This is an optimization exercise on Yosys and OpenROAD, whose aim is small area, a short achievable clock period and few clock cycles, not a production implementation.
Where RTL was checked, it was by simulation tests only, not by an equivalence proof against the original.
The series may have gaps, and a smaller design here may also do less where the tests do not look.
The RTL of runs 3 and 4 was laid out without a check of its function.
Power is estimated from default activity; no workload was simulated.

<file path="constraint.sdc">
create_clock -name core_clock -period 10.0 [get_ports {clk}]
set_input_delay 2.0000 -clock core_clock [delete_from_list [all_inputs] [get_ports {clk}]]
set_output_delay 2.0000 -clock core_clock [all_outputs]
set_load 0.01 [all_outputs]
</file>
<file path="design.v">
module FemtoRV32(
   input 	 clk,
   output [31:0] mem_addr,   
   output [31:0] mem_wdata,  
   output [3:0]  mem_wmask,  
   input [31:0]  mem_rdata,  
   output 	 mem_rstrb,  
   input 	 mem_rbusy,  
   input 	 mem_wbusy,  
   input 	 reset       
);
   parameter RESET_ADDR       = 32'h00000000;
   parameter ADDR_WIDTH       = 32;
 wire [4:0] rdId = instr[11:7];
 (* onehot *)
 wire [7:0] funct3Is = 8'b00000001 << instr[14:12];
 wire [31:0] Uimm = {    instr[31],   instr[30:12], {12{1'b0}}};
 wire [31:0] Iimm = {{21{instr[31]}}, instr[30:20]};
 /*verilator lint_off UNUSED*/  
 wire [31:0] Simm = {{21{instr[31]}}, instr[30:25],instr[11:7]};
 wire [31:0] Bimm = {{20{instr[31]}}, instr[7],instr[30:25],instr[11:8],1'b0};
 wire [31:0] Jimm = {{12{instr[31]}}, instr[19:12],instr[20],instr[30:21],1'b0};
 /*verilator lint_on UNUSED*/
   wire isLoad    =  (instr[6:2] == 5'b00000);  
   wire isALUimm  =  (instr[6:2] == 5'b00100);  
   wire isStore   =  (instr[6:2] == 5'b01000);  
   wire isALUreg  =  (instr[6:2] == 5'b01100);  
   wire isSYSTEM  =  (instr[6:2] == 5'b11100);  
   wire isJAL     =  instr[3];  
   wire isJALR    =  (instr[6:2] == 5'b11001);  
   wire isLUI     =  (instr[6:2] == 5'b01101);  
   wire isAUIPC   =  (instr[6:2] == 5'b00101);  
   wire isBranch  =  (instr[6:2] == 5'b11000);  
   wire isALU = isALUimm | isALUreg;
   reg [31:0] rs1;
   reg [31:0] rs2;
   (* no_rw_check *)
   reg [31:0] registerFile [31:0];
   always @(posedge clk) begin
     if (writeBack)
       if (rdId != 0)
         registerFile[rdId] <= writeBackData;
   end
   wire [31:0] aluIn1 = rs1;
   wire [31:0] aluIn2 = isALUreg | isBranch ? rs2 : Iimm;
   reg  [31:0] aluReg;        
   reg  [4:0]  aluShamt;      
   wire aluBusy = |aluShamt;  
   wire aluWr;                
   wire [31:0] aluPlus = aluIn1 + aluIn2;
   wire [32:0] aluMinus = {1'b1, ~aluIn2} + {1'b0,aluIn1} + 33'b1;
   wire        LT  = (aluIn1[31] ^ aluIn2[31]) ? aluIn1[31] : aluMinus[32];
   wire        LTU = aluMinus[32];
   wire        EQ  = (aluMinus[31:0] == 0);
   wire [31:0] aluOut =
     (funct3Is[0]  ? instr[30] & instr[5] ? aluMinus[31:0] : aluPlus : 32'b0) |
     (funct3Is[2]  ? {31'b0, LT}                                     : 32'b0) |
     (funct3Is[3]  ? {31'b0, LTU}                                    : 32'b0) |
     (funct3Is[4]  ? aluIn1 ^ aluIn2                                 : 32'b0) |
     (funct3Is[6]  ? aluIn1 | aluIn2                                 : 32'b0) |
     (funct3Is[7]  ? aluIn1 & aluIn2                                 : 32'b0) |
     (funct3IsShift ? aluReg                                         : 32'b0) ;
   wire funct3IsShift = funct3Is[1] | funct3Is[5];
   always @(posedge clk) begin
      if(aluWr) begin
         if (funct3IsShift) begin   
	    aluReg <= aluIn1;
	    aluShamt <= aluIn2[4:0];
	 end
      end
      if (|aluShamt) begin
         aluShamt <= aluShamt - 1;
	 aluReg <= funct3Is[1] ? aluReg << 1 :               
		   {instr[30] & aluReg[31], aluReg[31:1]};   
      end
      if(!reset) aluShamt <= 5'b0;
   end
   wire predicate =
        funct3Is[0] &  EQ  |  
        funct3Is[1] & !EQ  |  
        funct3Is[4] &  LT  |  
        funct3Is[5] & !LT  |  
        funct3Is[6] &  LTU |  
        funct3Is[7] & !LTU ;  
   reg  [ADDR_WIDTH-1:0] PC;  
   reg  [31:2] instr;         
   wire [ADDR_WIDTH-1:0] PCplus4 = PC + 4;
   wire [ADDR_WIDTH-1:0] PCplusImm = PC + ( instr[3] ? Jimm[ADDR_WIDTH-1:0] :
					    instr[4] ? Uimm[ADDR_WIDTH-1:0] :
					               Bimm[ADDR_WIDTH-1:0] );
   wire [ADDR_WIDTH-1:0] loadstore_addr = rs1[ADDR_WIDTH-1:0] +
		   (instr[5] ? Simm[ADDR_WIDTH-1:0] : Iimm[ADDR_WIDTH-1:0]);
   /*verilator lint_off WIDTH*/
   assign mem_addr = state[WAIT_INSTR_bit] | state[FETCH_INSTR_bit] ?
		     PC : loadstore_addr ;
   wire [31:0] writeBackData  =
      (isSYSTEM            ? cycles     : 32'b0) |   
      (isLUI               ? Uimm       : 32'b0) |   
      (isALU               ? aluOut     : 32'b0) |   
      (isAUIPC             ? PCplusImm  : 32'b0) |   
      (isJALR   | isJAL    ? PCplus4    : 32'b0) |   
      (isLoad              ? LOAD_data  : 32'b0) ;   
   /*verilator lint_on WIDTH*/
   wire mem_byteAccess     = instr[13:12] == 2'b00;  
   wire mem_halfwordAccess = instr[13:12] == 2'b01;  
   wire LOAD_sign =
	!instr[14] & (mem_byteAccess ? LOAD_byte[7] : LOAD_halfword[15]);
   wire [31:0] LOAD_data =
         mem_byteAccess ? {{24{LOAD_sign}},     LOAD_byte} :
     mem_halfwordAccess ? {{16{LOAD_sign}}, LOAD_halfword} :
                          mem_rdata ;
   wire [15:0] LOAD_halfword =
	       loadstore_addr[1] ? mem_rdata[31:16] : mem_rdata[15:0];
   wire  [7:0] LOAD_byte =
	       loadstore_addr[0] ? LOAD_halfword[15:8] : LOAD_halfword[7:0];
   assign mem_wdata[ 7: 0] = rs2[7:0];
   assign mem_wdata[15: 8] = loadstore_addr[0] ? rs2[7:0]  : rs2[15: 8];
   assign mem_wdata[23:16] = loadstore_addr[1] ? rs2[7:0]  : rs2[23:16];
   assign mem_wdata[31:24] = loadstore_addr[0] ? rs2[7:0]  :
			     loadstore_addr[1] ? rs2[15:8] : rs2[31:24];
   wire [3:0] STORE_wmask =
	      mem_byteAccess      ?
	            (loadstore_addr[1] ?
		          (loadstore_addr[0] ? 4'b1000 : 4'b0100) :
		          (loadstore_addr[0] ? 4'b0010 : 4'b0001)
                    ) :
	      mem_halfwordAccess ?
	            (loadstore_addr[1] ? 4'b1100 : 4'b0011) :
              4'b1111;
   localparam FETCH_INSTR_bit     = 0;
   localparam WAIT_INSTR_bit      = 1;
   localparam EXECUTE_bit         = 2;
   localparam WAIT_ALU_OR_MEM_bit = 3;
   localparam NB_STATES           = 4;
   localparam FETCH_INSTR     = 1 << FETCH_INSTR_bit;
   localparam WAIT_INSTR      = 1 << WAIT_INSTR_bit;
   localparam EXECUTE         = 1 << EXECUTE_bit;
   localparam WAIT_ALU_OR_MEM = 1 << WAIT_ALU_OR_MEM_bit;
   (* onehot *)
   reg [NB_STATES-1:0] state;
   wire writeBack = ~(isBranch | isStore ) &
	            (state[EXECUTE_bit] | state[WAIT_ALU_OR_MEM_bit]);
   assign mem_rstrb = state[EXECUTE_bit] & isLoad | state[FETCH_INSTR_bit];
   assign mem_wmask = {4{state[EXECUTE_bit] & isStore}} & STORE_wmask;
   assign aluWr = state[EXECUTE_bit] & isALU;
   wire jumpToPCplusImm = isJAL | (isBranch & predicate);
   wire needToWait = isLoad | isStore | isALU & funct3IsShift;
   always @(posedge clk) begin
      if(!reset) begin
         state      <= WAIT_ALU_OR_MEM;  
         PC         <= RESET_ADDR[ADDR_WIDTH-1:0];
      end else
      case(1'b1)
        state[WAIT_INSTR_bit]: begin
           if(!mem_rbusy) begin  
              rs1 <= (mem_rdata[19:15] == 5'd0) ? 32'b0 : registerFile[mem_rdata[19:15]];
              rs2 <= (mem_rdata[24:20] == 5'd0) ? 32'b0 : registerFile[mem_rdata[24:20]];
              instr <= mem_rdata[31:2];  
              state <= EXECUTE;          
           end
        end
        state[EXECUTE_bit]: begin
           PC <= isJALR          ? {aluPlus[ADDR_WIDTH-1:1],1'b0} :
                 jumpToPCplusImm ? PCplusImm :
                 PCplus4;
	   state <= needToWait ? WAIT_ALU_OR_MEM : FETCH_INSTR;
        end
        state[WAIT_ALU_OR_MEM_bit]: begin
           if(!aluBusy & !mem_rbusy & !mem_wbusy) state <= FETCH_INSTR;
        end
        default: begin  
          state <= WAIT_INSTR;
        end
      endcase
   end
   reg [31:0]  cycles;
   always @(posedge clk) cycles <= !reset ? 0 : cycles + 1;
endmodule
</file>
<file path="config.mk">
export PLATFORM = sky130hd
export DESIGN_NAME = FemtoRV32
export DESIGN_NICKNAME = FemtoRV32
export VERILOG_FILES = /design/flow/design.v
export SDC_FILE = /design/flow/constraint.sdc
export NUM_CORES = 4
export LEC_CHECK = 0
export CAP_MARGIN = 20
export CORE_MARGIN = 2
export CORE_UTILIZATION = 30
export PLACE_DENSITY = 0.5
export SLEW_MARGIN = 20
</file>
<file path="run.sh">
#!/bin/bash
# synth_recipe.tcl (not shown) runs the flow's synth.tcl, then flattens the netlist and writes it again
# the make line also repeats each setting of config.mk as NAME=value (left out here)
make -C /OpenROAD-flow-scripts/flow DESIGN_CONFIG=/design/flow/config.mk WORK_HOME=/design/flow/orfs CLKGATE_MAP_FILE= SYNTH_SCRIPT=/design/flow/synth_recipe.tcl finish
</file>
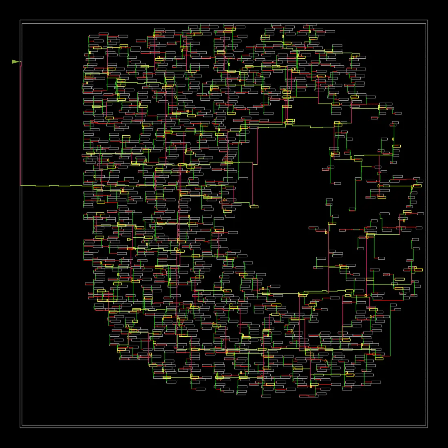
Figure 1: run 1, clock routing.
Clock Power: 4.97 mW
FF+latch count: 1222
clock buffer count: 182

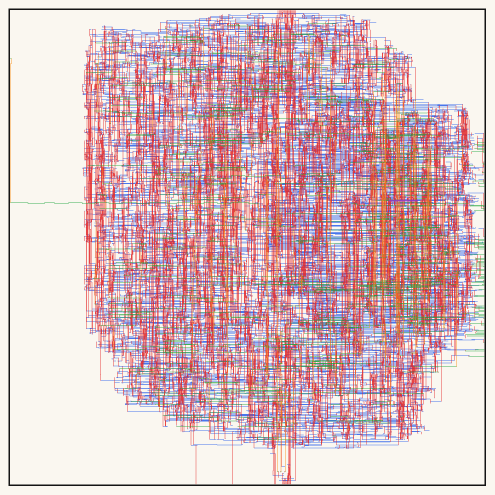
Figure 2: run 1, metal layers overlaid.
Scale: 1 px per um.
color	layer	wire length
blue	metal 1	104 mm
purple	metal 5	27.6 um
green	metal 3	17200 um
red	metal 2	114 mm
orange	metal 4	10700 um

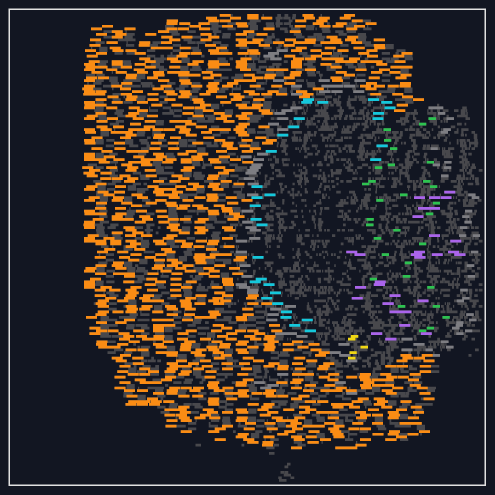
Figure 3: run 1, sequential cells colored by netlist name.
Scale: 1 px per um. Other sequential cells in the stronger gray, the rest of the logic in the fainter gray.
color	signal	flops
green	PC	31
yellow	aluShamt	5
cyan	aluReg	32
orange	registerFile	1024
purple	instr	30

==> flow_metrics.tcl, run 1 <==
set metrics [dict create \
    hold_buffers 0 \
    grt_pass1_vias 42900 \
    cts_resized 0 \
    fp.coreArea_mm2 0.220 \
    cts_tree "yes" \
    die_y_um 475 \
    setup_viol 0 \
    tns_ns 0 \
    grt_use_total_pct 21.6 \
    use_met3_pct 3.06 \
    n_fill_cell 21300 \
    dr.pass1.iters 6 \
    ant_nets 0 \
    slew-limit-headroom_pct 19.8 \
    synthArstFlopShare_pct 0 \
    wl_per_cell_um 32.5 \
    crit_path_end_kind "output port" \
    grt.busiest_layer "met2" \
    whs_path_depth 1 \
    worst_pin_slew_ns 1.20 \
    required_ns 8.00 \
    avgSynthCellArea_um2 15.1 \
    yosys_warnings 1 \
    ff2ff_path_depth 20 \
    synthMuxAreaShare_pct 24.0 \
    grt_use_met2_pct 34.3 \
    post-route-drc-count 0 \
    clkSinkCount 1222 \
    hold_violations 0 \
    drive_above_1_share_pct 24.0 \
    holdPathEnd "aluShamt[0]" \
    netlist_instances 4410 \
    irDropWorstVdd_v 0.000125 \
    synth_compound_area_share_pct 7.72 \
    synth_top_family_by_area "multiplexers" \
    port_buffers 104 \
    grt_max_degree 108 \
    power.leakage_nw 25.3 \
    ys.flop_type "edfxtp_1" \
    initial_core_util_pct 30.2 \
    critPathArrivalTime_ns 6.51 \
    clk_pin_slew_worst_paths_ns 0.06 \
    gr-total-overflow 0 \
    final_nets 4699 \
    routed_wl_um 246000 \
    htreeDepth 4 \
    synth-edff-count 1150 \
    ys_ff_latch 1222 \
    cts_setup_buffers 0 \
    synth-simple-area-share_pct 6.05 \
    path_class "flip-flop to output port" \
    synth-xor-area-share_pct 2.37 \
    first_iter_violations 4908 \
    crit_fanout 19 \
    rsz0062_at_grt "false" \
    fmax_mhz 118 \
    final_common_cell "edfxtp_1" \
    regToRegSetupSlack_ns 2.60 \
    slew_violations 0 \
    hold_start "aluShamt[0]" \
    start_kind "flip-flop" \
    timing.final.crit_share_pct 85.1 \
    cts_buffers 140 \
    grt_pass1_wl_um 343000 \
    place_hpwl_um 157000 \
    r2r_start "instr[5]" \
    power_density_mw_per_mm2 168 \
    power_mw 12.7 \
    clock_skew_ns 0.0409 \
    clock_latency_ns 0.82 \
    hold_path.class "flip-flop to flip-flop" \
    gp_congestion 0.990 \
    cts-root-buf "clkbuf_16" \
    fp.dieArea_mm2 0.225 \
    areaGrowthSynthToFinish_pct 14.1 \
    viasPerCell 5.69 \
    grt_antenna_before_repair 7 \
    io_pins 105 \
    synth_adder_area_share_pct 3.13 \
    maxCapViolations 0 \
    synth_area_mm2 0.0664 \
    final_cell_mix "edfxtp_1, mux4_2, nand2_1, nor2_1, o21ai_0" \
    cts_max_path_buffers 3 \
    die_w_um 475 \
    routed-via-count 43100 \
    synth_cell_types 96 \
    finalCriticalPeriod_ns 8.51 \
    utilization_pct 34.5 \
    status "no timing/DRC/antenna violations" \
    num_rows 172 \
    yosysSeqAreaShare_pct 54.2 \
    grt_use_met1_pct 29.8 \
]
Testbench counts for the RTL of run 1, summed over its fixed seeds: cycles 269,672.
==> run 1: worst max-delay path, cell delays in order, from the launching register on <==
cell and delay, ns:
edfxtp_1 0.78, mux2_2 0.41, ha_1 0.21, fa_2 0.38
a21o_1 0.17, a21o_1 0.21, a2111oi_0 0.45, o21bai_1 0.26
a41oi_1 0.62, o21ai_0 0.26, a21oi_1 0.22, nor2_1 0.11
o41a_1 0.43, a21o_1 0.19, a21oi_1 0.16, xor2_1 0.08
o21ai_0 0.17, clkdlybuf4s50_1 0.57
==> run 1: how the worst max path moves through the flow <==
stage                        end      from  slack, ns
global route        mem_addr[26]  instr[5]       1.01
CTS                 mem_addr[26]  instr[5]       1.43
detailed placement  mem_addr[26]  instr[5]       2.33
finish              mem_addr[26]  instr[5]       1.49
floorplan              instr[10]     reset       2.98
global placement    mem_addr[26]  instr[5]       2.21
==> run 1: Yosys cell counts (18+ instances only) <==
cell type	number	area, um2
clkbuf_1	206	773
nand2b_1	27	169
inv_1	112	420
a221oi_1	29	254
a211oi_1	18	135
nand2_1	290	1090
mux4_2	641	14400
nor2b_1	25	156
a21o_1	89	668
o21ai_0	178	891
xor2_1	49	429
mux2_2	38	428
nand3_1	47	235
a21oi_1	135	676
and2_1	56	350
edfxtp_1	1150	34500
dfxtp_1	72	1440
o21bai_1	20	150
a221o_1	25	250
nor3_1	41	205
o221ai_1	26	228
o211ai_1	18	135
nand4_1	23	144
xnor2_1	131	1150
nor2_1	284	1070
ha_1	160	2000
buf_1	71	267
a31oi_1	47	294
mux2i_1	107	1070
a22oi_1	24	180
==> run 1: cell type report <==
cell class                      instances  area (um2)  share of cell area (%)
Multi-Input combinational cell       2798       29400                    38.7
Timing Repair Buffer                  221        2020                    2.66
Antenna cell                            2        5.00                 0.00660
Clock buffer                          182        3700                    4.89
Sequential cell                      1222       36000                    47.5
Inverter                              116         435                   0.574
Clock inverter                         63         614                   0.810
Tap cell                             2958        3700                    4.88
==> run 1: power breakdown <==
| part | leakage, nW | switching [mW] | total (mW) | internal [mW] |
|---|---|---|---|---|
| registers | 11.3 | 0.150 | 5.94 | 5.79 |
| clock network | 2.08 | 2.16 | 4.97 | 2.80 |
| logic | 12.0 | 1.09 | 1.81 | 0.715 |
| total | 25.3 | 3.40 | 12.7 | 9.31 |
==> run 1: cell families (layout without fill, tap and decap cells) <==
group,after synthesis,count (layout)
simple gates,876,876
flops,1222,1222
xor+xnor,180,180
buf+inv,421,582
mux,787,787
other cells,1,34
compound gates,759,759
fa+ha+maj,164,164
==> run 1: routing by layer <==
metal  up-vias  wire, um
met4         2     10700
met3       361     17200
li1      18000         -
met5         -        27
met2      1826    114000
met1     22900    104000
==> run 1: sequential cells by signal, summed over array words and instances, names as in the netlist <==
| register | flops |
|---|---|
| rs1 | 32 |
| state | 4 |
| rs2 | 32 |
| aluShamt | 5 |
| registerFile | 1024 |
| PC | 31 |
| aluReg | 32 |
| cycles | 32 |
| instr | 30 |
==> run 1: through the flow <==
step	worst slack (ns)	std cells	cell area (um2)	hold slack [ns]
after floorplan	2.98	4441	66500	0.444
after global placement	2.21	7315	71500	0.467
after detailed placement	2.33	7315	71500	0.478
after CTS	1.43	7560	75800	0.491
after global routing	1.01	7560	75800	0.509
final	1.49	7562	75800	0.497
## Run 2: files that changed since run 1, shown whole
==> design.v <==
module FemtoRV32(
   input         clk,
   output [31:0] mem_addr,   
   output [31:0] mem_wdata,  
   output [3:0]  mem_wmask,  
   input  [31:0] mem_rdata,  
   output        mem_rstrb,  
   input         mem_rbusy,  
   input         mem_wbusy,  
   input         reset       
);
   wire stall = mem_rbusy | mem_wbusy;
   reg        D_valid;       
   reg [31:0] PC_D;          
   reg        E_valid;
   reg [31:0] E_rs1;         
   reg [31:0] E_op2;         
   reg [31:0] E_aux;         
   reg [4:0]  E_rd;
   reg [4:0]  E_rs1id;       
   reg [4:0]  E_rs2id;
   reg [2:0]  E_f3;
   reg        E_wr;          
   reg        E_isLoad, E_isStore, E_isBranch, E_isJAL, E_isJALR;
   reg        E_sub, E_arith;
   reg        E_selAdd, E_selSlt, E_selSltu, E_selXor, E_selOr, E_selAnd;
   reg        E_selShift, E_selLink, E_selCyc;
   reg        W_valid;       
   reg        W_wr;          
   reg [4:0]  W_rd;
   reg [2:0]  W_f3;
   reg [1:0]  W_a;
   reg [31:0] cycles;
   reg [31:0] registerFile [1:31];
   wire        rf_we;
   wire [4:0]  rf_wa;
   wire [31:0] rf_wd;
   always @(posedge clk) begin
      if (rf_we)
         registerFile[rf_wa] <= rf_wd;
   end
   wire [31:0] I = mem_rdata;
   wire [4:0] D_rs1 = I[19:15];
   wire [4:0] D_rs2 = I[24:20];
   wire [4:0] D_rd  = I[11:7];
   wire D_isLoad   = (I[6:2] == 5'b00000);
   wire D_isALUimm = (I[6:2] == 5'b00100);
   wire D_isAUIPC  = (I[6:2] == 5'b00101);
   wire D_isStore  = (I[6:2] == 5'b01000);
   wire D_isALUreg = (I[6:2] == 5'b01100);
   wire D_isLUI    = (I[6:2] == 5'b01101);
   wire D_isBranch = (I[6:2] == 5'b11000);
   wire D_isJALR   = (I[6:2] == 5'b11001);
   wire D_isJAL    = (I[6:2] == 5'b11011);
   wire D_isSYSTEM = (I[6:2] == 5'b11100);
   wire [31:0] Iimm = {{21{I[31]}}, I[30:20]};
   wire [31:0] Simm = {{21{I[31]}}, I[30:25], I[11:7]};
   wire [31:0] Bimm = {{20{I[31]}}, I[7], I[30:25], I[11:8], 1'b0};
   wire [31:0] Uimm = {I[31:12], 12'b0};
   wire [31:0] Jimm = {{12{I[31]}}, I[19:12], I[20], I[30:21], 1'b0};
   wire D_usesRs1 = !(D_isLUI | D_isAUIPC | D_isJAL);
   wire D_usesRs2 = D_isALUreg | D_isBranch | D_isStore;
   wire D_isALU   = D_isALUimm | D_isALUreg;
   wire [2:0] D_f3 = I[14:12];
   wire        E_fwd;
   wire [31:0] E_result;
   wire [31:0] rf_r1 = (D_rs1 == 5'd0) ? 32'b0 : registerFile[D_rs1];
   wire [31:0] rf_r2 = (D_rs2 == 5'd0) ? 32'b0 : registerFile[D_rs2];
   wire [31:0] D_r1 = (E_fwd && E_rd == D_rs1) ? E_result : rf_r1;
   wire [31:0] D_r2 = (E_fwd && E_rd == D_rs2) ? E_result : rf_r2;
   wire [31:0] D_imm = D_isStore           ? Simm :
                       (D_isLUI|D_isAUIPC) ? Uimm :
                       D_isJAL             ? Jimm :
                                             Iimm;
   wire [31:0] D_target = PC_D + Bimm;
   wire Eexec = E_valid & !W_valid;
   wire [31:0] op2x = E_sub ? ~E_op2 : E_op2;
   wire [32:0] X = {1'b0, E_rs1} + {1'b0, op2x} + {32'b0, E_sub};
   wire        LTU = !X[32];
   wire        LT  = (E_rs1[31] ^ E_op2[31]) ? E_rs1[31] : X[31];
   wire        EQ  = (E_rs1 == E_op2);
   wire taken = (E_f3[2:1] == 2'b00) ? (EQ  ^ E_f3[0]) :
                (E_f3[2:1] == 2'b10) ? (LT  ^ E_f3[0]) :
                                       (LTU ^ E_f3[0]);
   wire        shLeft = !E_f3[2];
   wire [31:0] rs1rev;
   genvar gi;
   generate
      for (gi = 0; gi < 32; gi = gi + 1) begin : rev1
         assign rs1rev[gi] = E_rs1[31-gi];
      end
   endgenerate
   wire [31:0] shIn = shLeft ? rs1rev : E_rs1;
   wire        shFill = E_arith & E_rs1[31];
   wire [63:0] shExt = {{32{shFill}}, shIn} >> E_op2[4:0];
   wire [31:0] shR = shExt[31:0];
   wire [31:0] shRrev;
   generate
      for (gi = 0; gi < 32; gi = gi + 1) begin : rev2
         assign shRrev[gi] = shR[31-gi];
      end
   endgenerate
   wire [31:0] shOut = shLeft ? shRrev : shR;
   wire [31:0] incPC = PC_D + 32'd4;
   wire [31:0] link  = D_valid ? PC_D : incPC;
   assign E_result =
      (E_selAdd   ? X[31:0]         : 32'b0) |
      (E_selSlt   ? {31'b0, LT}     : 32'b0) |
      (E_selSltu  ? {31'b0, LTU}    : 32'b0) |
      (E_selXor   ? E_rs1 ^ E_op2   : 32'b0) |
      (E_selOr    ? E_rs1 | E_op2   : 32'b0) |
      (E_selAnd   ? E_rs1 & E_op2   : 32'b0) |
      (E_selShift ? shOut           : 32'b0) |
      (E_selLink  ? link            : 32'b0) |
      (E_selCyc   ? cycles          : 32'b0);
   assign E_fwd = E_valid & E_wr;
   wire E_ld = Eexec & E_isLoad;
   wire E_st = Eexec & E_isStore;
   wire E_useX = Eexec & (E_isLoad | E_isStore | E_isJAL | E_isJALR);
   wire E_br   = Eexec & E_isBranch & taken;
   wire E_redirect = Eexec & (E_isJAL | E_isJALR | (E_isBranch & taken));
   wire fetch = !(E_ld | E_st);
   assign mem_addr = E_useX ? {X[31:1], X[0] & !E_isJALR} :
                     E_br   ? E_aux :
                              incPC;
   assign mem_rstrb = !stall & !E_st;
   wire [3:0] st_mask =
      E_f3[1] ? 4'b1111 :
      E_f3[0] ? (X[1] ? 4'b1100 : 4'b0011) :
                (4'b0001 << X[1:0]);
   assign mem_wmask = (!stall & E_st) ? st_mask : 4'b0000;
   assign mem_wdata = E_f3[1] ? E_aux :
                      E_f3[0] ? {2{E_aux[15:0]}} :
                                {4{E_aux[7:0]}};
   wire [15:0] ld_half = W_a[1] ? mem_rdata[31:16] : mem_rdata[15:0];
   wire  [7:0] ld_byte = W_a[0] ? ld_half[15:8] : ld_half[7:0];
   wire        ld_sign = !W_f3[2] & (W_f3[0] ? ld_half[15] : ld_byte[7]);
   wire [31:0] ld_data = W_f3[1] ? mem_rdata :
                         W_f3[0] ? {{16{ld_sign}}, ld_half} :
                                   {{24{ld_sign}}, ld_byte};
   assign rf_we = !stall & ((Eexec & E_wr) | (W_valid & W_wr));
   assign rf_wa = W_valid ? W_rd : E_rd;
   assign rf_wd = W_valid ? ld_data : E_result;
   always @(posedge clk) begin
      if (!reset) begin
         D_valid <= 1'b0;
         E_valid <= 1'b0;
         W_valid <= 1'b0;
         PC_D    <= 32'hFFFFFFFC;
      end else if (!stall) begin
         D_valid <= fetch;
         if (fetch) PC_D <= mem_addr;
         W_valid <= E_ld;
         if (!W_valid) E_valid <= D_valid & !E_redirect;
      end
   end
   always @(posedge clk) begin
      if (!stall) begin
         if (W_valid) begin
            if (W_wr && E_rs1id == W_rd) E_rs1 <= ld_data;
            if (W_wr && E_rs2id == W_rd) begin
               if (E_isStore) E_aux <= ld_data;
               else           E_op2 <= ld_data;
            end
         end else begin
            E_rs1   <= (D_isAUIPC | D_isJAL) ? PC_D : D_isLUI ? 32'b0 : D_r1;
            E_op2   <= (D_isALUreg | D_isBranch) ? D_r2 : D_imm;
            E_aux   <= D_isStore ? D_r2 : D_target;
            E_rd    <= D_rd;
            E_rs1id <= D_usesRs1 ? D_rs1 : 5'd0;
            E_rs2id <= D_usesRs2 ? D_rs2 : 5'd0;
            E_f3    <= D_f3;
            E_wr    <= !(D_isBranch | D_isStore | D_isLoad) & (D_rd != 5'd0);
            E_isLoad   <= D_isLoad;
            E_isStore  <= D_isStore;
            E_isBranch <= D_isBranch;
            E_isJAL    <= D_isJAL;
            E_isJALR   <= D_isJALR;
            E_sub      <= D_isBranch | (D_isALU & (D_f3 == 3'b010 | D_f3 == 3'b011)) |
                          (D_isALUreg & D_f3 == 3'b000 & I[30]);
            E_arith    <= I[30];
            E_selAdd   <= (D_isALU & D_f3 == 3'b000) | D_isLUI | D_isAUIPC;
            E_selSlt   <= D_isALU & D_f3 == 3'b010;
            E_selSltu  <= D_isALU & D_f3 == 3'b011;
            E_selXor   <= D_isALU & D_f3 == 3'b100;
            E_selOr    <= D_isALU & D_f3 == 3'b110;
            E_selAnd   <= D_isALU & D_f3 == 3'b111;
            E_selShift <= D_isALU & D_f3[1:0] == 2'b01;
            E_selLink  <= D_isJAL | D_isJALR;
            E_selCyc   <= D_isSYSTEM;
         end
         if (E_ld) begin
            W_wr  <= E_rd != 5'd0;
            W_rd  <= E_rd;
            W_f3  <= E_f3;
            W_a   <= X[1:0];
         end
      end
   end
   always @(posedge clk) cycles <= !reset ? 32'b0 : cycles + 1;
endmodule
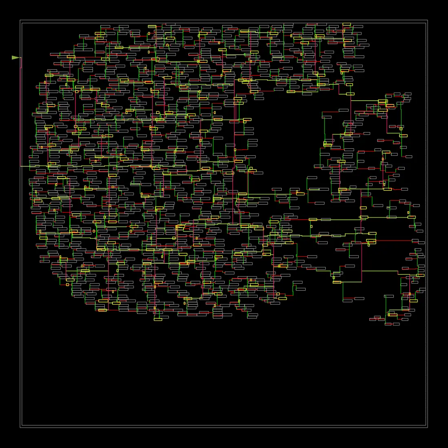
Figure 4: run 2, clock routing.
TritonCTS Buffers: 133
worst skew pair latency: 0.81 ns

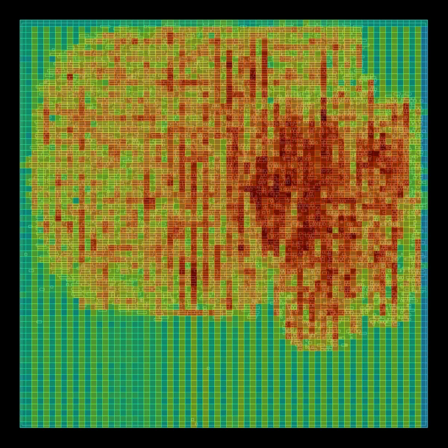
Figure 5: run 2, routing congestion map.
gr usage total: 23.5%
global routing usage on met1: 32.5%
GRT busiest layer: met2
WL/cell: 35.2 um
met3 Resource Use GR: 4.84%

==> flow_metrics.tcl, run 2 <==
set metrics [dict create \
    yosys_warnings 1 \
    final_common_cell "edfxtp_1" \
    routed-via-count 47200 \
    crit_path_max_incr_delay_ns 0.67 \
    power.internal_mw 9.33 \
    regToRegSetupSlack_ns 4.42 \
    crit_family "compound AO/OA/AOI/OAI gates" \
    grt_use_met2_pct 35.3 \
    initial_core_util_pct 30.2 \
    netlist_instances 4674 \
    first_iter_violations 6745 \
    grt_pass1_vias 45400 \
    hold_buffers 0 \
    yosysSeqAreaShare_pct 52.8 \
    irDropWorstVdd_v 0.000132 \
    dr.pass1.iters 6 \
    whs_path_depth 0 \
    synthMostInstantiatedCell "edfxtp_1" \
    fp.coreArea_mm2 0.222 \
    crit_fanout 39 \
    p_clk_share_pct 36.1 \
    ant_nets 0 \
    gp_congestion 1.04 \
    setup_viol 0 \
    htreeDepth 4 \
    yosysTopAreaCell "edfxtp_1" \
    ff2ff_path_depth 14 \
    cts_setup_buffers 0 \
    start_kind "flip-flop" \
    die_y_um 477 \
    post-route-drc-count 0 \
    fp.dieArea_mm2 0.227 \
    p_sw_mw 4.11 \
    hold_path.class "flip-flop to flip-flop" \
    ys.flop_type "edfxtp_1" \
    synth-edff-count 1134 \
    cts-root-buf "clkbuf_16" \
    cp_num_buf_inv 3 \
    p_comb_share_pct 20.7 \
    grt_max_degree 102 \
    required_ns 8.00 \
    crit_path_end_kind "output port" \
    pre_cts_ws_ns 2.85 \
    place_hpwl_um 182000 \
    avgSynthCellArea_um2 14.3 \
    slew_violations 0 \
    worst_pin_slew_ns 1.27 \
    cts_max_path_buffers 3 \
    utilization_pct 34.4 \
    num_rows 173 \
    clkSinkCount 1201 \
    timing.final.crit_share_pct 81.0 \
    clock_skew_ns 0.0365 \
    viasPerCell 6.06 \
    final_cell_mix "edfxtp_1, mux4_2, nand2_1, nor2_1, a21oi_1" \
    critPathSlowestCell "edfxtp_1" \
    power_density_mw_per_mm2 176 \
    fmax_mhz 123 \
    largest_register "registerFile" \
    final_nets 4877 \
    crit_chain "buf_4 > xor2_1 > ha_1 > a211oi_1 > o21ai_1 > o2111ai_1 > nand3_1 > a211oi_1 > o32ai_1 > o21a_1 > o211ai_1 > buf_4 > mux2i_1 > o21ai_1 > clkdlybuf4s50_1" \
    clk_pin_slew_worst_paths_ns 0.06 \
    drive_above_1_share_pct 23.7 \
    synth_cell_types 88 \
    io_pins 105 \
    p_sw_share_pct 30.6 \
    power.leakage_nw 26.1 \
    tns_ns 0 \
    r2r_start "E_op2[2]" \
    netlist_top_cells_count "edfxtp_1, mux4_2, nand2_1" \
    maxCapViolations 0 \
    holdPathEnd "W_f3[0]" \
    worst_slack_ns 1.90 \
    reg2reg_to "E_aux[31]" \
    hold_start "E_f3[0]" \
    cts_tree "yes" \
    p_seq_share_pct 43.1 \
    synth_area_leaders "edfxtp_1, mux4_2, mux2i_1" \
    port_buffers 104 \
    grt_antenna_before_repair 28 \
    synth_area_mm2 0.0671 \
    path_class "flip-flop to output port" \
    die_w_um 477 \
    rsz0062_at_grt "false" \
    finalCriticalPeriod_ns 8.10 \
    ys_ff_latch 1201 \
    grt_pass1_wl_um 376000 \
    synthArstFlopShare_pct 0 \
    hold_violations 0 \
    areaGrowthSynthToFinish_pct 13.9 \
    status "no timing/DRC/antenna violations" \
    slew-limit-headroom_pct 14.2 \
    largest_reg_flops 992 \
    cts_resized 0 \
    hold_ws_ns 0.520 \
    critPathArrivalTime_ns 6.10 \
    gr-total-overflow 0 \
    routed_wl_um 274000 \
    yosysTopAreaCellShare_pct 50.8 \
]
Testbench counts for the RTL of run 2, summed over its fixed seeds: cycles 87,634.
-- run 2: cell type report --
cell class / instances / area [um2]
timing repair buffer: 259 / 2270
antenna: 6 / 15.0
fill: 21400 / 146000
inverter: 109 / 409
clock inverter: 75 / 674
multi-input combinational: 3008 / 30400
sequential: 1201 / 35400
clock buffer: 169 / 3530
tap: 2975 / 3720
-- run 2: power groups by stage --
stage,combinational (mW),sequential (mW),clock (mW)
floorplan,1.56,5.80,0
global placement,2.71,5.90,0
detailed placement,2.70,5.90,0
CTS,2.71,5.79,4.94
global route,2.89,5.79,5.14
finish,2.79,5.80,4.86
-- run 2: logic make-up (layout without fill, tap and decap cells) --
logic type / after synthesis / after routing / share of synthesized area, %
AO/OA/AOI/OAI: 912 / 912 / 8.89
XOR/XNOR: 192 / 192 / 2.51
adder cells (fa/ha/maj): 129 / 129 / 2.43
buffers and inverters: 465 / 612 / 2.78
flip-flops: 1201 / 1201 / 52.8
multiplexers: 887 / 887 / 24.6
other: 0 / 6 / 0
AND/OR/NAND/NOR: 888 / 888 / 5.99
-- run 2: worst max path at each step --
stage / from / end / cells after the start
floorplan: E_op2[1] / mem_addr[10] / 17
global placement: E_op2[2] / mem_addr[25] / 15
detailed placement: E_op2[2] / mem_addr[26] / 15
CTS: E_op2[0] / mem_addr[26] / 15
global route: E_op2[2] / mem_addr[26] / 15
finish: E_op2[2] / mem_addr[25] / 15
-- run 2: worst reg2reg max path: cells and delay by family, from the launching register on --
| family | cells | cell delay [ns] |
|---|---|---|
| buf+inv | 2 | 0.71 |
| xor+xnor | 2 | 0.31 |
| flops | 1 | 0.67 |
| simple gates | 3 | 0.55 |
| fa+ha+maj | 1 | 0.38 |
| compound gates | 6 | 2.68 |
-- run 2: per-stage QoR --
stage	power [mW]	cell area, um2	instances
6_report	13.4	76400	7802
5_1_grt	13.8	76400	7800
4_1_cts	13.4	76300	7795
3_5_place_dp	8.60	72100	7551
3_3_place_gp	8.61	72000	7550
2_1_floorplan	7.36	67100	4674
-- run 2: layer usage --
metal  up-vias  wire length [um]
met5         -                63
met4        10             15000
met3       596             25200
met2      2820            121000
met1     24900            113000
li1      19000                 -
Figure 6. Local utilization (run 2).
The die is cut into 24 by 24 equal tiles; dark purple is low, yellow is high, 0 to 100% covered.
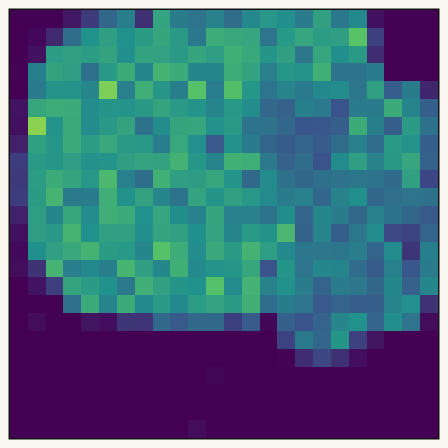

## Run 3: files that changed since run 2, shown whole
==> design.v <==
module FemtoRV32(
   input         clk,
   output [31:0] mem_addr,   
   output [31:0] mem_wdata,  
   output [3:0]  mem_wmask,  
   input  [31:0] mem_rdata,  
   output        mem_rstrb,  
   input         mem_rbusy,  
   input         mem_wbusy,  
   input         reset       
);
   wire stall = mem_rbusy | mem_wbusy;
   reg [31:0] B_addr;
   reg [31:0] B_wdata;
   reg [3:0]  B_wmask;
   reg        B_rd;          
   reg        B_fetch;       
   reg        pend;          
   reg        D_valid;       
   reg [31:0] PC_D;          
   reg        E_valid;
   reg [31:0] E_rs1;         
   reg [31:0] E_op2;         
   reg [31:0] E_aux;         
   reg [4:0]  E_rd;
   reg [4:0]  E_rs1id;       
   reg [4:0]  E_rs2id;
   reg [2:0]  E_f3;
   reg        E_wr;          
   reg        E_isLoad, E_isStore, E_isBranch, E_isJALR, E_pred;
   reg        E_sub, E_arith;
   reg        E_selAdd, E_selSlt, E_selSltu, E_selXor, E_selOr, E_selAnd;
   reg        E_selShift, E_selAux, E_selCyc;
   reg        M_valid;       
   reg        M_isLoad;
   reg        M_wr;
   reg [4:0]  M_rd;
   reg [2:0]  M_f3;
   reg [1:0]  M_a;
   reg        W_valid;       
   reg        W_wr;
   reg [4:0]  W_rd;
   reg [2:0]  W_f3;
   reg [1:0]  W_a;
   reg [31:0] cycles;
   assign mem_addr  = B_addr;
   assign mem_wdata = B_wdata;
   assign mem_wmask = stall ? 4'b0000 : B_wmask;
   assign mem_rstrb = B_rd & !stall;
   reg [31:0] registerFile [1:31];
   wire        rf_we;
   wire [4:0]  rf_wa;
   wire [31:0] rf_wd;
   always @(posedge clk) begin
      if (rf_we)
         registerFile[rf_wa] <= rf_wd;
   end
   wire [31:0] I = mem_rdata;
   wire [4:0] D_rs1 = I[19:15];
   wire [4:0] D_rs2 = I[24:20];
   wire [4:0] D_rd  = I[11:7];
   wire [2:0] D_f3  = I[14:12];
   wire D_isLoad   = (I[6:2] == 5'b00000);
   wire D_isALUimm = (I[6:2] == 5'b00100);
   wire D_isAUIPC  = (I[6:2] == 5'b00101);
   wire D_isStore  = (I[6:2] == 5'b01000);
   wire D_isALUreg = (I[6:2] == 5'b01100);
   wire D_isLUI    = (I[6:2] == 5'b01101);
   wire D_isBranch = (I[6:2] == 5'b11000);
   wire D_isJALR   = (I[6:2] == 5'b11001);
   wire D_isJAL    = (I[6:2] == 5'b11011);
   wire D_isSYSTEM = (I[6:2] == 5'b11100);
   wire [31:0] Iimm = {{21{I[31]}}, I[30:20]};
   wire [31:0] Simm = {{21{I[31]}}, I[30:25], I[11:7]};
   wire [31:0] Bimm = {{20{I[31]}}, I[7], I[30:25], I[11:8], 1'b0};
   wire [31:0] Uimm = {I[31:12], 12'b0};
   wire [31:0] Jimm = {{12{I[31]}}, I[19:12], I[20], I[30:21], 1'b0};
   wire D_usesRs1 = !(D_isLUI | D_isAUIPC | D_isJAL);
   wire D_usesRs2 = D_isALUreg | D_isBranch | D_isStore;
   wire D_isALU   = D_isALUimm | D_isALUreg;
   wire D_pred    = D_isJAL | (D_isBranch & I[31]);    
   reg [31:0] rf_r1, rf_r2;
   integer ri;
   always @(*) begin
      rf_r1 = 32'b0;
      rf_r2 = 32'b0;
      for (ri = 1; ri < 32; ri = ri + 1) begin
         rf_r1 = rf_r1 | ({32{D_rs1 == ri}} & registerFile[ri]);
         rf_r2 = rf_r2 | ({32{D_rs2 == ri}} & registerFile[ri]);
      end
   end
   wire        E_fwd = E_valid & E_wr;
   wire [31:0] E_result;
   wire [31:0] D_r1 = (E_fwd && E_rd == D_rs1) ? E_result : rf_r1;
   wire [31:0] D_r2 = (E_fwd && E_rd == D_rs2) ? E_result : rf_r2;
   wire [31:0] D_imm = D_isStore           ? Simm :
                       (D_isLUI|D_isAUIPC) ? Uimm :
                                             Iimm;
   wire D_sub = D_isBranch | (D_isALU & (D_f3 == 3'b010 | D_f3 == 3'b011)) |
                (D_isALUreg & D_f3 == 3'b000 & I[30]);
   wire [31:0] D_op2 = (D_isALUreg | D_isBranch) ? D_r2 : D_imm;
   wire [31:0] D_target = PC_D + (I[3] ? Jimm : Bimm);    
   wire [31:0] D_pc4    = PC_D + 32'd4;
   wire E_stall = E_valid & (W_valid |
                  (M_valid & M_isLoad & M_wr &
                   (M_rd == E_rs1id | M_rd == E_rs2id | (E_wr & M_rd == E_rd))));
   wire E_exec  = E_valid & !E_stall;
   wire [32:0] X = {1'b0, E_rs1} + {1'b0, E_op2} + {32'b0, E_sub};
   wire        LTU = !X[32];
   wire        LT  = (E_rs1[31] ^ !E_op2[31]) ? E_rs1[31] : X[31];
   wire        EQ  = &(E_rs1 ^ E_op2);
   wire taken = (E_f3[2:1] == 2'b00) ? (EQ  ^ E_f3[0]) :
                (E_f3[2:1] == 2'b10) ? (LT  ^ E_f3[0]) :
                                       (LTU ^ E_f3[0]);
   wire        shLeft = !E_f3[2];
   wire [31:0] rs1rev;
   genvar gi;
   generate
      for (gi = 0; gi < 32; gi = gi + 1) begin : rev1
         assign rs1rev[gi] = E_rs1[31-gi];
      end
   endgenerate
   wire [31:0] shIn = shLeft ? rs1rev : E_rs1;
   wire        shFill = E_arith & E_rs1[31];
   wire [63:0] shExt = {{32{shFill}}, shIn} >> E_op2[4:0];
   wire [31:0] shR = shExt[31:0];
   wire [31:0] shRrev;
   generate
      for (gi = 0; gi < 32; gi = gi + 1) begin : rev2
         assign shRrev[gi] = shR[31-gi];
      end
   endgenerate
   wire [31:0] shOut = shLeft ? shRrev : shR;
   assign E_result =
      (E_selAdd   ? X[31:0]         : 32'b0) |
      (E_selSlt   ? {31'b0, LT}     : 32'b0) |
      (E_selSltu  ? {31'b0, LTU}    : 32'b0) |
      (E_selXor   ? E_rs1 ^ E_op2   : 32'b0) |
      (E_selOr    ? E_rs1 | E_op2   : 32'b0) |
      (E_selAnd   ? E_rs1 & E_op2   : 32'b0) |
      (E_selShift ? shOut           : 32'b0) |
      (E_selAux   ? E_aux           : 32'b0) |
      (E_selCyc   ? cycles_inc      : 32'b0);
   wire        E_redirect = E_exec & (E_isJALR | (E_isBranch & (taken ^ E_pred)));
   wire [31:0] E_newpc    = E_isJALR ? {X[31:1], 1'b0} : E_aux;
   wire        E_mem      = E_exec & (E_isLoad | E_isStore);
   wire [3:0] st_mask =
      E_f3[1] ? 4'b1111 :
      E_f3[0] ? (X[1] ? 4'b1100 : 4'b0011) :
                (4'b0001 << X[1:0]);
   wire [31:0] st_data = E_f3[1] ? E_aux :
                         E_f3[0] ? {2{E_aux[15:0]}} :
                                   {4{E_aux[7:0]}};
   wire D_enter    = D_valid & !E_stall & !E_redirect;
   wire D_refetch  = D_valid & E_stall;
   wire D_redirect = D_enter & D_pred;
   wire [15:0] ld_half = W_a[1] ? mem_rdata[31:16] : mem_rdata[15:0];
   wire  [7:0] ld_byte = W_a[0] ? ld_half[15:8] : ld_half[7:0];
   wire        ld_sign = !W_f3[2] & (W_f3[0] ? ld_half[15] : ld_byte[7]);
   wire [31:0] ld_data = W_f3[1] ? mem_rdata :
                         W_f3[0] ? {{16{ld_sign}}, ld_half} :
                                   {{24{ld_sign}}, ld_byte};
   assign rf_we = !stall & ((E_exec & E_wr) | (W_valid & W_wr));
   assign rf_wa = W_valid ? W_rd : E_rd;
   assign rf_wd = W_valid ? ld_data : E_result;
   wire [31:0] seq = pend ? PC_D : (B_fetch ? B_addr : PC_D) + 32'd4;
   always @(posedge clk) begin
      if (!reset) begin
         B_addr  <= 32'b0;
         B_rd    <= 1'b1;
         B_fetch <= 1'b1;
         B_wmask <= 4'b0000;
         pend    <= 1'b0;
         D_valid <= 1'b0;
         E_valid <= 1'b0;
         M_valid <= 1'b0;
         W_valid <= 1'b0;
      end else if (!stall) begin
         B_wmask <= 4'b0000;
         B_fetch <= !E_mem;
         B_rd    <= !(E_exec & E_isStore);
         if (E_mem) begin
            B_addr <= X[31:0];
            if (E_isStore) B_wmask <= st_mask;
            if (D_redirect) pend <= 1'b1;
         end else begin
            pend <= 1'b0;
            if (E_redirect)      B_addr <= E_newpc;
            else if (D_refetch)  B_addr <= PC_D;
            else if (D_redirect) B_addr <= D_target;
            else                 B_addr <= seq;
         end
         D_valid <= B_fetch & !E_redirect & !D_redirect & !D_refetch;
         if (!E_stall) E_valid <= D_enter;
         M_valid <= E_mem;
         W_valid <= M_valid & M_isLoad;
      end
   end
   always @(posedge clk) begin
      if (!stall) begin
         if (E_mem & D_redirect) PC_D <= D_target;
         else if (B_fetch)       PC_D <= B_addr;
         if (E_exec & E_isStore) B_wdata <= st_data;
         if (E_stall) begin
            if (W_valid & W_wr & E_rs1id == W_rd) E_rs1 <= ld_data;
            if (W_valid & W_wr & E_rs2id == W_rd) begin
               if (E_isStore) E_aux <= ld_data;
               else           E_op2 <= E_sub ? ~ld_data : ld_data;
            end
         end else begin
            E_rs1   <= (D_isAUIPC) ? PC_D : D_isLUI ? 32'b0 : D_r1;
            E_op2   <= D_sub ? ~D_op2 : D_op2;
            E_aux   <= D_isStore ? D_r2 :
                       (D_isBranch & !I[31]) ? D_target : D_pc4;
            E_rd    <= D_rd;
            E_rs1id <= D_usesRs1 ? D_rs1 : 5'd0;
            E_rs2id <= D_usesRs2 ? D_rs2 : 5'd0;
            E_f3    <= D_f3;
            E_wr    <= !(D_isBranch | D_isStore | D_isLoad) & (D_rd != 5'd0);
            E_isLoad   <= D_isLoad;
            E_isStore  <= D_isStore;
            E_isBranch <= D_isBranch;
            E_isJALR   <= D_isJALR;
            E_pred     <= I[31];
            E_sub      <= D_sub;
            E_arith    <= I[30];
            E_selAdd   <= (D_isALU & D_f3 == 3'b000) | D_isLUI | D_isAUIPC;
            E_selSlt   <= D_isALU & D_f3 == 3'b010;
            E_selSltu  <= D_isALU & D_f3 == 3'b011;
            E_selXor   <= D_isALU & D_f3 == 3'b100;
            E_selOr    <= D_isALU & D_f3 == 3'b110;
            E_selAnd   <= D_isALU & D_f3 == 3'b111;
            E_selShift <= D_isALU & D_f3[1:0] == 2'b01;
            E_selAux   <= D_isJAL | D_isJALR;
            E_selCyc   <= D_isSYSTEM;
         end
         if (E_mem) begin
            M_isLoad <= E_isLoad;
            M_wr  <= E_rd != 5'd0;
            M_rd  <= E_rd;
            M_f3  <= E_f3;
            M_a   <= X[1:0];
         end
         W_wr  <= M_wr;
         W_rd  <= M_rd;
         W_f3  <= M_f3;
         W_a   <= M_a;
      end
   end
   wire [31:0] cycles_inc = cycles + 1;
   always @(posedge clk) cycles <= !reset ? 32'b0 : cycles_inc;
endmodule
==> config.mk <==
export PLATFORM = sky130hd
export DESIGN_NAME = FemtoRV32
export DESIGN_NICKNAME = FemtoRV32
export VERILOG_FILES = /design/flow/design.v
export SDC_FILE = /design/flow/constraint.sdc
export NUM_CORES = 4
export LEC_CHECK = 0
export CAP_MARGIN = 20
export CORE_MARGIN = 2
export CORE_UTILIZATION = 30
export PLACE_DENSITY = 0.5
export SETUP_SLACK_MARGIN = 5
export SLEW_MARGIN = 20
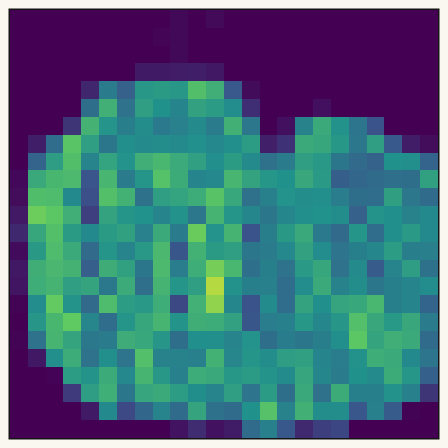
Figure 7: run 3, local utilization.
The die is cut into 24 by 24 equal tiles; dark purple is low, yellow is high, 0 to 100% covered.
fullest tile	89%
nearly empty tiles	27%
emptiest ninth of the die	top right
tiles over 75% full	1.2%
Core ar.: 0.227 mm2
Final Util: 36.5%
starting density of the core: 30.2%

==> flow_metrics.tcl, run 3 <==
set metrics [dict create \
    status "failed layout checks" \
    so_faults "capacitance limit, slew limit" \
    setup_viol 0 \
    ff2ff_path_depth 20 \
    hold_buffers 0 \
    yosys_warnings 1 \
    largest_reg_flops 992 \
    synth_top_family_by_area "compound AO/OA/AOI/OAI gates" \
    die_w_um 483 \
    hold_violations 0 \
    yosysSeqAreaShare_pct 55.0 \
    tns_ns 0 \
    slew-limit-headroom_pct -5.23 \
    place_inst 8836 \
    timing.final.crit_share_pct 52.3 \
    crit_chain "fa_2 > a211oi_2 > o21ai_1 > o211ai_1 > a21oi_2 > o2111a_1 > or4_4 > and3_4 > o21ai_2 > nand2b_1 > fa_2 > nor3_2 > a31oi_2 > mux2i_1 > o21ai_2 > o41a_1 > buf_12 > o211ai_1 > o211a_1 > o32ai_2" \
    synth_compound_area_share_pct 21.3 \
    crit_path_end_kind "flip-flop" \
    slew_violations 6 \
    grt_pass1_vias 59300 \
    start_kind "flip-flop" \
    ys_ff_latch 1285 \
    synth-xor-area-share_pct 2.66 \
    worst_pin_slew_ns 1.58 \
    routed_wl_um 389000 \
    maxCapViolations 1 \
    fp.dieArea_mm2 0.233 \
    gr-total-overflow 0 \
    routed-via-count 64700 \
    synthMostInstantiatedCell "edfxtp_1" \
    power_density_mw_per_mm2 162 \
    yosysTopAreaCellShare_pct 52.9 \
    synth_adder_area_share_pct 1.88 \
    critPathSlowestCell "edfxtp_1" \
    port_buffers 104 \
    cts-root-buf "clkbuf_16" \
    synth-simple-area-share_pct 10.6 \
    irDropWorstVdd_v 0.000132 \
    cts_max_path_buffers 3 \
    first_iter_violations 14600 \
    post-route-drc-count 0 \
    grt_antenna_before_repair 31 \
    final_nets 6336 \
    grt_pass1_wl_um 513000 \
    dr.pass1.iters 13 \
    largest_register "registerFile" \
    cts_buffers 141 \
    die_y_um 483 \
    grt_use_total_pct 31.9 \
    viasPerCell 6.93 \
    final_common_cell "edfxtp_1" \
    grt_max_degree 75 \
    cts_tree "yes" \
    power.leakage_nw 28.2 \
    drive_above_1_share_pct 18.5 \
    wl_per_cell_um 41.6 \
    hold_path.class "flip-flop to flip-flop" \
    r2r_start "E_rs1[0]" \
    finalCriticalPeriod_ns 5.23 \
    yosysTopAreaCell "edfxtp_1" \
    clk_pin_slew_worst_paths_ns 0.07 \
    reg2reg_to "B_addr[24]" \
    synth-edff-count 1210 \
    io_pins 105 \
    rsz0062_at_grt "true" \
    synth_area_leaders "edfxtp_1, a22oi_1, nand2_1" \
    place_hpwl_um 236000 \
    crit_fanout 6 \
    avgSynthCellArea_um2 11.5 \
    synthArstFlopShare_pct 0 \
    clkSinkCount 1285 \
    required_ns 10.70 \
    critPathArrivalTime_ns 5.93 \
    regToRegSetupSlack_ns 4.77 \
    synthMuxAreaShare_pct 5.16 \
    clock_latency_ns 0.86 \
    holdPathEnd "W_f3[2]" \
    netlist_instances 5960 \
    path_class "flip-flop to flip-flop" \
    fmax_mhz 191 \
    synth_area_mm2 0.0687 \
    htreeDepth 4 \
    areaGrowthSynthToFinish_pct 20.9 \
    clock_skew_ns 0.0755 \
    ant_nets 0 \
    num_rows 175 \
    finalNonFillerCells 9335 \
    gp_congestion 0.993 \
    whs_path_depth 0 \
    final_cell_mix "edfxtp_1, a22oi_1, nand2_1, buf_4, a21oi_1" \
    ys.flop_type "edfxtp_1" \
    crit_path_max_incr_delay_ns 0.53 \
    synth_cell_types 100 \
    hold_start "M_f3[2]" \
    netlist_top_cells_count "edfxtp_1, a22oi_1, nand2_1" \
]
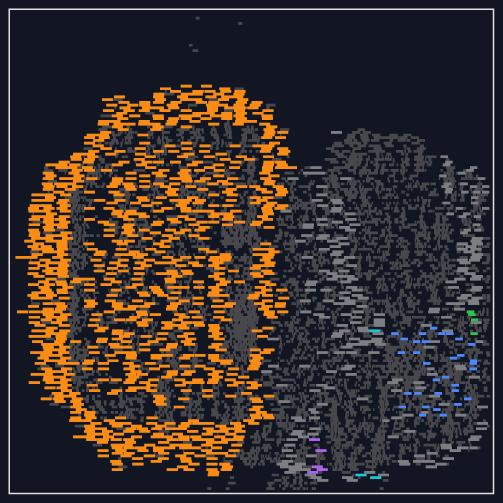
Figure 8: run 3, sequential cells colored by netlist name.
Scale: 1 px per um. Other sequential cells in the stronger gray, the rest of the logic in the fainter gray.
color	signal	flops
blue	B_addr	32
green	B_wmask	4
purple	W_rd	5
orange	registerFile	992
cyan	M_f3	3
sequential share of cell area: 45.5%
sequential power: 6.06 mW
FF+latch area: 0.0378 mm2

-- run 3: changes by cell type in the layout (fill, tap and decap cells not counted), moves of 76 or more --
cell	before	now
a22oi_1	23	632
edfxtp_1	1134	1210
buf_4	154	345
a22o_1	4	165
a221oi_1	35	173
nand2_1	301	411
nand4_1	17	106
nand3_1	61	218
mux4_2	602	68
-- run 3: worst max-delay path by stage --
stage	from	endpoint	slack [ns]	cells after the start
after floorplan	E_op2[2]	PC_D[14]	4.83	24
after global placement	mem_rdata[20]	E_op2[3]	2.91	13
after detailed placement	mem_rdata[24]	E_op2[3]	2.90	13
after CTS	E_rs1[0]	B_addr[6]	4.85	21
after global routing	E_rs1[0]	PC_D[30]	4.68	21
final	E_rs1[0]	B_addr[24]	4.77	20
-- run 3: cells by family (layout without fill, tap and decap cells) --
kind of cell	count (synthesis)	count (layout)
AO/OA/AOI/OAI	1997	1998
XOR/XNOR	209	209
adder cells (fa/ha/maj)	101	101
buffers and inverters	593	939
flip-flops	1285	1285
multiplexers	263	263
other	0	16
AND/OR/NAND/NOR	1512	1515
-- run 3: timing repair --
action / 4_1_cts / 5_1_grt
setup endpoints to repair: 430 / 257
cloned: 8 / 10
buffers inserted: 160 / 51
resized for setup: 250 / 169
pin swaps: 87 / 76
-- run 3: metal layers --
layer	vias to the layer above	wire (um)	track usage, %
met2	6802	159000	45.7
met4	24	32600	20.8
li1	24400	-	-
met1	31700	136000	39.4
met3	1833	60900	12.9
met5	-	263	0.960
-- run 3: where the power goes --
group	leakage, nW	total, mW	internal, mW	switching [mW]
registers	11.7	6.06	5.96	0.0988
clock network	2.29	5.50	3.06	2.45
logic	14.2	1.90	0.604	1.29
-- run 3: final cells by class --
class | count | area, um2
flip-flops and latches | 1285 | 37800
repair buffers | 554 | 5340
clock buffers | 173 | 3670
clock inverters | 81 | 1090
repair inverters | 2 | 16.3
diodes | 16 | 40.0
well taps | 3009 | 3760
multi-input cells | 4086 | 30800
inverters | 129 | 533
fillers | 22000 | 144000
-- run 3: stage by stage --
| step | cell area [um2] | power [mW] | setup slack, ns | hold slack, ns |
|---|---|---|---|---|
| floorplan | 69000 | 7.02 | 4.83 | 0.400 |
| global placement | 74500 | 7.77 | 2.91 | 0.404 |
| detailed placement | 74500 | 7.78 | 2.90 | 0.407 |
| CTS | 81800 | 13.3 | 4.85 | 0.428 |
| global route | 83100 | 13.7 | 4.68 | 0.428 |
| finish | 83100 | 13.5 | 4.77 | 0.423 |
-- run 3: critical path: cells and delay by family, from the launching register on --
family / cells / cell delay [ns]
compound gates: 12 / 2.40
fa+ha+maj: 2 / 0.90
buf+inv: 1 / 0.20
flops: 1 / 0.53
mux: 1 / 0.21
simple gates: 4 / 0.86
==> run 3 -> run 4 <==
--- a/config.mk
+++ b/config.mk
@@ -9,5 +9,5 @@
 export CORE_MARGIN = 2
 export CORE_UTILIZATION = 30
 export PLACE_DENSITY = 0.5
-export SETUP_SLACK_MARGIN = 5
+export SETUP_SLACK_MARGIN = 4
 export SLEW_MARGIN = 20
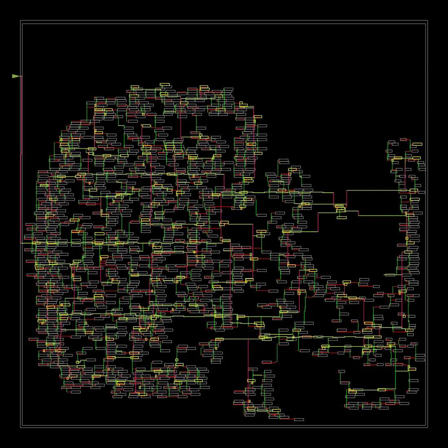
Figure 9: run 4, clock routing.
Setup Skew: 0.0513 ns
worst skew pair latency: 0.84 ns

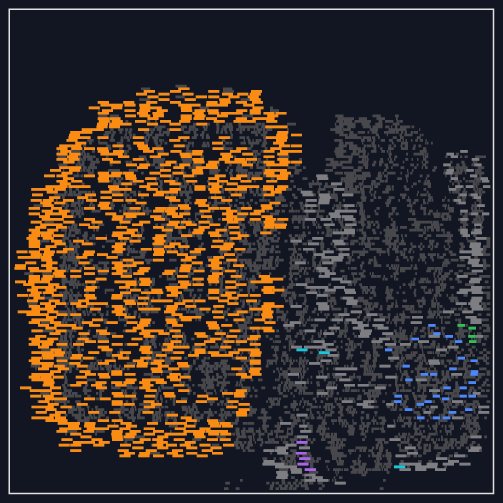
Figure 10: run 4, sequential cells colored by netlist name.
Scale: 1 px per um. Other sequential cells in the stronger gray, the rest of the logic in the fainter gray.
color	signal	flops
green	B_wmask	4
cyan	M_f3	3
blue	B_addr	32
purple	W_rd	5
orange	registerFile	992
not colored	249

==> flow_metrics.tcl, run 4 <==
set metrics [dict create \
    crit_fanout 20 \
    final_area_mm2 0.0800 \
    cts_tree "yes" \
    grt_antenna_before_repair 21 \
    cts_buffers 138 \
    use_met3_pct 10.8 \
    grt.busiest_layer "met2" \
    largest_register "registerFile" \
    final_cell_mix "edfxtp_1, a22oi_1, nand2_1, a21oi_1, buf_4" \
    fmax_mhz 156 \
    netlist_top_cells_count "edfxtp_1, a22oi_1, nand2_1" \
    critPathArrivalTime_ns 6.95 \
    status "no timing/DRC/antenna violations" \
    multi_input_area_mm2 0.0296 \
    grt_max_degree 83 \
    tns_ns 0 \
    port_buffers 104 \
    place_inst 8857 \
    synthMostInstantiatedCell "edfxtp_1" \
    drive_above_1_share_pct 13.4 \
    yosysTopAreaCell "edfxtp_1" \
    start_kind "input port" \
    post_dp_cell_area_mm2 0.0746 \
    finalCriticalPeriod_ns 6.40 \
    synth_area_mm2 0.0687 \
    die_y_um 483 \
    ant_nets 0 \
    first_iter_violations 13000 \
    timing.final.crit_share_pct 64.0 \
    viasPerCell 6.89 \
    htreeDepth 4 \
    critPathSlowestCell "clkdlybuf4s50_1" \
    slew-limit-headroom_pct 18.0 \
    rsz0062_at_grt "true" \
    worst_pin_slew_ns 1.22 \
    yosys_warnings 1 \
    clk_pin_slew_worst_paths_ns 0.06 \
    num_rows 175 \
    clkSinkCount 1285 \
    regArea_mm2 0.0378 \
    areaGrowthSynthToFinish_pct 16.3 \
    power_density_mw_per_mm2 166 \
]
-- run 4: critical path, delay by kind of cell --
kind / cells / cell delay [ns]
AOI/OAI and AO/OA: 4 / 1.69
and+or+nand+nor: 4 / 1.67
buffers and inverters: 2 / 1.53
-- run 4: cells by family after synthesis --
family / share of synthesized area (%)
AOI/OAI and AO/OA: 21.3
and+or+nand+nor: 10.6
DFF: 55.0
buffers and inverters: 3.38
muxes: 5.16
xor gates and xnor gates: 2.66
adders and majority gates: 1.88
-- run 4: final timing paths --
kind,startpoint,endpoint,slack (ns),cells past startpoint
worst min-delay path,M_f3[1],W_f3[1],0.42,0
worst max register to register,E_op2[3],registerFile[26][31],4.08,18
worst min register to register,M_f3[1],W_f3[1],0.42,0
worst max-delay path,mem_rdata[18],E_rs1[6],3.60,10
-- run 4: timing repair --
action / CTS / global route
gates cloned: 1 / 2
buffers inserted: 24 / 18
endpoints found under the setup margin: 147 / 128
gates resized for setup: 36 / 19
pin swaps: 7 / 4
-- run 4: per-stage QoR --
step | setup WS (ns) | utilization (%) | hold WS, ns
6_report | 3.60 | 35.1 | 0.421
5_1_grt | 3.98 | 35.1 | 0.438
4_1_cts | 4.00 | 35.0 | 0.424
2_1_floorplan | 4.19 | - | 0.400
3_3_place_gp | 2.84 | 32.7 | 0.408
3_5_place_dp | 2.80 | 32.8 | 0.405
-- run 4: report_power, final --
part	internal, mW	switching [mW]	total, mW
registers	5.96	0.0998	6.06
logic	0.507	1.23	1.73
clock network	3.13	2.37	5.51
-- run 4: cell type report --
cell class,instances,share of cell area (%)
Antenna cell,14,0.0438
Clock buffer,163,4.52
Clock inverter,89,1.45
Inverter,129,0.623
Multi-Input combinational cell,4082,37.0
Sequential cell,1285,47.3
Tap cell,3009,4.71
Timing Repair Buffer,396,4.29
Timing Repair inverter,1,0.00626
-- run 4: routing by layer --
layer | vias up | wire length (um)
met1 | 31200 | 139000
met4 | 24 | 29700
met3 | 1609 | 54400
li1 | 24100 | -
met5 | - | 209
met2 | 6278 | 159000
==> run 4 -> run 5 <==
--- a/design.v
+++ b/design.v
@@ -153,7 +153,7 @@
                                    {4{E_aux[7:0]}};
    wire D_enter    = D_valid & !E_stall & !E_redirect;
    wire D_refetch  = D_valid & E_stall;
-   wire D_redirect = D_enter & D_pred;
+   wire D_redirect = D_valid & !E_stall & D_pred;
    wire [15:0] ld_half = W_a[1] ? mem_rdata[31:16] : mem_rdata[15:0];
    wire  [7:0] ld_byte = W_a[0] ? ld_half[15:8] : ld_half[7:0];
    wire        ld_sign = !W_f3[2] & (W_f3[0] ? ld_half[15] : ld_byte[7]);
@@ -164,6 +164,10 @@
    assign rf_wa = W_valid ? W_rd : E_rd;
    assign rf_wd = W_valid ? ld_data : E_result;
    wire [31:0] seq = pend ? PC_D : (B_fetch ? B_addr : PC_D) + 32'd4;
+   wire [31:0] B_next = E_mem      ? X[31:0] :
+                        D_refetch  ? PC_D :
+                        D_redirect ? D_target :
+                                     seq;
    always @(posedge clk) begin
       if (!reset) begin
          B_addr  <= 32'b0;
@@ -179,17 +183,9 @@
          B_wmask <= 4'b0000;
          B_fetch <= !E_mem;
          B_rd    <= !(E_exec & E_isStore);
-         if (E_mem) begin
-            B_addr <= X[31:0];
-            if (E_isStore) B_wmask <= st_mask;
-            if (D_redirect) pend <= 1'b1;
-         end else begin
-            pend <= 1'b0;
-            if (E_redirect)      B_addr <= E_newpc;
-            else if (D_refetch)  B_addr <= PC_D;
-            else if (D_redirect) B_addr <= D_target;
-            else                 B_addr <= seq;
-         end
+         if (E_isStore & E_exec) B_wmask <= st_mask;
+         pend   <= E_mem & D_redirect;
+         B_addr <= E_redirect ? E_newpc : B_next;
          D_valid <= B_fetch & !E_redirect & !D_redirect & !D_refetch;
          if (!E_stall) E_valid <= D_enter;
          M_valid <= E_mem;
==> config.mk (replaced) <==
export PLATFORM = sky130hd
export DESIGN_NAME = FemtoRV32
export DESIGN_NICKNAME = FemtoRV32
export VERILOG_FILES = /design/flow/design.v
export SDC_FILE = /design/flow/constraint.sdc
export NUM_CORES = 4
export LEC_CHECK = 0
export CAP_MARGIN = 30
export CORE_MARGIN = 2
export CORE_UTILIZATION = 40
export PLACE_DENSITY = 0.6
export SETUP_SLACK_MARGIN = 5
export SLEW_MARGIN = 30
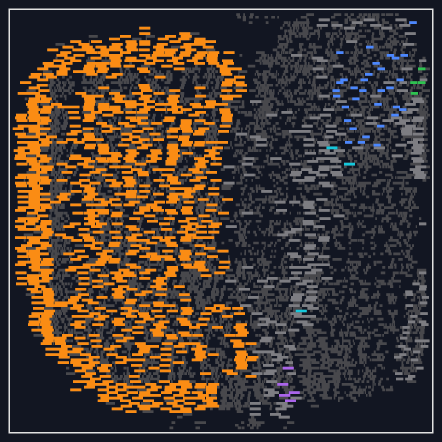
Figure 11: run 5, sequential cells colored by netlist name.
Scale: 1 px per um. Other sequential cells in the stronger gray, the rest of the logic in the fainter gray.
color	signal	flops
green	B_wmask	4
blue	B_addr	32
orange	registerFile	992
purple	W_rd	5
cyan	M_f3	3
not colored	249

==> flow_metrics.tcl, run 5 <==
set metrics [dict create \
    grt_use_total_pct 42.7 \
    tns_ns 0 \
    die_y_um 422 \
    grt_antenna_before_repair 19 \
    hold_violations 0 \
    die_w_um 422 \
    synth_area_leaders "edfxtp_1, a22oi_1, nand2_1" \
    power_density_mw_per_mm2 161 \
    areaGrowthSynthToFinish_pct 18.2 \
    critPathSlowestCell "edfxtp_1" \
    required_ns 10.57 \
    port_buffers 104 \
    num_rows 153 \
    grt_pass1_vias 61500 \
    final_common_cell "edfxtp_1" \
    grt_pass1_wl_um 527000 \
    routed_wl_um 394000 \
    first_iter_violations 14700 \
    cts_max_path_buffers 3 \
    status "no timing/DRC/antenna violations" \
    finalCriticalPeriod_ns 5.17 \
    clk_pin_slew_worst_paths_ns 0.07 \
    gp_congestion 1.03 \
    fp.dieArea_mm2 0.178 \
    start_kind "flip-flop" \
    ys.flop_type "edfxtp_1" \
    yosysTopAreaCellShare_pct 52.0 \
    viasPerCell 7.50 \
    netlist_top_cells_count "edfxtp_1, a22oi_1, nand2_1" \
    slew_violations 0 \
    wl_per_cell_um 43.8 \
    io_pins 105 \
    fmax_mhz 193 \
    timing.final.crit_share_pct 51.7 \
    synthMostInstantiatedCell "edfxtp_1" \
    clkSinkCount 1285 \
    avgSynthCellArea_um2 11.0 \
    final_cell_mix "edfxtp_1, a22oi_1, nand2_1, buf_4, nand3_1" \
    clock_skew_ns 0.0716 \
    crit_fanout 3 \
    cts-root-buf "clkbuf_16" \
    slew-limit-headroom_pct 20.4 \
    netlist_instances 6380 \
    path_class "flip-flop to flip-flop" \
    dr.pass1.iters 11 \
    cts_tree "yes" \
    fp.coreArea_mm2 0.174 \
    r2r_start "E_op2[2]" \
    cts_buffers 141 \
    gr-total-overflow 0 \
    grt_max_degree 69 \
    crit_family "compound AO/OA/AOI/OAI gates" \
    setup_viol 0 \
    ant_nets 0 \
    worst_pin_slew_ns 1.19 \
    clock_latency_ns 0.83 \
    synth_cell_types 94 \
    critPathArrivalTime_ns 5.74 \
    hold_path.class "flip-flop to flip-flop" \
    largest_register "registerFile" \
    rsz0062_at_grt "true" \
    yosysTopAreaCell "edfxtp_1" \
    crit_path_end_kind "flip-flop" \
    largest_reg_flops 992 \
    synthArstFlopShare_pct 0 \
    yosys_warnings 1 \
    htreeDepth 4 \
    ys_ff_latch 1285 \
    hold_ws_ns 0.396 \
    maxCapViolations 0 \
    power.leakage_nw 29.3 \
    timing.critical_path.from "E_op2[2]" \
    place_hpwl_um 247000 \
    cp_num_buf_inv 2 \
    synth_area_mm2 0.0699 \
    synth-edff-count 1210 \
    crit_chain "buf_12 > clkinvlp_4 > ha_4 > and3_4 > a221oi_4 > a211oi_4 > o211ai_1 > nand2_1 > o21ai_4 > a21oi_2 > nor3_2 > o21bai_2 > fa_2 > nand2_1 > o211ai_1 > a221oi_4 > nand3_4 > o31ai_4 > nor2_2 > a21o_1 > a31o_2" \
    drive_above_1_share_pct 16.5 \
    hold_start "M_a[0]" \
]
Testbench counts for the RTL of run 5, summed over its fixed seeds: cycles 90,074.
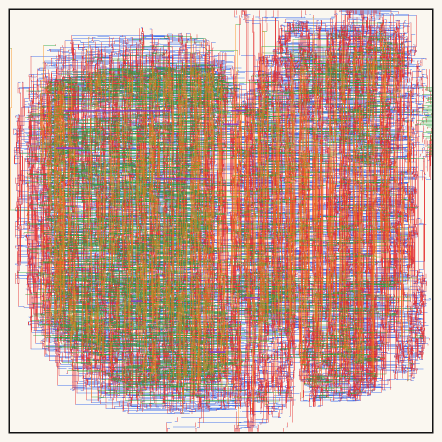
Figure 12: run 5, metal layers overlaid.
Scale: 1 px per um.
color	layer	wire length
orange	metal 4	42.8 mm
blue	metal 1	130 mm
purple	metal 5	246 um
red	metal 2	162 mm
green	metal 3	59.3 mm

[run 5: cell types whose count changed after synthesis, moves of 49 or more]
cell | previous run | this run
a22o_1 | 165 | 27
a221oi_1 | 175 | 44
nand2_1 | 418 | 649
a22oi_1 | 632 | 817
clkbuf_1 | 363 | 412
nand3_1 | 222 | 309
[run 5: final timing paths]
kind	endpoint	slack, ns	cells after the start
worst max-delay path	E_op2[31]	4.83	21
worst max register to register	E_op2[31]	4.83	21
worst min-delay path	W_a[0]	0.40	0
worst min register to register	W_a[0]	0.40	0
[run 5: cells by family after synthesis]
kind of cell / share of synthesized area [%]
buffers and inverters: 3.55
adders and majority gates: 1.85
xor gates and xnor gates: 2.43
AOI/OAI and AO/OA: 20.5
and+or+nand+nor: 13.2
DFF: 54.1
muxes: 4.35
[run 5: stage by stage]
| step | power (mW) | std cells | utilization, % | worst slack, ns | area [um2] |
|---|---|---|---|---|---|
| floorplan | 6.92 | 6380 | - | 5.00 | 70000 |
| global placement | 7.66 | 8563 | 42.9 | 2.67 | 74600 |
| detailed placement | 7.66 | 8565 | 43.0 | 2.60 | 74700 |
| CTS | 13.1 | 8918 | 46.8 | 4.90 | 81400 |
| global route | 13.5 | 8982 | 47.5 | 4.72 | 82600 |
| finish | 13.3 | 9003 | 47.5 | 4.83 | 82600 |
[run 5: power by group]
group | total (mW) | switching [mW] | internal [mW]
Clock | 5.43 | 2.40 | 3.02
Combinational | 1.81 | 1.24 | 0.567
Sequential | 6.03 | 0.0991 | 5.93
[run 5: final cells by class]
cell class	instances	area [um2]	share of cell area (%)
antenna	22	55.1	0.0666
tap	2325	2910	3.52
inverter	125	497	0.601
clock buffer	172	3700	4.47
multi-input combinational	4465	31600	38.3
timing repair buffer	521	4930	5.96
clock inverter	88	1060	1.28
sequential	1285	37800	45.8
[run 5: timing repair]
item	in CTS	in global routing
pin swaps	54	58
gates resized for setup	268	126
hold buffers	0	0
buffers inserted	79	54
endpoints found under the setup margin	462	316
gates cloned	14	6
[run 5: routing by layer]
metal  global-route usage [%]  vias up  share of wire (%)
met4                     34.4       16                 11
met3                     15.4     2280                 15
met1                     50.8    32500                 33
li1                         -    25500                  -
met2                     61.9     7232                 41
met5                    0.430        -              0.062
==> run 5 -> run 6 <==
--- a/design.v
+++ b/design.v
@@ -10,6 +10,24 @@
    input         reset       
 );
    wire stall = mem_rbusy | mem_wbusy;
+   function [32:0] fast_add(input [31:0] a, input [31:0] b, input cin);
+      reg [31:0] g, p, G, P;
+      integer lvl, i;
+      begin
+         g = a & b;
+         p = a ^ b;
+         G = g;
+         P = p;
+         G[0] = g[0] | (p[0] & cin);
+         for (lvl = 0; lvl < 5; lvl = lvl + 1)
+            for (i = 0; i < 32; i = i + 1)
+               if (i[lvl]) begin
+                  G[i] = G[i] | (P[i] & G[((i >> lvl) << lvl) - 1]);
+                  P[i] = P[i] & P[((i >> lvl) << lvl) - 1];
+               end
+         fast_add = {G[31], p ^ {G[30:0], cin}};
+      end
+   endfunction
    reg [31:0] B_addr;
    reg [31:0] B_wdata;
    reg [3:0]  B_wmask;
@@ -99,13 +117,13 @@
    wire D_sub = D_isBranch | (D_isALU & (D_f3 == 3'b010 | D_f3 == 3'b011)) |
                 (D_isALUreg & D_f3 == 3'b000 & I[30]);
    wire [31:0] D_op2 = (D_isALUreg | D_isBranch) ? D_r2 : D_imm;
-   wire [31:0] D_target = PC_D + (I[3] ? Jimm : Bimm);    
-   wire [31:0] D_pc4    = PC_D + 32'd4;
+   wire [31:0] D_target = fast_add(PC_D, I[3] ? Jimm : Bimm, 1'b0);    
+   wire [31:0] D_pc4    = fast_add(PC_D, 32'd4, 1'b0);
    wire E_stall = E_valid & (W_valid |
                   (M_valid & M_isLoad & M_wr &
                    (M_rd == E_rs1id | M_rd == E_rs2id | (E_wr & M_rd == E_rd))));
    wire E_exec  = E_valid & !E_stall;
-   wire [32:0] X = {1'b0, E_rs1} + {1'b0, E_op2} + {32'b0, E_sub};
+   wire [32:0] X = fast_add(E_rs1, E_op2, E_sub);
    wire        LTU = !X[32];
    wire        LT  = (E_rs1[31] ^ !E_op2[31]) ? E_rs1[31] : X[31];
    wire        EQ  = &(E_rs1 ^ E_op2);
@@ -163,7 +181,7 @@
    assign rf_we = !stall & ((E_exec & E_wr) | (W_valid & W_wr));
    assign rf_wa = W_valid ? W_rd : E_rd;
    assign rf_wd = W_valid ? ld_data : E_result;
-   wire [31:0] seq = pend ? PC_D : (B_fetch ? B_addr : PC_D) + 32'd4;
+   wire [31:0] seq = pend ? PC_D : fast_add(B_fetch ? B_addr : PC_D, 32'd4, 1'b0);
    wire [31:0] B_next = E_mem      ? X[31:0] :
                         D_refetch  ? PC_D :
                         D_redirect ? D_target :
@@ -243,6 +261,6 @@
          W_a   <= M_a;
       end
    end
-   wire [31:0] cycles_inc = cycles + 1;
+   wire [31:0] cycles_inc = fast_add(cycles, 32'd1, 1'b0);
    always @(posedge clk) cycles <= !reset ? 32'b0 : cycles_inc;
 endmodule
--- a/config.mk
+++ b/config.mk
@@ -7,7 +7,7 @@
 export LEC_CHECK = 0
 export CAP_MARGIN = 30
 export CORE_MARGIN = 2
-export CORE_UTILIZATION = 40
-export PLACE_DENSITY = 0.6
+export CORE_UTILIZATION = 30
+export PLACE_DENSITY = 0.45
 export SETUP_SLACK_MARGIN = 5
 export SLEW_MARGIN = 30
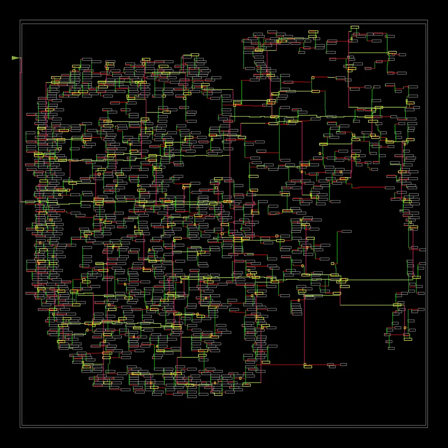
Figure 13: run 6, clock routing.
Setup Skew: 0.0535 ns
total clock sinks: 1285

==> flow_metrics.tcl, run 6 <==
set metrics [dict create \
    status "no timing/DRC/antenna violations" \
    hold_path.class "flip-flop to flip-flop" \
    first_iter_violations 12100 \
    p_sw_mw 3.90 \
    cp.depth 11 \
    grt_pass1_vias 59100 \
    p_sw_share_pct 28.4 \
    power.internal_mw 9.82 \
    areaGrowthSynthToFinish_pct 19.9 \
    power_density_mw_per_mm2 166 \
    port_buffers 104 \
    setup_viol 0 \
    finalNonFillerCells 9511 \
    required_ns 10.62 \
    ys_ff_latch 1285 \
    fp.dieArea_mm2 0.234 \
    synthMostInstantiatedCell "edfxtp_1" \
    grt_antenna_before_repair 26 \
    crit_path_end_kind "flip-flop" \
    ff2ff_path_depth 18 \
    crit_family "simple AND/OR/NAND/NOR gates" \
    irDropWorstVdd_v 0.000160 \
    path_common_cell "a22oi_1" \
    clock_latency_ns 0.85 \
    start_kind "input port" \
    synth_cell_types 91 \
    ys.flop_type "edfxtp_1" \
    fmax_mhz 191 \
    place_hpwl_um 260000 \
    maxCapViolations 0 \
    num_rows 175 \
    routed_wl_um 409000 \
    largest_reg_flops 992 \
    netlist_instances 6182 \
    worst_pin_slew_ns 1.17 \
    crit_chain "clkdlybuf4s50_1 > buf_4 > or3b_2 > nor2_4 > buf_6 > a22oi_1 > nand2_1 > nor4_1 > a31oi_2 > o21ai_0 > a22oi_1" \
    die_w_um 483 \
    p_seq_share_pct 44.2 \
    ant_nets 0 \
    power.leakage_nw 28.0 \
    synth_area_leaders "edfxtp_1, a22oi_1, nand2_1" \
    slew-limit-headroom_pct 22.0 \
    drive_above_1_share_pct 16.5 \
    cts_buffers 149 \
    path_class "input port to flip-flop" \
    worst_slack_ns 4.77 \
    n_fill_cell 22100 \
    io_pins 105 \
    place_inst 9088 \
    critPathSlowestCell "or3b_2" \
    routed-via-count 64400 \
    initial_core_util_pct 30.2 \
    slew_violations 0 \
    htreeDepth 4 \
    pre_cts_ws_ns 2.97 \
    final_nets 6522 \
    crit_fanout 22 \
    cts_max_path_buffers 3 \
    dr.pass1.iters 11 \
    cts-root-buf "clkbuf_16" \
    wl_per_cell_um 43.0 \
    hold_ws_ns 0.423 \
    synth-edff-count 1210 \
    yosysTopAreaCell "edfxtp_1" \
    whs_path_depth 0 \
    netlist_top_cells_count "edfxtp_1, a22oi_1, nand2_1" \
    grt_pass1_wl_um 539000 \
    tns_ns 0 \
    fp.coreArea_mm2 0.228 \
    synthArstFlopShare_pct 0 \
    hold_violations 0 \
    critPathArrivalTime_ns 5.85 \
    viasPerCell 6.77 \
    yosysSeqAreaShare_pct 54.9 \
    crit_path_max_incr_delay_ns 0.62 \
    p_comb_share_pct 13.8 \
    regToRegSetupSlack_ns 4.89 \
    die_y_um 483 \
    rsz0062_at_grt "true" \
    finalCriticalPeriod_ns 5.23 \
    grt_max_degree 94 \
    yosys_warnings 1 \
    final_common_cell "edfxtp_1" \
    timing.final.crit_share_pct 52.3 \
    cp_num_buf_inv 3 \
    cts_tree "yes" \
    avgSynthCellArea_um2 11.1 \
    final_cell_mix "edfxtp_1, a22oi_1, nand2_1, nand3_1, buf_4" \
    gp_congestion 0.988 \
    synth_area_mm2 0.0689 \
    p_clk_share_pct 42.0 \
    clk_pin_slew_worst_paths_ns 0.07 \
    grt_use_total_pct 33.5 \
    hold_buffers 0 \
    power_mw 13.7 \
    yosysTopAreaCellShare_pct 52.7 \
    gr-total-overflow 0 \
    largest_register "registerFile" \
]
Testbench counts for the RTL of run 6, summed over its fixed seeds: cycles 90,074.
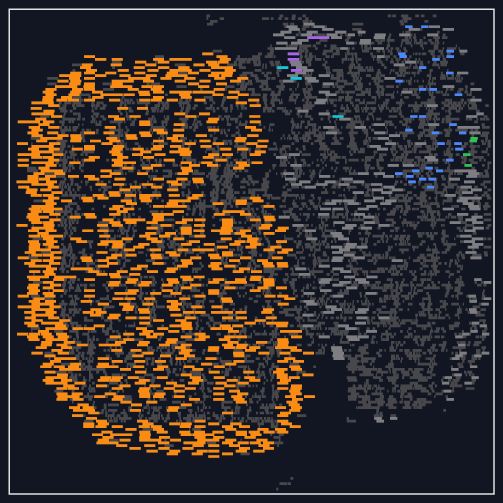
Figure 14: run 6, sequential cells colored by netlist name.
Scale: 1 px per um. Other sequential cells in the stronger gray, the rest of the logic in the fainter gray.
color	signal	flops
blue	B_addr	32
purple	W_rd	5
cyan	M_f3	3
orange	registerFile	992
green	B_wmask	4
not colored	249

-- run 6: cells by family after synthesis --
kind of cell / synth area share, %
fa+ha+maj: 2.26
xor+xnor: 2.35
flops: 54.9
mux: 4.23
compound gates: 19.1
simple gates: 13.8
buf+inv: 3.39
-- run 6: cell type report --
type | count | area (um2) | area share [%]
diodes | 9 | 22.5 | 0.0273
clock buffers | 175 | 3930 | 4.76
clock inverters | 101 | 1110 | 1.35
inverters | 131 | 508 | 0.615
multi-input cells | 4295 | 30600 | 37.0
flip-flops and latches | 1285 | 37800 | 45.8
well taps | 3009 | 3760 | 4.56
repair buffers | 505 | 4800 | 5.81
repair inverters | 1 | 8.76 | 0.0106
-- run 6: path summary, 6_finish.rpt --
| kind | start | end |
|---|---|---|
| max | mem_rdata[15] | E_rs1[16] |
| min | M_a[0] | W_a[0] |
| max reg2reg | E_rs1[0] | E_rs1[31] |
| min reg2reg | M_a[0] | W_a[0] |
-- run 6: through the flow --
step,area [um2],util (%)
floorplan,69000,-
global placement,74600,32.7
detailed placement,75000,32.9
CTS,81600,35.8
global route,82600,36.2
finish,82600,36.2
-- run 6: per-layer routing --
metal	global-route usage (%)	wire [um]	vias to the layer above	share of wire (%)
met5	0	185	-	0.045
met4	22.6	34300	26	8.4
met3	10.5	52300	1529	13
met2	49.8	173000	5767	42
met1	41.5	149000	32200	36
li1	-	-	24800	-
-- run 6: power groups by stage --
stage          combinational (mW)  clock (mW)  sequential (mW)
5_1_grt                      1.92        6.01             6.06
6_report                     1.89        5.77             6.06
4_1_cts                      1.74        5.81             6.06
3_3_place_gp                 1.62           0             6.19
3_5_place_dp                 1.63           0             6.19
2_1_floorplan               0.883           0             6.11
-- run 6: what timing repair did --
action                     in CTS  in global routing
setup endpoints to repair     423                204
pin swaps                      45                 49
gates resized for setup       235                115
buffers inserted               78                 44
cloned                         10                  3
==> run 6 -> run 7 <==
--- a/config.mk
+++ b/config.mk
@@ -7,7 +7,7 @@
 export LEC_CHECK = 0
 export CAP_MARGIN = 30
 export CORE_MARGIN = 2
-export CORE_UTILIZATION = 30
-export PLACE_DENSITY = 0.45
+export CORE_UTILIZATION = 40
+export PLACE_DENSITY = 0.6
 export SETUP_SLACK_MARGIN = 5
 export SLEW_MARGIN = 30
==> flow_metrics.tcl, run 7 <==
set metrics [dict create \
    crit_fanout 28 \
    place_inst 8356 \
    die_y_um 419 \
    clk_pin_slew_worst_paths_ns 0.07 \
    port_buffers 104 \
    gr-total-overflow 0 \
    hold_violations 0 \
    crit_path_max_incr_delay_ns 0.49 \
    largest_reg_flops 992 \
    maxCapViolations 0 \
    regToRegSetupSlack_ns 4.88 \
    place_hpwl_um 222000 \
    start_kind "input port" \
    dr.pass1.iters 11 \
    slew_violations 0 \
    grt_pass1_wl_um 490000 \
    fmax_mhz 194 \
    status "no timing/DRC/antenna violations" \
    first_iter_violations 15700 \
    worst_pin_slew_ns 1.17 \
    areaGrowthSynthToFinish_pct 17.6 \
    hold_path.class "flip-flop to flip-flop" \
    synthArstFlopShare_pct 0 \
    cts_max_path_buffers 3 \
    ant_nets 0 \
    power.internal_mw 9.76 \
    power_mw 13.6 \
    yosysTopAreaCell "edfxtp_1" \
    clkSinkCount 1285 \
    synth_adder_area_share_pct 2.26 \
    path_class "input port to flip-flop" \
    final_common_cell "edfxtp_1" \
    grt_antenna_before_repair 19 \
    synth-xor-area-share_pct 2.35 \
    synth-simple-area-share_pct 13.8 \
    synthMuxAreaShare_pct 4.23 \
    die_w_um 419 \
    finalCriticalPeriod_ns 5.16 \
    fp.dieArea_mm2 0.176 \
    yosysTopAreaCellShare_pct 52.7 \
    synth_area_leaders "edfxtp_1, a22oi_1, nand2_1" \
    cts_tree "yes" \
    synth-edff-count 1210 \
    ys_ff_latch 1285 \
    synth_top_family_by_area "compound AO/OA/AOI/OAI gates" \
    p_sw_share_pct 28.1 \
    grt_max_degree 66 \
    hold_ws_ns 0.420 \
    netlist_top_cells_count "edfxtp_1, a22oi_1, nand2_1" \
    cts-root-buf "clkbuf_16" \
    gp_congestion 1.04 \
    pre_cts_ws_ns 2.99 \
    rsz0062_at_grt "true" \
    io_pins 105 \
    finalNonFillerCells 8759 \
    power_density_mw_per_mm2 167 \
    clock_latency_ns 0.85 \
    tns_ns 0 \
    viasPerCell 7.52 \
    power.leakage_nw 27.7 \
    crit_family "simple AND/OR/NAND/NOR gates" \
    yosys_warnings 1 \
    crit_chain "dlymetal6s2s_1 > buf_12 > and3b_4 > buf_6 > and2_1 > buf_4 > a22oi_1 > nand2_1 > nor4_1 > nand3_1 > o21a_1 > mux2i_1 > or3_1" \
    hold_buffers 0 \
    drive_above_1_share_pct 15.5 \
    p_comb_share_pct 13.5 \
    clock_skew_ns 0.0718 \
    critPathSlowestCell "buf_4" \
    final_cell_mix "edfxtp_1, a22oi_1, nand2_1, nand3_1, buf_4" \
    slew-limit-headroom_pct 21.9 \
    p_seq_share_pct 44.7 \
    final_nets 6474 \
    wl_per_cell_um 42.1 \
    cts_buffers 143 \
    worst_slack_ns 4.84 \
    p_sw_mw 3.81 \
    netlist_instances 6182 \
    n_fill_cell 15300 \
    avgSynthCellArea_um2 11.1 \
    p_clk_share_pct 41.8 \
    irDropWorstVdd_v 0.000167 \
    crit_path_end_kind "flip-flop" \
    critPathArrivalTime_ns 5.73 \
    grt_pass1_vias 59000 \
    timing.final.crit_share_pct 51.6 \
    htreeDepth 4 \
    num_rows 152 \
]
[run 7: area by class of cell]
class / instances / area, um2 / area share, %
Antenna cell: 11 / 27.5 / 0.0340
Clock buffer: 173 / 3780 / 4.67
Clock inverter: 90 / 1190 / 1.47
Inverter: 131 / 512 / 0.631
Multi-Input combinational cell: 4296 / 30500 / 37.7
Sequential cell: 1285 / 37800 / 46.7
Tap cell: 2310 / 2890 / 3.57
Timing Repair Buffer: 461 / 4270 / 5.26
Timing Repair inverter: 2 / 13.8 / 0.0170
[run 7: stage by stage]
step | util (%) | cell area [um2]
floorplan | - | 69000
global placement | 42.9 | 73500
detailed placement | 43.0 | 73600
CTS | 46.7 | 80000
global route | 47.3 | 81000
finish | 47.3 | 81100
[run 7: cells by family (layout without fill, tap and decap cells)]
family | count (synthesis) | after routing
DFF | 1285 | 1285
adders and majority gates | 118 | 118
muxes | 210 | 210
buffers and inverters | 606 | 857
and+or+nand+nor | 1949 | 1949
other | 0 | 11
AOI/OAI and AO/OA | 1829 | 1834
xor gates and xnor gates | 185 | 185
[run 7: final timing paths]
kind / startpoint / end / cells after the start
hold / removal: M_f3[0] / W_f3[0] / 0
setup reg to reg: E_op2[0] / registerFile[4][31] / 19
hold reg to reg: M_f3[0] / W_f3[0] / 0
setup / recovery: mem_rdata[22] / E_op2[3] / 13
[run 7: routing by layer]
layer / GRT usage [%] / wire (um)
met5: 0 / 104
met4: 30.8 / 38000
met3: 16.5 / 62200
met2: 56.6 / 147000
met1: 49.0 / 121000
[run 7: power by group through the flow]
stage	registers [mW]	clock network (mW)	logic, mW
floorplan	6.11	0	0.883
global placement	6.18	0	1.54
detailed placement	6.18	0	1.55
CTS	6.06	5.65	1.64
global route	6.06	5.85	1.84
finish	6.06	5.67	1.83
[run 7: repair_timing]
action,4_1_cts,5_1_grt
setup endpoints to repair,362,161
cloned,10,7
resized for setup,202,131
setup buffers,69,40
pin swaps,32,41
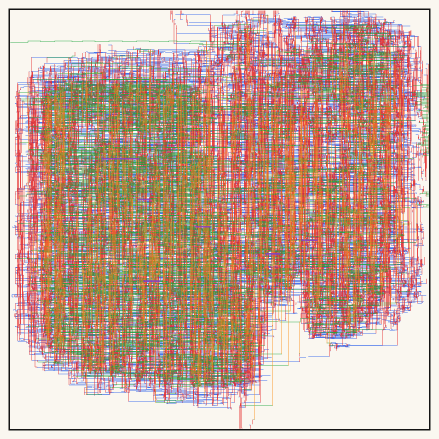
Figure 15: run 7, metal layers overlaid.
Scale: 1 px per um.
color	layer	wire length
blue	metal 1	121 mm
green	metal 3	62.2 mm
purple	metal 5	105 um
orange	metal 4	38.0 mm
red	metal 2	147 mm
gr usage total: 40.3%
via count: 65800
final wirelength: 368000 um

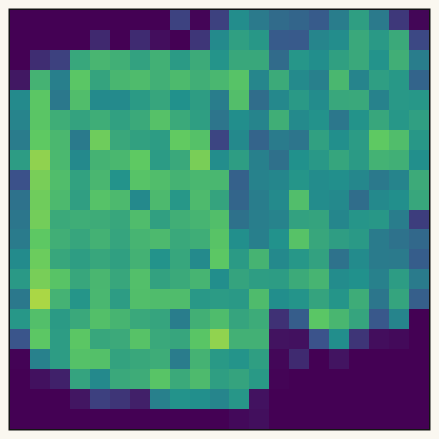
Figure 16: run 7, local utilization.
Scale: 1 px per um. The die is cut into 21 by 21 equal tiles; dark purple is low, yellow is high, 0 to 100% covered.
densest ninth of the die	left middle
fullest tile	87%
nearly empty tiles	15%
mean over tiles	45%
tiles over 75% full	2.7%
Core ar.: 0.171 mm2
starting density of the core: 40.2%
Final Util: 47.3%

Figure 17. A small window of the routed layout (run 7).
Region (190, 273) to (230, 313) um. Cells in gray, sequential cells in the stronger gray; small squares are vias.
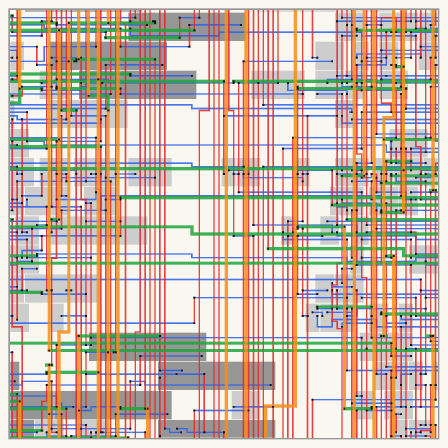

==> run 7 -> run 8 <==
--- a/config.mk
+++ b/config.mk
@@ -7,7 +7,9 @@
 export LEC_CHECK = 0
 export CAP_MARGIN = 30
 export CORE_MARGIN = 2
-export CORE_UTILIZATION = 40
-export PLACE_DENSITY = 0.6
+export CORE_UTILIZATION = 30
+export CTS_BUF_LIST = sky130_fd_sc_hd__clkbuf_8
+export CTS_CLUSTER_SIZE = 25
+export PLACE_DENSITY = 0.45
 export SETUP_SLACK_MARGIN = 5
 export SLEW_MARGIN = 30
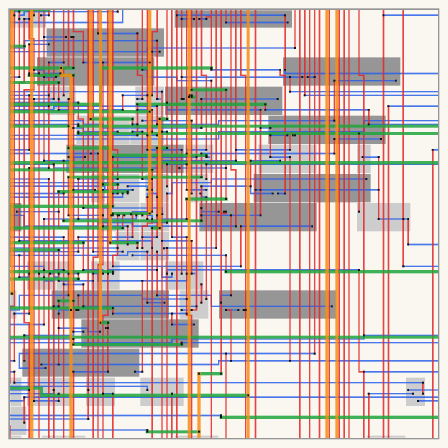
Figure 18: run 8, a small window of the routed layout.
Region (222, 318) to (262, 358) um. Cells in gray, sequential cells in the stronger gray; small squares are vias.
color	layer
red	metal 2
green	metal 3
blue	metal 1
orange	metal 4
sequential cells in the window	13
cells with their middle in the window	40
most frequent	edfxtp_1 (13), a22oi_1 (9)
netlist names of flops here include	registerFile (13)

==> flow_metrics.tcl, run 8 <==
set metrics [dict create \
    hold_ws_ns 0.426 \
    rsz0062_at_grt "true" \
    fp.coreArea_mm2 0.228 \
    synth_area_leaders "edfxtp_1, a22oi_1, nand2_1" \
    clk_pin_slew_worst_paths_ns 0.08 \
    p_seq_share_pct 46.5 \
    synth_area_mm2 0.0689 \
    synthArstFlopShare_pct 0 \
    multi_input_area_mm2 0.0305 \
    yosys_warnings 1 \
    largest_reg_flops 992 \
    cts_buffers 222 \
    final_cell_mix "edfxtp_1, a22oi_1, nand2_1, nand3_1, buf_4" \
    clkSinkCount 1285 \
    wl_per_cell_um 42.5 \
    hold_path.class "flip-flop to flip-flop" \
    timing.final.crit_share_pct 52.2 \
    synth-simple-area-share_pct 13.8 \
    grt_use_total_pct 33.5 \
    n_fill_cell 22400 \
    grt_antenna_before_repair 20 \
    cts_tree "yes" \
    gr-total-overflow 0 \
    regArea_mm2 0.0378 \
    crit_fanout 33 \
    crit_path_end_kind "flip-flop" \
    irDropWorstVdd_v 0.000111 \
    fmax_mhz 191 \
    routed_wl_um 409000 \
    tns_ns 0 \
    die_y_um 483 \
    clock_skew_ns 0.104 \
    initial_core_util_pct 30.2 \
    worst_pin_slew_ns 1.13 \
    fp.dieArea_mm2 0.234 \
    netlist_instances 6182 \
    htreeDepth 4 \
    start_kind "input port" \
    final_common_cell "edfxtp_1" \
    num_rows 175 \
    status "no timing/DRC/antenna violations" \
    path_class "input port to flip-flop" \
    areaGrowthSynthToFinish_pct 18.6 \
    place_hpwl_um 260000 \
    final_area_mm2 0.0817 \
    clock_latency_ns 1.08 \
    synth_top_family_by_area "compound AO/OA/AOI/OAI gates" \
    synth-xor-area-share_pct 2.35 \
    port_buffers 104 \
    hold_violations 0 \
    ys_ff_latch 1285 \
    power.leakage_nw 28.0 \
    die_w_um 483 \
    yosysTopAreaCell "edfxtp_1" \
    slew-limit-headroom_pct 24.1 \
    final_nets 6573 \
    p_clk_share_pct 39.2 \
    cts_max_path_buffers 3 \
    drive_above_1_share_pct 16.5 \
    first_iter_violations 12000 \
    p_sw_share_pct 29.9 \
    ant_nets 0 \
    grt_pass1_wl_um 540000 \
    cts-root-buf "clkbuf_8" \
    avgSynthCellArea_um2 11.1 \
    viasPerCell 6.73 \
    io_pins 105 \
    utilization_pct 35.8 \
    routed-via-count 64800 \
    synth_adder_area_share_pct 2.26 \
    grt_max_degree 94 \
    finalCriticalPeriod_ns 5.22 \
    dr.pass1.iters 11 \
    gp_congestion 0.988 \
    synth-edff-count 1210 \
    slew_violations 0 \
    yosysTopAreaCellShare_pct 52.7 \
    power_density_mw_per_mm2 160 \
    critPathArrivalTime_ns 6.01 \
    post_dp_cell_area_mm2 0.0750 \
    netlist_top_cells_count "edfxtp_1, a22oi_1, nand2_1" \
    grt_pass1_vias 59800 \
    synthMuxAreaShare_pct 4.23 \
    maxCapViolations 0 \
    hold_buffers 0 \
    p_comb_share_pct 14.3 \
    power.internal_mw 9.15 \
    p_sw_mw 3.90 \
]
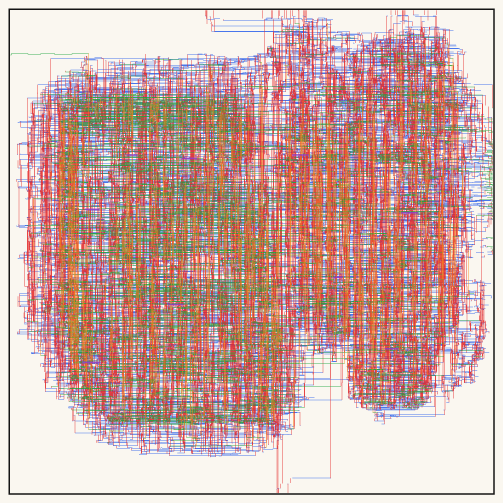
Figure 19: run 8, metal layers overlaid.
Scale: 1 px per um.
color	layer	wire length
green	metal 3	52.1 mm
blue	metal 1	149 mm
purple	metal 5	114 um
orange	metal 4	34.0 mm
red	metal 2	174 mm

run 8: cell counts after synthesis:
No cell type changed its count.
run 8: cells by family (layout without fill, tap and decap cells):
group	Yosys count	in the layout
AOI/OAI and AO/OA	1829	1832
buffers and inverters	606	1027
DFF	1285	1285
other	0	12
muxes	210	210
adders and majority gates	118	118
xor gates and xnor gates	185	185
and+or+nand+nor	1949	1951
run 8: layout make-up:
class | instances | area share, %
flip-flops and latches | 1285 | 46.3
multi-input cells | 4296 | 37.3
repair buffers | 482 | 5.54
well taps | 3009 | 4.61
clock buffers | 228 | 3.84
clock inverters | 185 | 1.74
inverters | 131 | 0.622
diodes | 12 | 0.0368
repair inverters | 1 | 0.0107
run 8: metal layers:
metal,GRT usage (%),wire (um),vias up
met3,10.3,52100,1582
met1,41.7,149000,32400
met2,49.9,174000,5925
met5,0,114,-
met4,22.6,34000,18
li1,-,-,25000
run 8: final timing paths:
path	from	to	slack [ns]	cells after the start
hold / removal	M_f3[1]	W_f3[1]	0.43	0
setup / recovery	mem_rdata[20]	E_op2[10]	4.78	11
hold reg to reg	M_f3[1]	W_f3[1]	0.43	0
setup reg to reg	E_op2[0]	E_rs1[31]	4.84	19
run 8: critical path, stage by stage:
cell,delay (ns)
clkdlybuf4s18_2,0.54
and2_2,0.27
buf_4,0.45
and2_4,0.54
buf_4,0.51
a222oi_1,0.23
nand4_1,0.49
nand2_1,0.11
a221o_1,0.35
a32o_1,0.21
a31o_2,0.21
run 8: timing repair:
action                                  in CTS  in global routing
gates cloned                                11                  2
pin swaps                                   41                 35
endpoints found under the setup margin     390                147
setup buffers                               73                 26
gates resized for setup                    189                 84
run 8: through the flow:
step           std cells  power (mW)  worst slack (ns)
2_1_floorplan       6182        7.00              5.00
3_3_place_gp        9072        7.81              2.73
3_5_place_dp        9088        7.82              2.97
4_1_cts             9585        12.9              4.89
5_1_grt             9621        13.3              4.85
6_report            9629        13.0              4.78
run 8: power by group through the flow:
stage / Clock, mW / Sequential (mW) / Combinational [mW]
2_1_floorplan: 0 / 6.11 / 0.883
3_3_place_gp: 0 / 6.19 / 1.62
3_5_place_dp: 0 / 6.19 / 1.63
4_1_cts: 5.16 / 6.06 / 1.73
5_1_grt: 5.37 / 6.06 / 1.89
6_report: 5.11 / 6.06 / 1.87
==> run 8 -> run 9 <==
--- a/design.v
+++ b/design.v
@@ -48,7 +48,7 @@
    reg        E_isLoad, E_isStore, E_isBranch, E_isJALR, E_pred;
    reg        E_sub, E_arith;
    reg        E_selAdd, E_selSlt, E_selSltu, E_selXor, E_selOr, E_selAnd;
-   reg        E_selShift, E_selAux, E_selCyc;
+   reg        E_selShift, E_selAux, E_selCyc, E_selImm;
    reg        M_valid;       
    reg        M_isLoad;
    reg        M_wr;
@@ -93,7 +93,7 @@
    wire [31:0] Bimm = {{20{I[31]}}, I[7], I[30:25], I[11:8], 1'b0};
    wire [31:0] Uimm = {I[31:12], 12'b0};
    wire [31:0] Jimm = {{12{I[31]}}, I[19:12], I[20], I[30:21], 1'b0};
-   wire D_usesRs1 = !(D_isLUI | D_isAUIPC | D_isJAL);
+   wire D_usesRs1 = !(D_isLUI | D_isAUIPC | D_isJAL);    
    wire D_usesRs2 = D_isALUreg | D_isBranch | D_isStore;
    wire D_isALU   = D_isALUimm | D_isALUreg;
    wire D_pred    = D_isJAL | (D_isBranch & I[31]);    
@@ -117,7 +117,7 @@
    wire D_sub = D_isBranch | (D_isALU & (D_f3 == 3'b010 | D_f3 == 3'b011)) |
                 (D_isALUreg & D_f3 == 3'b000 & I[30]);
    wire [31:0] D_op2 = (D_isALUreg | D_isBranch) ? D_r2 : D_imm;
-   wire [31:0] D_target = fast_add(PC_D, I[3] ? Jimm : Bimm, 1'b0);    
+   wire [31:0] D_target = fast_add(PC_D, I[3] ? Jimm : I[2] ? Uimm : Bimm, 1'b0);
    wire [31:0] D_pc4    = fast_add(PC_D, 32'd4, 1'b0);
    wire E_stall = E_valid & (W_valid |
                   (M_valid & M_isLoad & M_wr &
@@ -158,6 +158,7 @@
       (E_selAnd   ? E_rs1 & E_op2   : 32'b0) |
       (E_selShift ? shOut           : 32'b0) |
       (E_selAux   ? E_aux           : 32'b0) |
+      (E_selImm   ? E_op2           : 32'b0) |
       (E_selCyc   ? cycles_inc      : 32'b0);
    wire        E_redirect = E_exec & (E_isJALR | (E_isBranch & (taken ^ E_pred)));
    wire [31:0] E_newpc    = E_isJALR ? {X[31:1], 1'b0} : E_aux;
@@ -222,10 +223,10 @@
                else           E_op2 <= E_sub ? ~ld_data : ld_data;
             end
          end else begin
-            E_rs1   <= (D_isAUIPC) ? PC_D : D_isLUI ? 32'b0 : D_r1;
+            E_rs1   <= D_r1;
             E_op2   <= D_sub ? ~D_op2 : D_op2;
             E_aux   <= D_isStore ? D_r2 :
-                       (D_isBranch & !I[31]) ? D_target : D_pc4;
+                       ((D_isBranch & !I[31]) | D_isAUIPC) ? D_target : D_pc4;
             E_rd    <= D_rd;
             E_rs1id <= D_usesRs1 ? D_rs1 : 5'd0;
             E_rs2id <= D_usesRs2 ? D_rs2 : 5'd0;
@@ -238,14 +239,15 @@
             E_pred     <= I[31];
             E_sub      <= D_sub;
             E_arith    <= I[30];
-            E_selAdd   <= (D_isALU & D_f3 == 3'b000) | D_isLUI | D_isAUIPC;
+            E_selAdd   <= D_isALU & D_f3 == 3'b000;
+            E_selImm   <= D_isLUI;
             E_selSlt   <= D_isALU & D_f3 == 3'b010;
             E_selSltu  <= D_isALU & D_f3 == 3'b011;
             E_selXor   <= D_isALU & D_f3 == 3'b100;
             E_selOr    <= D_isALU & D_f3 == 3'b110;
             E_selAnd   <= D_isALU & D_f3 == 3'b111;
             E_selShift <= D_isALU & D_f3[1:0] == 2'b01;
-            E_selAux   <= D_isJAL | D_isJALR;
+            E_selAux   <= D_isJAL | D_isJALR | D_isAUIPC;
             E_selCyc   <= D_isSYSTEM;
          end
          if (E_mem) begin
--- a/config.mk
+++ b/config.mk
@@ -7,9 +7,9 @@
 export LEC_CHECK = 0
 export CAP_MARGIN = 30
 export CORE_MARGIN = 2
-export CORE_UTILIZATION = 30
+export CORE_UTILIZATION = 40
 export CTS_BUF_LIST = sky130_fd_sc_hd__clkbuf_8
 export CTS_CLUSTER_SIZE = 25
-export PLACE_DENSITY = 0.45
+export PLACE_DENSITY = 0.6
 export SETUP_SLACK_MARGIN = 5
 export SLEW_MARGIN = 30
==> flow_metrics.tcl, run 9 <==
set metrics [dict create \
    dr.pass1.iters 11 \
    ys_ff_latch 1286 \
    yosys_warnings 1 \
    largest_reg_flops 992 \
    status "no timing/DRC/antenna violations" \
    grt_antenna_before_repair 23 \
    cts_max_path_buffers 3 \
    grt_use_met2_pct 56.0 \
    wl_per_cell_um 42.5 \
    use_met3_pct 18.1 \
    grt_max_degree 99 \
    finalCriticalPeriod_ns 5.20 \
    rsz0062_at_grt "true" \
    yosysTopAreaCellShare_pct 53.8 \
    synth-edff-count 1211 \
    num_rows 150 \
    synth_area_mm2 0.0676 \
    drive_above_1_share_pct 15.8 \
    netlist_instances 5817 \
    power.leakage_nw 27.3 \
    place_inst 7920 \
    maxCapViolations 0 \
    finalNonFillerCells 8398 \
    fp.dieArea_mm2 0.172 \
    clock_skew_ns 0.0632 \
    netlist_top_cells_count "edfxtp_1, a22oi_1, nand2_1" \
    path_class "input port to flip-flop" \
    clkSinkCount 1286 \
    areaGrowthSynthToFinish_pct 15.8 \
    start_kind "input port" \
    clk_pin_slew_worst_paths_ns 0.06 \
    hold_violations 0 \
    clock_latency_ns 1.01 \
    gr-total-overflow 0 \
    routed_wl_um 357000 \
    viasPerCell 7.45 \
    synthArstFlopShare_pct 0 \
    place_hpwl_um 220000 \
    grt_pass1_wl_um 481000 \
    power_density_mw_per_mm2 158 \
    die_y_um 415 \
    hold_ws_ns 0.426 \
    hold_path.class "flip-flop to flip-flop" \
    routed-via-count 62600 \
    grt_use_met1_pct 48.2 \
    cts-root-buf "clkbuf_8" \
    hold_buffers 0 \
    port_buffers 104 \
    yosysTopAreaCell "edfxtp_1" \
    ant_nets 0 \
    grt.busiest_layer "met2" \
    critPathArrivalTime_ns 5.93 \
    io_pins 105 \
    cts_buffers 213 \
    final_cell_mix "edfxtp_1, a22oi_1, nand2_1, buf_4, nor2_1" \
    grt_use_total_pct 40.0 \
    timing.final.crit_share_pct 52.0 \
    slew-limit-headroom_pct 17.3 \
    initial_core_util_pct 40.4 \
    tns_ns 0 \
    gp_congestion 1.00 \
    avgSynthCellArea_um2 11.6 \
    final_common_cell "edfxtp_1" \
    crit_path_end_kind "flip-flop" \
    die_w_um 415 \
    fp.coreArea_mm2 0.167 \
    cts_tree "yes" \
    htreeDepth 4 \
    crit_fanout 20 \
    fmax_mhz 192 \
    synth_area_leaders "edfxtp_1, a22oi_1, nand2_1" \
]
Testbench counts for the RTL of run 9, summed over its fixed seeds: cycles 90,074.
run 9: cell count changes after synthesis, moves of 65 or more:
cell / before / now
a221oi_1: 45 / 165
a22o_1: 36 / 159
a22oi_1: 772 / 636
nand2_1: 608 / 456
and3_1: 104 / 39
nand3_1: 402 / 196
run 9: metrics by stage:
stage,setup slack (ns),area (um2),power (mW)
final,4.80,78200,12.4
after global placement,3.05,72400,7.61
after CTS,5.00,77600,12.2
after detailed placement,3.10,72600,7.62
after floorplan,4.92,67900,6.92
after global routing,4.94,78200,12.6
run 9: per-layer routing:
layer	routed length, um	vias to the layer above
li1	-	23800
met1	121000	30100
met2	142000	6737
met3	59000	1950
met4	34900	26
met5	453	-
run 9: timing repair:
item / in CTS / in global routing
gates resized for setup: 108 / 62
buffers inserted: 53 / 26
hold endpoints to repair: 0 / 0
pin swaps: 22 / 25
endpoints found under the setup margin: 283 / 115
gates cloned: 5 / 0
run 9: cells by family (layout without fill, tap and decap cells):
| family | after synthesis | in the layout | synth area share, % |
|---|---|---|---|
| adders and majority gates | 118 | 118 | 2.31 |
| xor gates and xnor gates | 193 | 193 | 2.50 |
| DFF | 1286 | 1286 | 56.0 |
| muxes | 202 | 202 | 4.04 |
| other | 0 | 14 | 0 |
| AOI/OAI and AO/OA | 1974 | 1974 | 21.4 |
| buffers and inverters | 563 | 926 | 3.25 |
| and+or+nand+nor | 1481 | 1481 | 10.5 |
run 9: cell type report:
| cell class | instances | area [um2] | area share [%] |
|---|---|---|---|
| Clock buffer | 215 | 2960 | 3.78 |
| Timing Repair inverter | 1 | 8.76 | 0.0112 |
| Timing Repair Buffer | 430 | 3940 | 5.03 |
| Multi-Input combinational cell | 3968 | 29000 | 37.1 |
| Sequential cell | 1286 | 37900 | 48.4 |
| Antenna cell | 14 | 35.0 | 0.0448 |
| Inverter | 116 | 458 | 0.585 |
| Clock inverter | 164 | 1190 | 1.52 |
| Tap cell | 2204 | 2760 | 3.53 |
run 9: worst max-delay path, stage by stage:
cell             delay [ns]
clkdlybuf4s50_1        0.47
buf_6                  0.28
nor3b_2                0.38
and2_4                 0.46
buf_6                  0.45
a22oi_1                0.16
nand2_1                0.09
nor4_1                 0.05
nand3_1                0.17
o21ai_0                0.19
o21ai_0                0.40
mux2_2                 0.40
a21oi_2                0.36
run 9: power breakdown:
group | internal, mW | total (mW) | switching, mW
sequential | 5.94 | 6.05 | 0.105
clock | 2.32 | 4.70 | 2.38
combinational | 0.515 | 1.64 | 1.13
total | 8.78 | 12.4 | 3.61
run 9: worst paths after layout:
check	startpoint	to	slack, ns	depth (start not counted)
worst min register to register	M_a[1]	W_a[1]	0.43	0
worst max register to register	E_rs1[13]	registerFile[23][16]	5.06	16
worst min-delay path	M_a[1]	W_a[1]	0.43	0
worst max-delay path	mem_rdata[20]	E_op2[3]	4.80	13
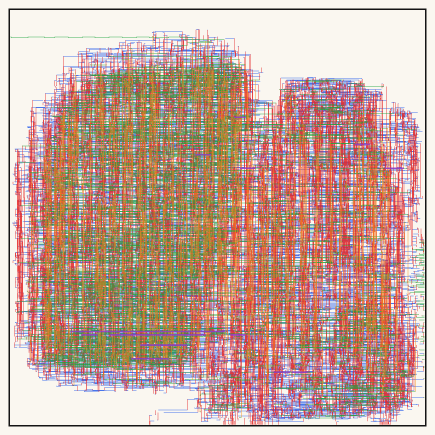
Figure 20: run 9, metal layers overlaid.
Scale: 1 px per um.
color	layer	wire length
red	metal 2	142 mm
green	metal 3	59.0 mm
blue	metal 1	121 mm
orange	metal 4	34.9 mm
purple	metal 5	454 um

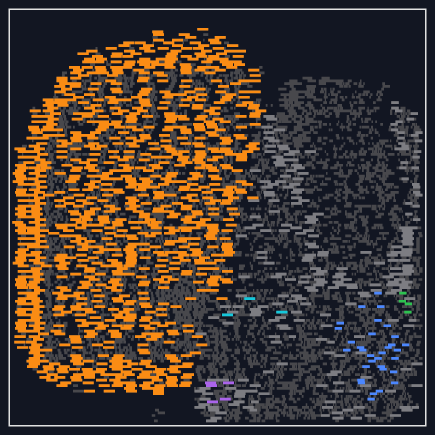
Figure 21: run 9, sequential cells colored by netlist name.
Scale: 1 px per um. Other sequential cells in the stronger gray, the rest of the logic in the fainter gray.
color	signal	flops
green	B_wmask	4
purple	W_rd	5
cyan	M_f3	3
orange	registerFile	992
blue	B_addr	32
not colored	250
sequential share of cell area: 48.4%
sequential power: 6.05 mW
FF+latch area: 0.0379 mm2
Final Util: 46.7%

==> run 9 -> run 10 <==
--- a/config.mk
+++ b/config.mk
@@ -7,9 +7,9 @@
 export LEC_CHECK = 0
 export CAP_MARGIN = 30
 export CORE_MARGIN = 2
-export CORE_UTILIZATION = 40
+export CORE_UTILIZATION = 30
 export CTS_BUF_LIST = sky130_fd_sc_hd__clkbuf_8
 export CTS_CLUSTER_SIZE = 25
-export PLACE_DENSITY = 0.6
+export PLACE_DENSITY = 0.45
 export SETUP_SLACK_MARGIN = 5
 export SLEW_MARGIN = 30
==> flow_metrics.tcl, run 10 <==
set metrics [dict create \
    io_pins 105 \
    hold_ws_ns 0.424 \
    crit_fanout 18 \
    place_hpwl_um 246000 \
    power.leakage_nw 27.6 \
    dr.pass1.iters 12 \
    synth_area_mm2 0.0676 \
    fp.dieArea_mm2 0.229 \
    finalCriticalPeriod_ns 5.18 \
    power.internal_mw 9.09 \
    port_buffers 104 \
    maxCapViolations 0 \
    synth-edff-count 1211 \
    clkSinkCount 1286 \
    p_clk_share_pct 39.9 \
    rsz0062_at_grt "true" \
    cts-root-buf "clkbuf_8" \
    die_w_um 479 \
    path_class "flip-flop to flip-flop" \
    cts_tree "yes" \
    synthArstFlopShare_pct 0 \
    p_sw_mw 3.76 \
    status "no timing/DRC/antenna violations" \
    fmax_mhz 193 \
    slew-limit-headroom_pct 21.4 \
    synth_top_family_by_area "compound AO/OA/AOI/OAI gates" \
    avgSynthCellArea_um2 11.6 \
    routed-via-count 62000 \
    clk_pin_slew_worst_paths_ns 0.07 \
    hold_path.class "flip-flop to flip-flop" \
    ant_nets 0 \
    routed_wl_um 393000 \
    grt_max_degree 68 \
    synth_area_leaders "edfxtp_1, a22oi_1, nand2_1" \
    cts_max_path_buffers 3 \
    synthMuxAreaShare_pct 4.04 \
    fp.coreArea_mm2 0.224 \
    hold_violations 0 \
    grt_antenna_before_repair 21 \
    clock_latency_ns 1.07 \
    num_rows 174 \
    p_sw_share_pct 29.3 \
    netlist_instances 5817 \
    synth_compound_area_share_pct 21.4 \
    worst_slack_ns 4.82 \
    timing.final.crit_share_pct 51.8 \
    die_y_um 479 \
    gr-total-overflow 0 \
    final_nets 6196 \
    grt_use_total_pct 33.0 \
    critPathArrivalTime_ns 5.96 \
    grt_pass1_wl_um 521000 \
    whs_path_depth 0 \
    start_kind "flip-flop" \
    htreeDepth 4 \
    synth-simple-area-share_pct 10.5 \
    netlist_top_cells_count "edfxtp_1, a22oi_1, nand2_1" \
    power_density_mw_per_mm2 161 \
    areaGrowthSynthToFinish_pct 18.5 \
    cts_buffers 222 \
    synth_adder_area_share_pct 2.31 \
    r2r_start "E_op2[3]" \
    yosysTopAreaCell "edfxtp_1" \
    yosys_warnings 1 \
    final_cell_mix "edfxtp_1, a22oi_1, nand2_1, buf_4, nor2_1" \
    regToRegSetupSlack_ns 4.82 \
    ff2ff_path_depth 16 \
    initial_core_util_pct 30.1 \
    wl_per_cell_um 42.6 \
]
[run 10: cell types whose count changed in the layout (fill, tap and decap cells not counted), sizes merged, moves of 2 or more]
cell,previous run,this run
dlygate4sd2,3,14
diode,14,16
clkdlybuf4s50,90,71
clkinv,77,105
bufinv,11,19
clkbuf,216,231
dlymetal6s2s,4,2
bufbuf,4,6
inv,181,177
buf,327,342
clkinvlp,12,6
clkdlybuf4s15,1,3
[run 10: timing repair]
item	4_1_cts	5_1_grt
setup buffers	44	29
pin swaps	19	32
resized for setup	143	84
gates cloned	6	1
setup endpoints to repair	440	154
[run 10: cells by family (layout without fill, tap and decap cells)]
group	after synthesis	count (layout)
other	0	16
AOI/OAI and AO/OA	1974	1975
buffers and inverters	563	977
muxes	202	202
and+or+nand+nor	1481	1481
DFF	1286	1286
xor gates and xnor gates	193	193
adders and majority gates	118	118
[run 10: cell type report]
type                    count  area [um2]  share of cell area [%]
flip-flops and latches   1286       37900                    47.3
multi-input cells        3969       29100                    36.4
repair buffers            447        4240                    5.30
well taps                2992        3740                    4.68
clock buffers             223        3070                    3.83
clock inverters           191        1520                    1.90
inverters                 116         454                   0.567
diodes                     16        40.0                  0.0500
[run 10: final timing paths]
check | endpoint
worst max register to register | E_op2[24]
worst min register to register | W_f3[1]
worst max-delay path | E_op2[24]
worst min-delay path | W_f3[1]
[run 10: critical path, cell delays in order, from the launching register on]
cell      delay (ns)
edfxtp_1        0.55
clkinv_1        0.14
buf_6           0.19
ha_1            0.36
nand3_1         0.13
o21bai_2        0.15
nand3_2         0.16
a221oi_4        0.37
inv_2           0.10
buf_4           0.14
buf_4           0.13
a21o_1          0.19
xnor2_1         0.70
o21ai_1         0.43
o21ai_1         0.77
mux2i_1         0.26
nand2_1         0.12
[run 10: per-stage QoR]
stage / std cells / area, um2 / util [%]
after floorplan: 5817 / 67900 / -
after global placement: 8724 / 73800 / 32.9
after detailed placement: 8728 / 73900 / 32.9
after CTS: 9192 / 79400 / 35.4
after global routing: 9227 / 80000 / 35.7
final: 9240 / 80100 / 35.7
[run 10: power by group through the flow]
stage	Clock (mW)	Combinational [mW]	Sequential, mW
finish	5.13	1.68	6.05
global route	5.40	1.71	6.04
CTS	5.17	1.56	6.04
detailed placement	0	1.50	6.16
global placement	0	1.50	6.16
floorplan	0	0.830	6.09
[run 10: per-layer routing]
layer	global-route usage [%]	part of all wire, %
met2	49.2	43
met3	10.1	13
met4	21.0	8.0
met5	0.0829	0.048
met1	41.6	37
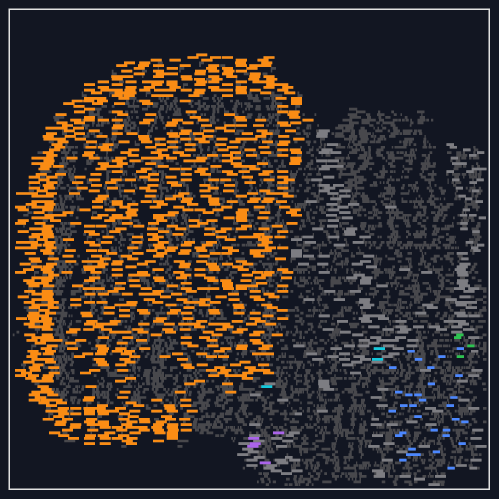
Figure 22: run 10, sequential cells colored by netlist name.
Scale: 1 px per um. Other sequential cells in the stronger gray, the rest of the logic in the fainter gray.
color	signal	flops
cyan	M_f3	3
orange	registerFile	992
green	B_wmask	4
purple	W_rd	5
blue	B_addr	32
Final Util: 35.7%
sequential share of cell area: 47.3%

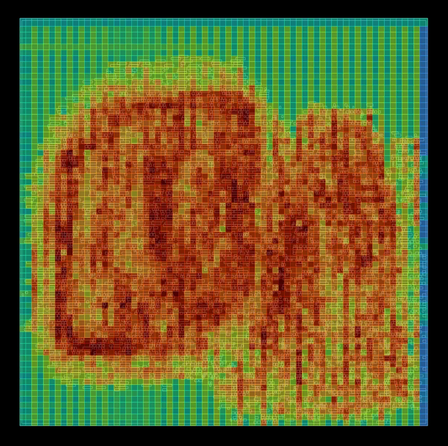
Figure 23: run 10, routing congestion map.
routing usage on met2: 49.2%
met3 Resource Use GR: 10.1%
global routing usage on met1: 41.6%

==> run 10 -> run 11 <==
--- a/config.mk
+++ b/config.mk
@@ -8,8 +8,8 @@
 export CAP_MARGIN = 30
 export CORE_MARGIN = 2
 export CORE_UTILIZATION = 30
-export CTS_BUF_LIST = sky130_fd_sc_hd__clkbuf_8
-export CTS_CLUSTER_SIZE = 25
+export CTS_BUF_LIST = sky130_fd_sc_hd__clkbuf_4 sky130_fd_sc_hd__clkbuf_8
+export CTS_CLUSTER_SIZE = 20
 export PLACE_DENSITY = 0.45
 export SETUP_SLACK_MARGIN = 5
 export SLEW_MARGIN = 30
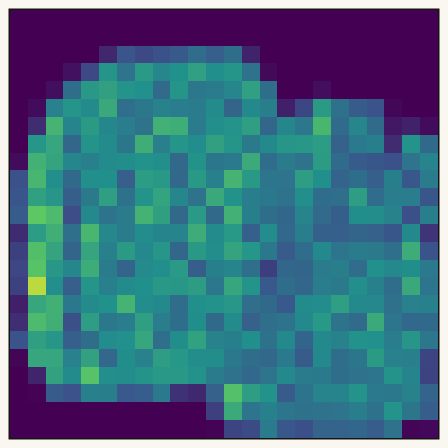
Figure 24: run 11, local utilization.
The die is cut into 24 by 24 equal tiles; dark purple is low, yellow is high, 0 to 100% covered.
fullest tile	90%
tiles over 75% full	0.20%
mean over tiles	33%
emptiest ninth of the die	top right
Final Util: 35.7%
Core ar.: 0.224 mm2

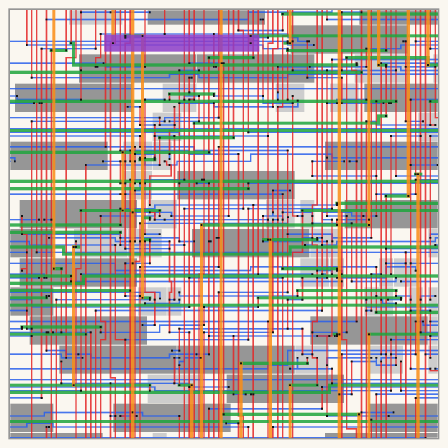
Figure 25: run 11, a small window of the routed layout.
Region (219, 315) to (259, 355) um. Cells in gray, sequential cells in the stronger gray; small squares are vias.
color	layer
red	metal 2
green	metal 3
blue	metal 1
purple	metal 5
orange	metal 4
most frequent	edfxtp_1 (21), a22oi_1 (11), nand2_1 (6)
cells with their middle in the window	50
netlist names of flops here include	registerFile (21)
sequential cells in the window	21

==> flow_metrics.tcl, run 11 <==
set metrics [dict create \
    synth_cell_types 93 \
    clkSinkCount 1286 \
    slew_violations 0 \
    power.leakage_nw 27.5 \
    io_pins 105 \
    gp_congestion 0.992 \
    fp.dieArea_mm2 0.229 \
    dr.pass1.iters 11 \
    grt_pass1_vias 57800 \
    synthArstFlopShare_pct 0 \
    grt_pass1_wl_um 521000 \
    netlist_top_cells_count "edfxtp_1, a22oi_1, nand2_1" \
    num_rows 174 \
    grt_use_total_pct 33.0 \
    p_sw_share_pct 28.8 \
    avgSynthCellArea_um2 11.6 \
    yosys_warnings 1 \
    slew-limit-headroom_pct 20.7 \
    power_density_mw_per_mm2 163 \
    path_class "input port to flip-flop" \
    status "no timing/DRC/antenna violations" \
    die_w_um 479 \
    cts_buffers 222 \
    crit_fanout 18 \
    ys.flop_type "edfxtp_1" \
    netlist_instances 5817 \
    cts_max_path_buffers 3 \
    yosysTopAreaCellShare_pct 53.8 \
    multi_input_area_mm2 0.0291 \
    grt.busiest_layer "met2" \
    htreeDepth 4 \
    hold_violations 0 \
    routed_wl_um 393000 \
    maxCapViolations 0 \
    synth_area_leaders "edfxtp_1, a22oi_1, nand2_1" \
    fmax_mhz 191 \
    ant_nets 0 \
    worst_slack_ns 4.76 \
    clock_latency_ns 1.07 \
    power.internal_mw 9.29 \
    crit_path_end_kind "flip-flop" \
    crit_path_max_incr_delay_ns 0.74 \
    cts_tree "yes" \
    synth_area_mm2 0.0676 \
    clk_pin_slew_worst_paths_ns 0.06 \
    place_hpwl_um 246000 \
    initial_core_util_pct 30.1 \
    first_iter_violations 12600 \
    required_ns 10.68 \
    areaGrowthSynthToFinish_pct 18.6 \
    routed-via-count 62000 \
    p_seq_share_pct 46.3 \
    finalCriticalPeriod_ns 5.24 \
    final_cell_mix "edfxtp_1, a22oi_1, nand2_1, buf_4, nor2_1" \
    grt_antenna_before_repair 20 \
    synthMostInstantiatedCell "edfxtp_1" \
    critPathSlowestCell "clkdlybuf4s15_1" \
    gr-total-overflow 0 \
    critPathArrivalTime_ns 5.92 \
    drive_above_1_share_pct 17.1 \
    hold_ws_ns 0.420 \
    final_nets 6191 \
    p_comb_share_pct 12.8 \
    yosysTopAreaCell "edfxtp_1" \
    crit_chain "clkdlybuf4s15_1 > nand3b_1 > nor2_4 > buf_4 > buf_4 > a22o_1 > a221oi_1 > nand4_1 > nor3_2 > a21oi_1 > nor2_1 > nor2_1" \
    regArea_mm2 0.0379 \
    largest_reg_flops 992 \
    ys_ff_latch 1286 \
    irDropWorstVdd_v 0.000130 \
    rsz0062_at_grt "true" \
    grt_max_degree 68 \
    p_sw_mw 3.76 \
    tns_ns 0 \
    hold_buffers 0 \
    grt_use_met2_pct 49.1 \
    port_buffers 104 \
    timing.final.crit_share_pct 52.4 \
    p_clk_share_pct 40.9 \
    worst_pin_slew_ns 1.19 \
    yosysSeqAreaShare_pct 56.0 \
    n_fill_cell 22000 \
    cts-root-buf "clkbuf_8" \
    use_met3_pct 10.1 \
    wl_per_cell_um 42.6 \
    grt_use_met1_pct 41.6 \
    synth-edff-count 1211 \
    start_kind "input port" \
    die_y_um 479 \
    hold_path.class "flip-flop to flip-flop" \
]
-- run 11: metal layers --
layer,wire length [um],up-vias,part of all wire (%)
met5,166,-,0.042
li1,-,23800,-
met1,144000,30900,37
met3,50900,1545,13
met2,167000,5706,42
met4,31600,24,8.0
-- run 11: layout make-up --
| cell class | instances | share of cell area, % |
|---|---|---|
| Sequential cell | 1286 | 47.2 |
| Inverter | 116 | 0.567 |
| Clock inverter | 136 | 1.64 |
| Timing Repair Buffer | 443 | 5.25 |
| Tap cell | 2992 | 4.67 |
| Antenna cell | 14 | 0.0437 |
| Multi-Input combinational cell | 3968 | 36.2 |
| Clock buffer | 278 | 4.34 |
-- run 11: per-stage QoR --
step	utilization [%]	std cells	cell area (um2)	power [mW]
3_5_place_dp	32.9	8728	73900	7.66
5_1_grt	35.7	9222	80100	13.4
2_1_floorplan	-	5817	67900	6.92
3_3_place_gp	32.9	8724	73800	7.66
6_report	35.7	9233	80200	13.1
4_1_cts	35.5	9192	79600	13.0
-- run 11: power groups by stage --
stage | logic (mW) | clock network, mW | registers (mW)
finish | 1.67 | 5.33 | 6.05
global route | 1.71 | 5.61 | 6.04
CTS | 1.56 | 5.37 | 6.04
detailed placement | 1.50 | 0 | 6.16
global placement | 1.50 | 0 | 6.16
floorplan | 0.830 | 0 | 6.09
-- run 11: kinds of logic (layout without fill, tap and decap cells) --
family / Yosys count / in the layout / synth area share, %
AOI/OAI and AO/OA: 1974 / 1974 / 21.4
buffers and inverters: 563 / 973 / 3.25
other: 0 / 14 / 0
adders and majority gates: 118 / 118 / 2.31
DFF: 1286 / 1286 / 56.0
xor gates and xnor gates: 193 / 193 / 2.50
muxes: 202 / 202 / 4.04
and+or+nand+nor: 1481 / 1481 / 10.5
-- run 11: final timing paths --
path	end	depth (start not counted)	startpoint	slack [ns]
worst max-delay path	E_rs1[0]	12	mem_rdata[15]	4.76
worst min-delay path	W_a[0]	0	M_a[0]	0.42
worst max register to register	B_addr[16]	20	E_op2[3]	4.89
worst min register to register	W_a[0]	0	M_a[0]	0.42
-- run 11: timing repair --
| action | 4_1_cts | 5_1_grt |
|---|---|---|
| gates cloned | 6 | 0 |
| setup buffers | 44 | 24 |
| gates resized for setup | 145 | 72 |
| pin swaps | 19 | 29 |
| setup endpoints to repair | 440 | 161 |
-- run 11: critical path: cells and delay by family --
family	cells	cell delay [ns]
AND/OR/NAND/NOR	6	1.65
buffers and inverters	3	1.79
AO/OA/AOI/OAI	3	0.43

## static timing again, ports no longer ideal
Ports are ideal in the flow. The routed layouts listed here were re-timed in OpenROAD.
Step 1 assumes that a clkbuf_16 drives the clock port and a buf_2 every other input.
Step 2 also shifts input and output timing later by t, the mid clock arrival at the registers, as if the neighbouring blocks saw the same clock.
Slacks: ideal / step 1 / step 2; pairs: ideal / step 1.
run	t (ns)	setup WS [ns]	worst hold slack (ns)	worst data-port slew with drivers (ns)	pins driven straight from the clock port
run 1	0.881	1.491 / 1.411 / 2.292	0.497 / 0.497 / 0.497	0.07	1
run 2	0.870	1.899 / 1.820 / 2.690	0.520 / 0.520 / 0.520	0.18	1
run 3	0.914	4.772 / 4.772 / 3.873	0.423 / 0.423 / 0.423	0.19	1
run 4	0.908	3.598 / 3.524 / 2.616	0.421 / 0.421 / 0.421	0.26	1
run 5	0.879	4.832 / 4.832 / 4.025	0.396 / 0.396 / 0.396	0.03	1
run 6	0.918	4.775 / 4.838 / 3.920	0.423 / 0.423 / 0.423	0.09	1
run 7	0.894	4.845 / 4.879 / 3.992	0.420 / 0.420 / 0.420	0.04	1
run 8	1.128	4.778 / 4.838 / 3.718	0.426 / 0.426 / 0.426	0.09	1
run 9	1.061	4.802 / 4.853 / 3.792	0.426 / 0.426 / 0.426	0.04	1
run 10	1.111	4.822 / 4.822 / 3.811	0.424 / 0.424 / 0.424	0.06	1
run 11	1.108	4.761 / 4.823 / 3.715	0.420 / 0.420 / 0.420	0.05	1
For run 8, which loses most, drivers alone change the setup slack by +0.060 ns; drivers and shift together by -1.060 ns.
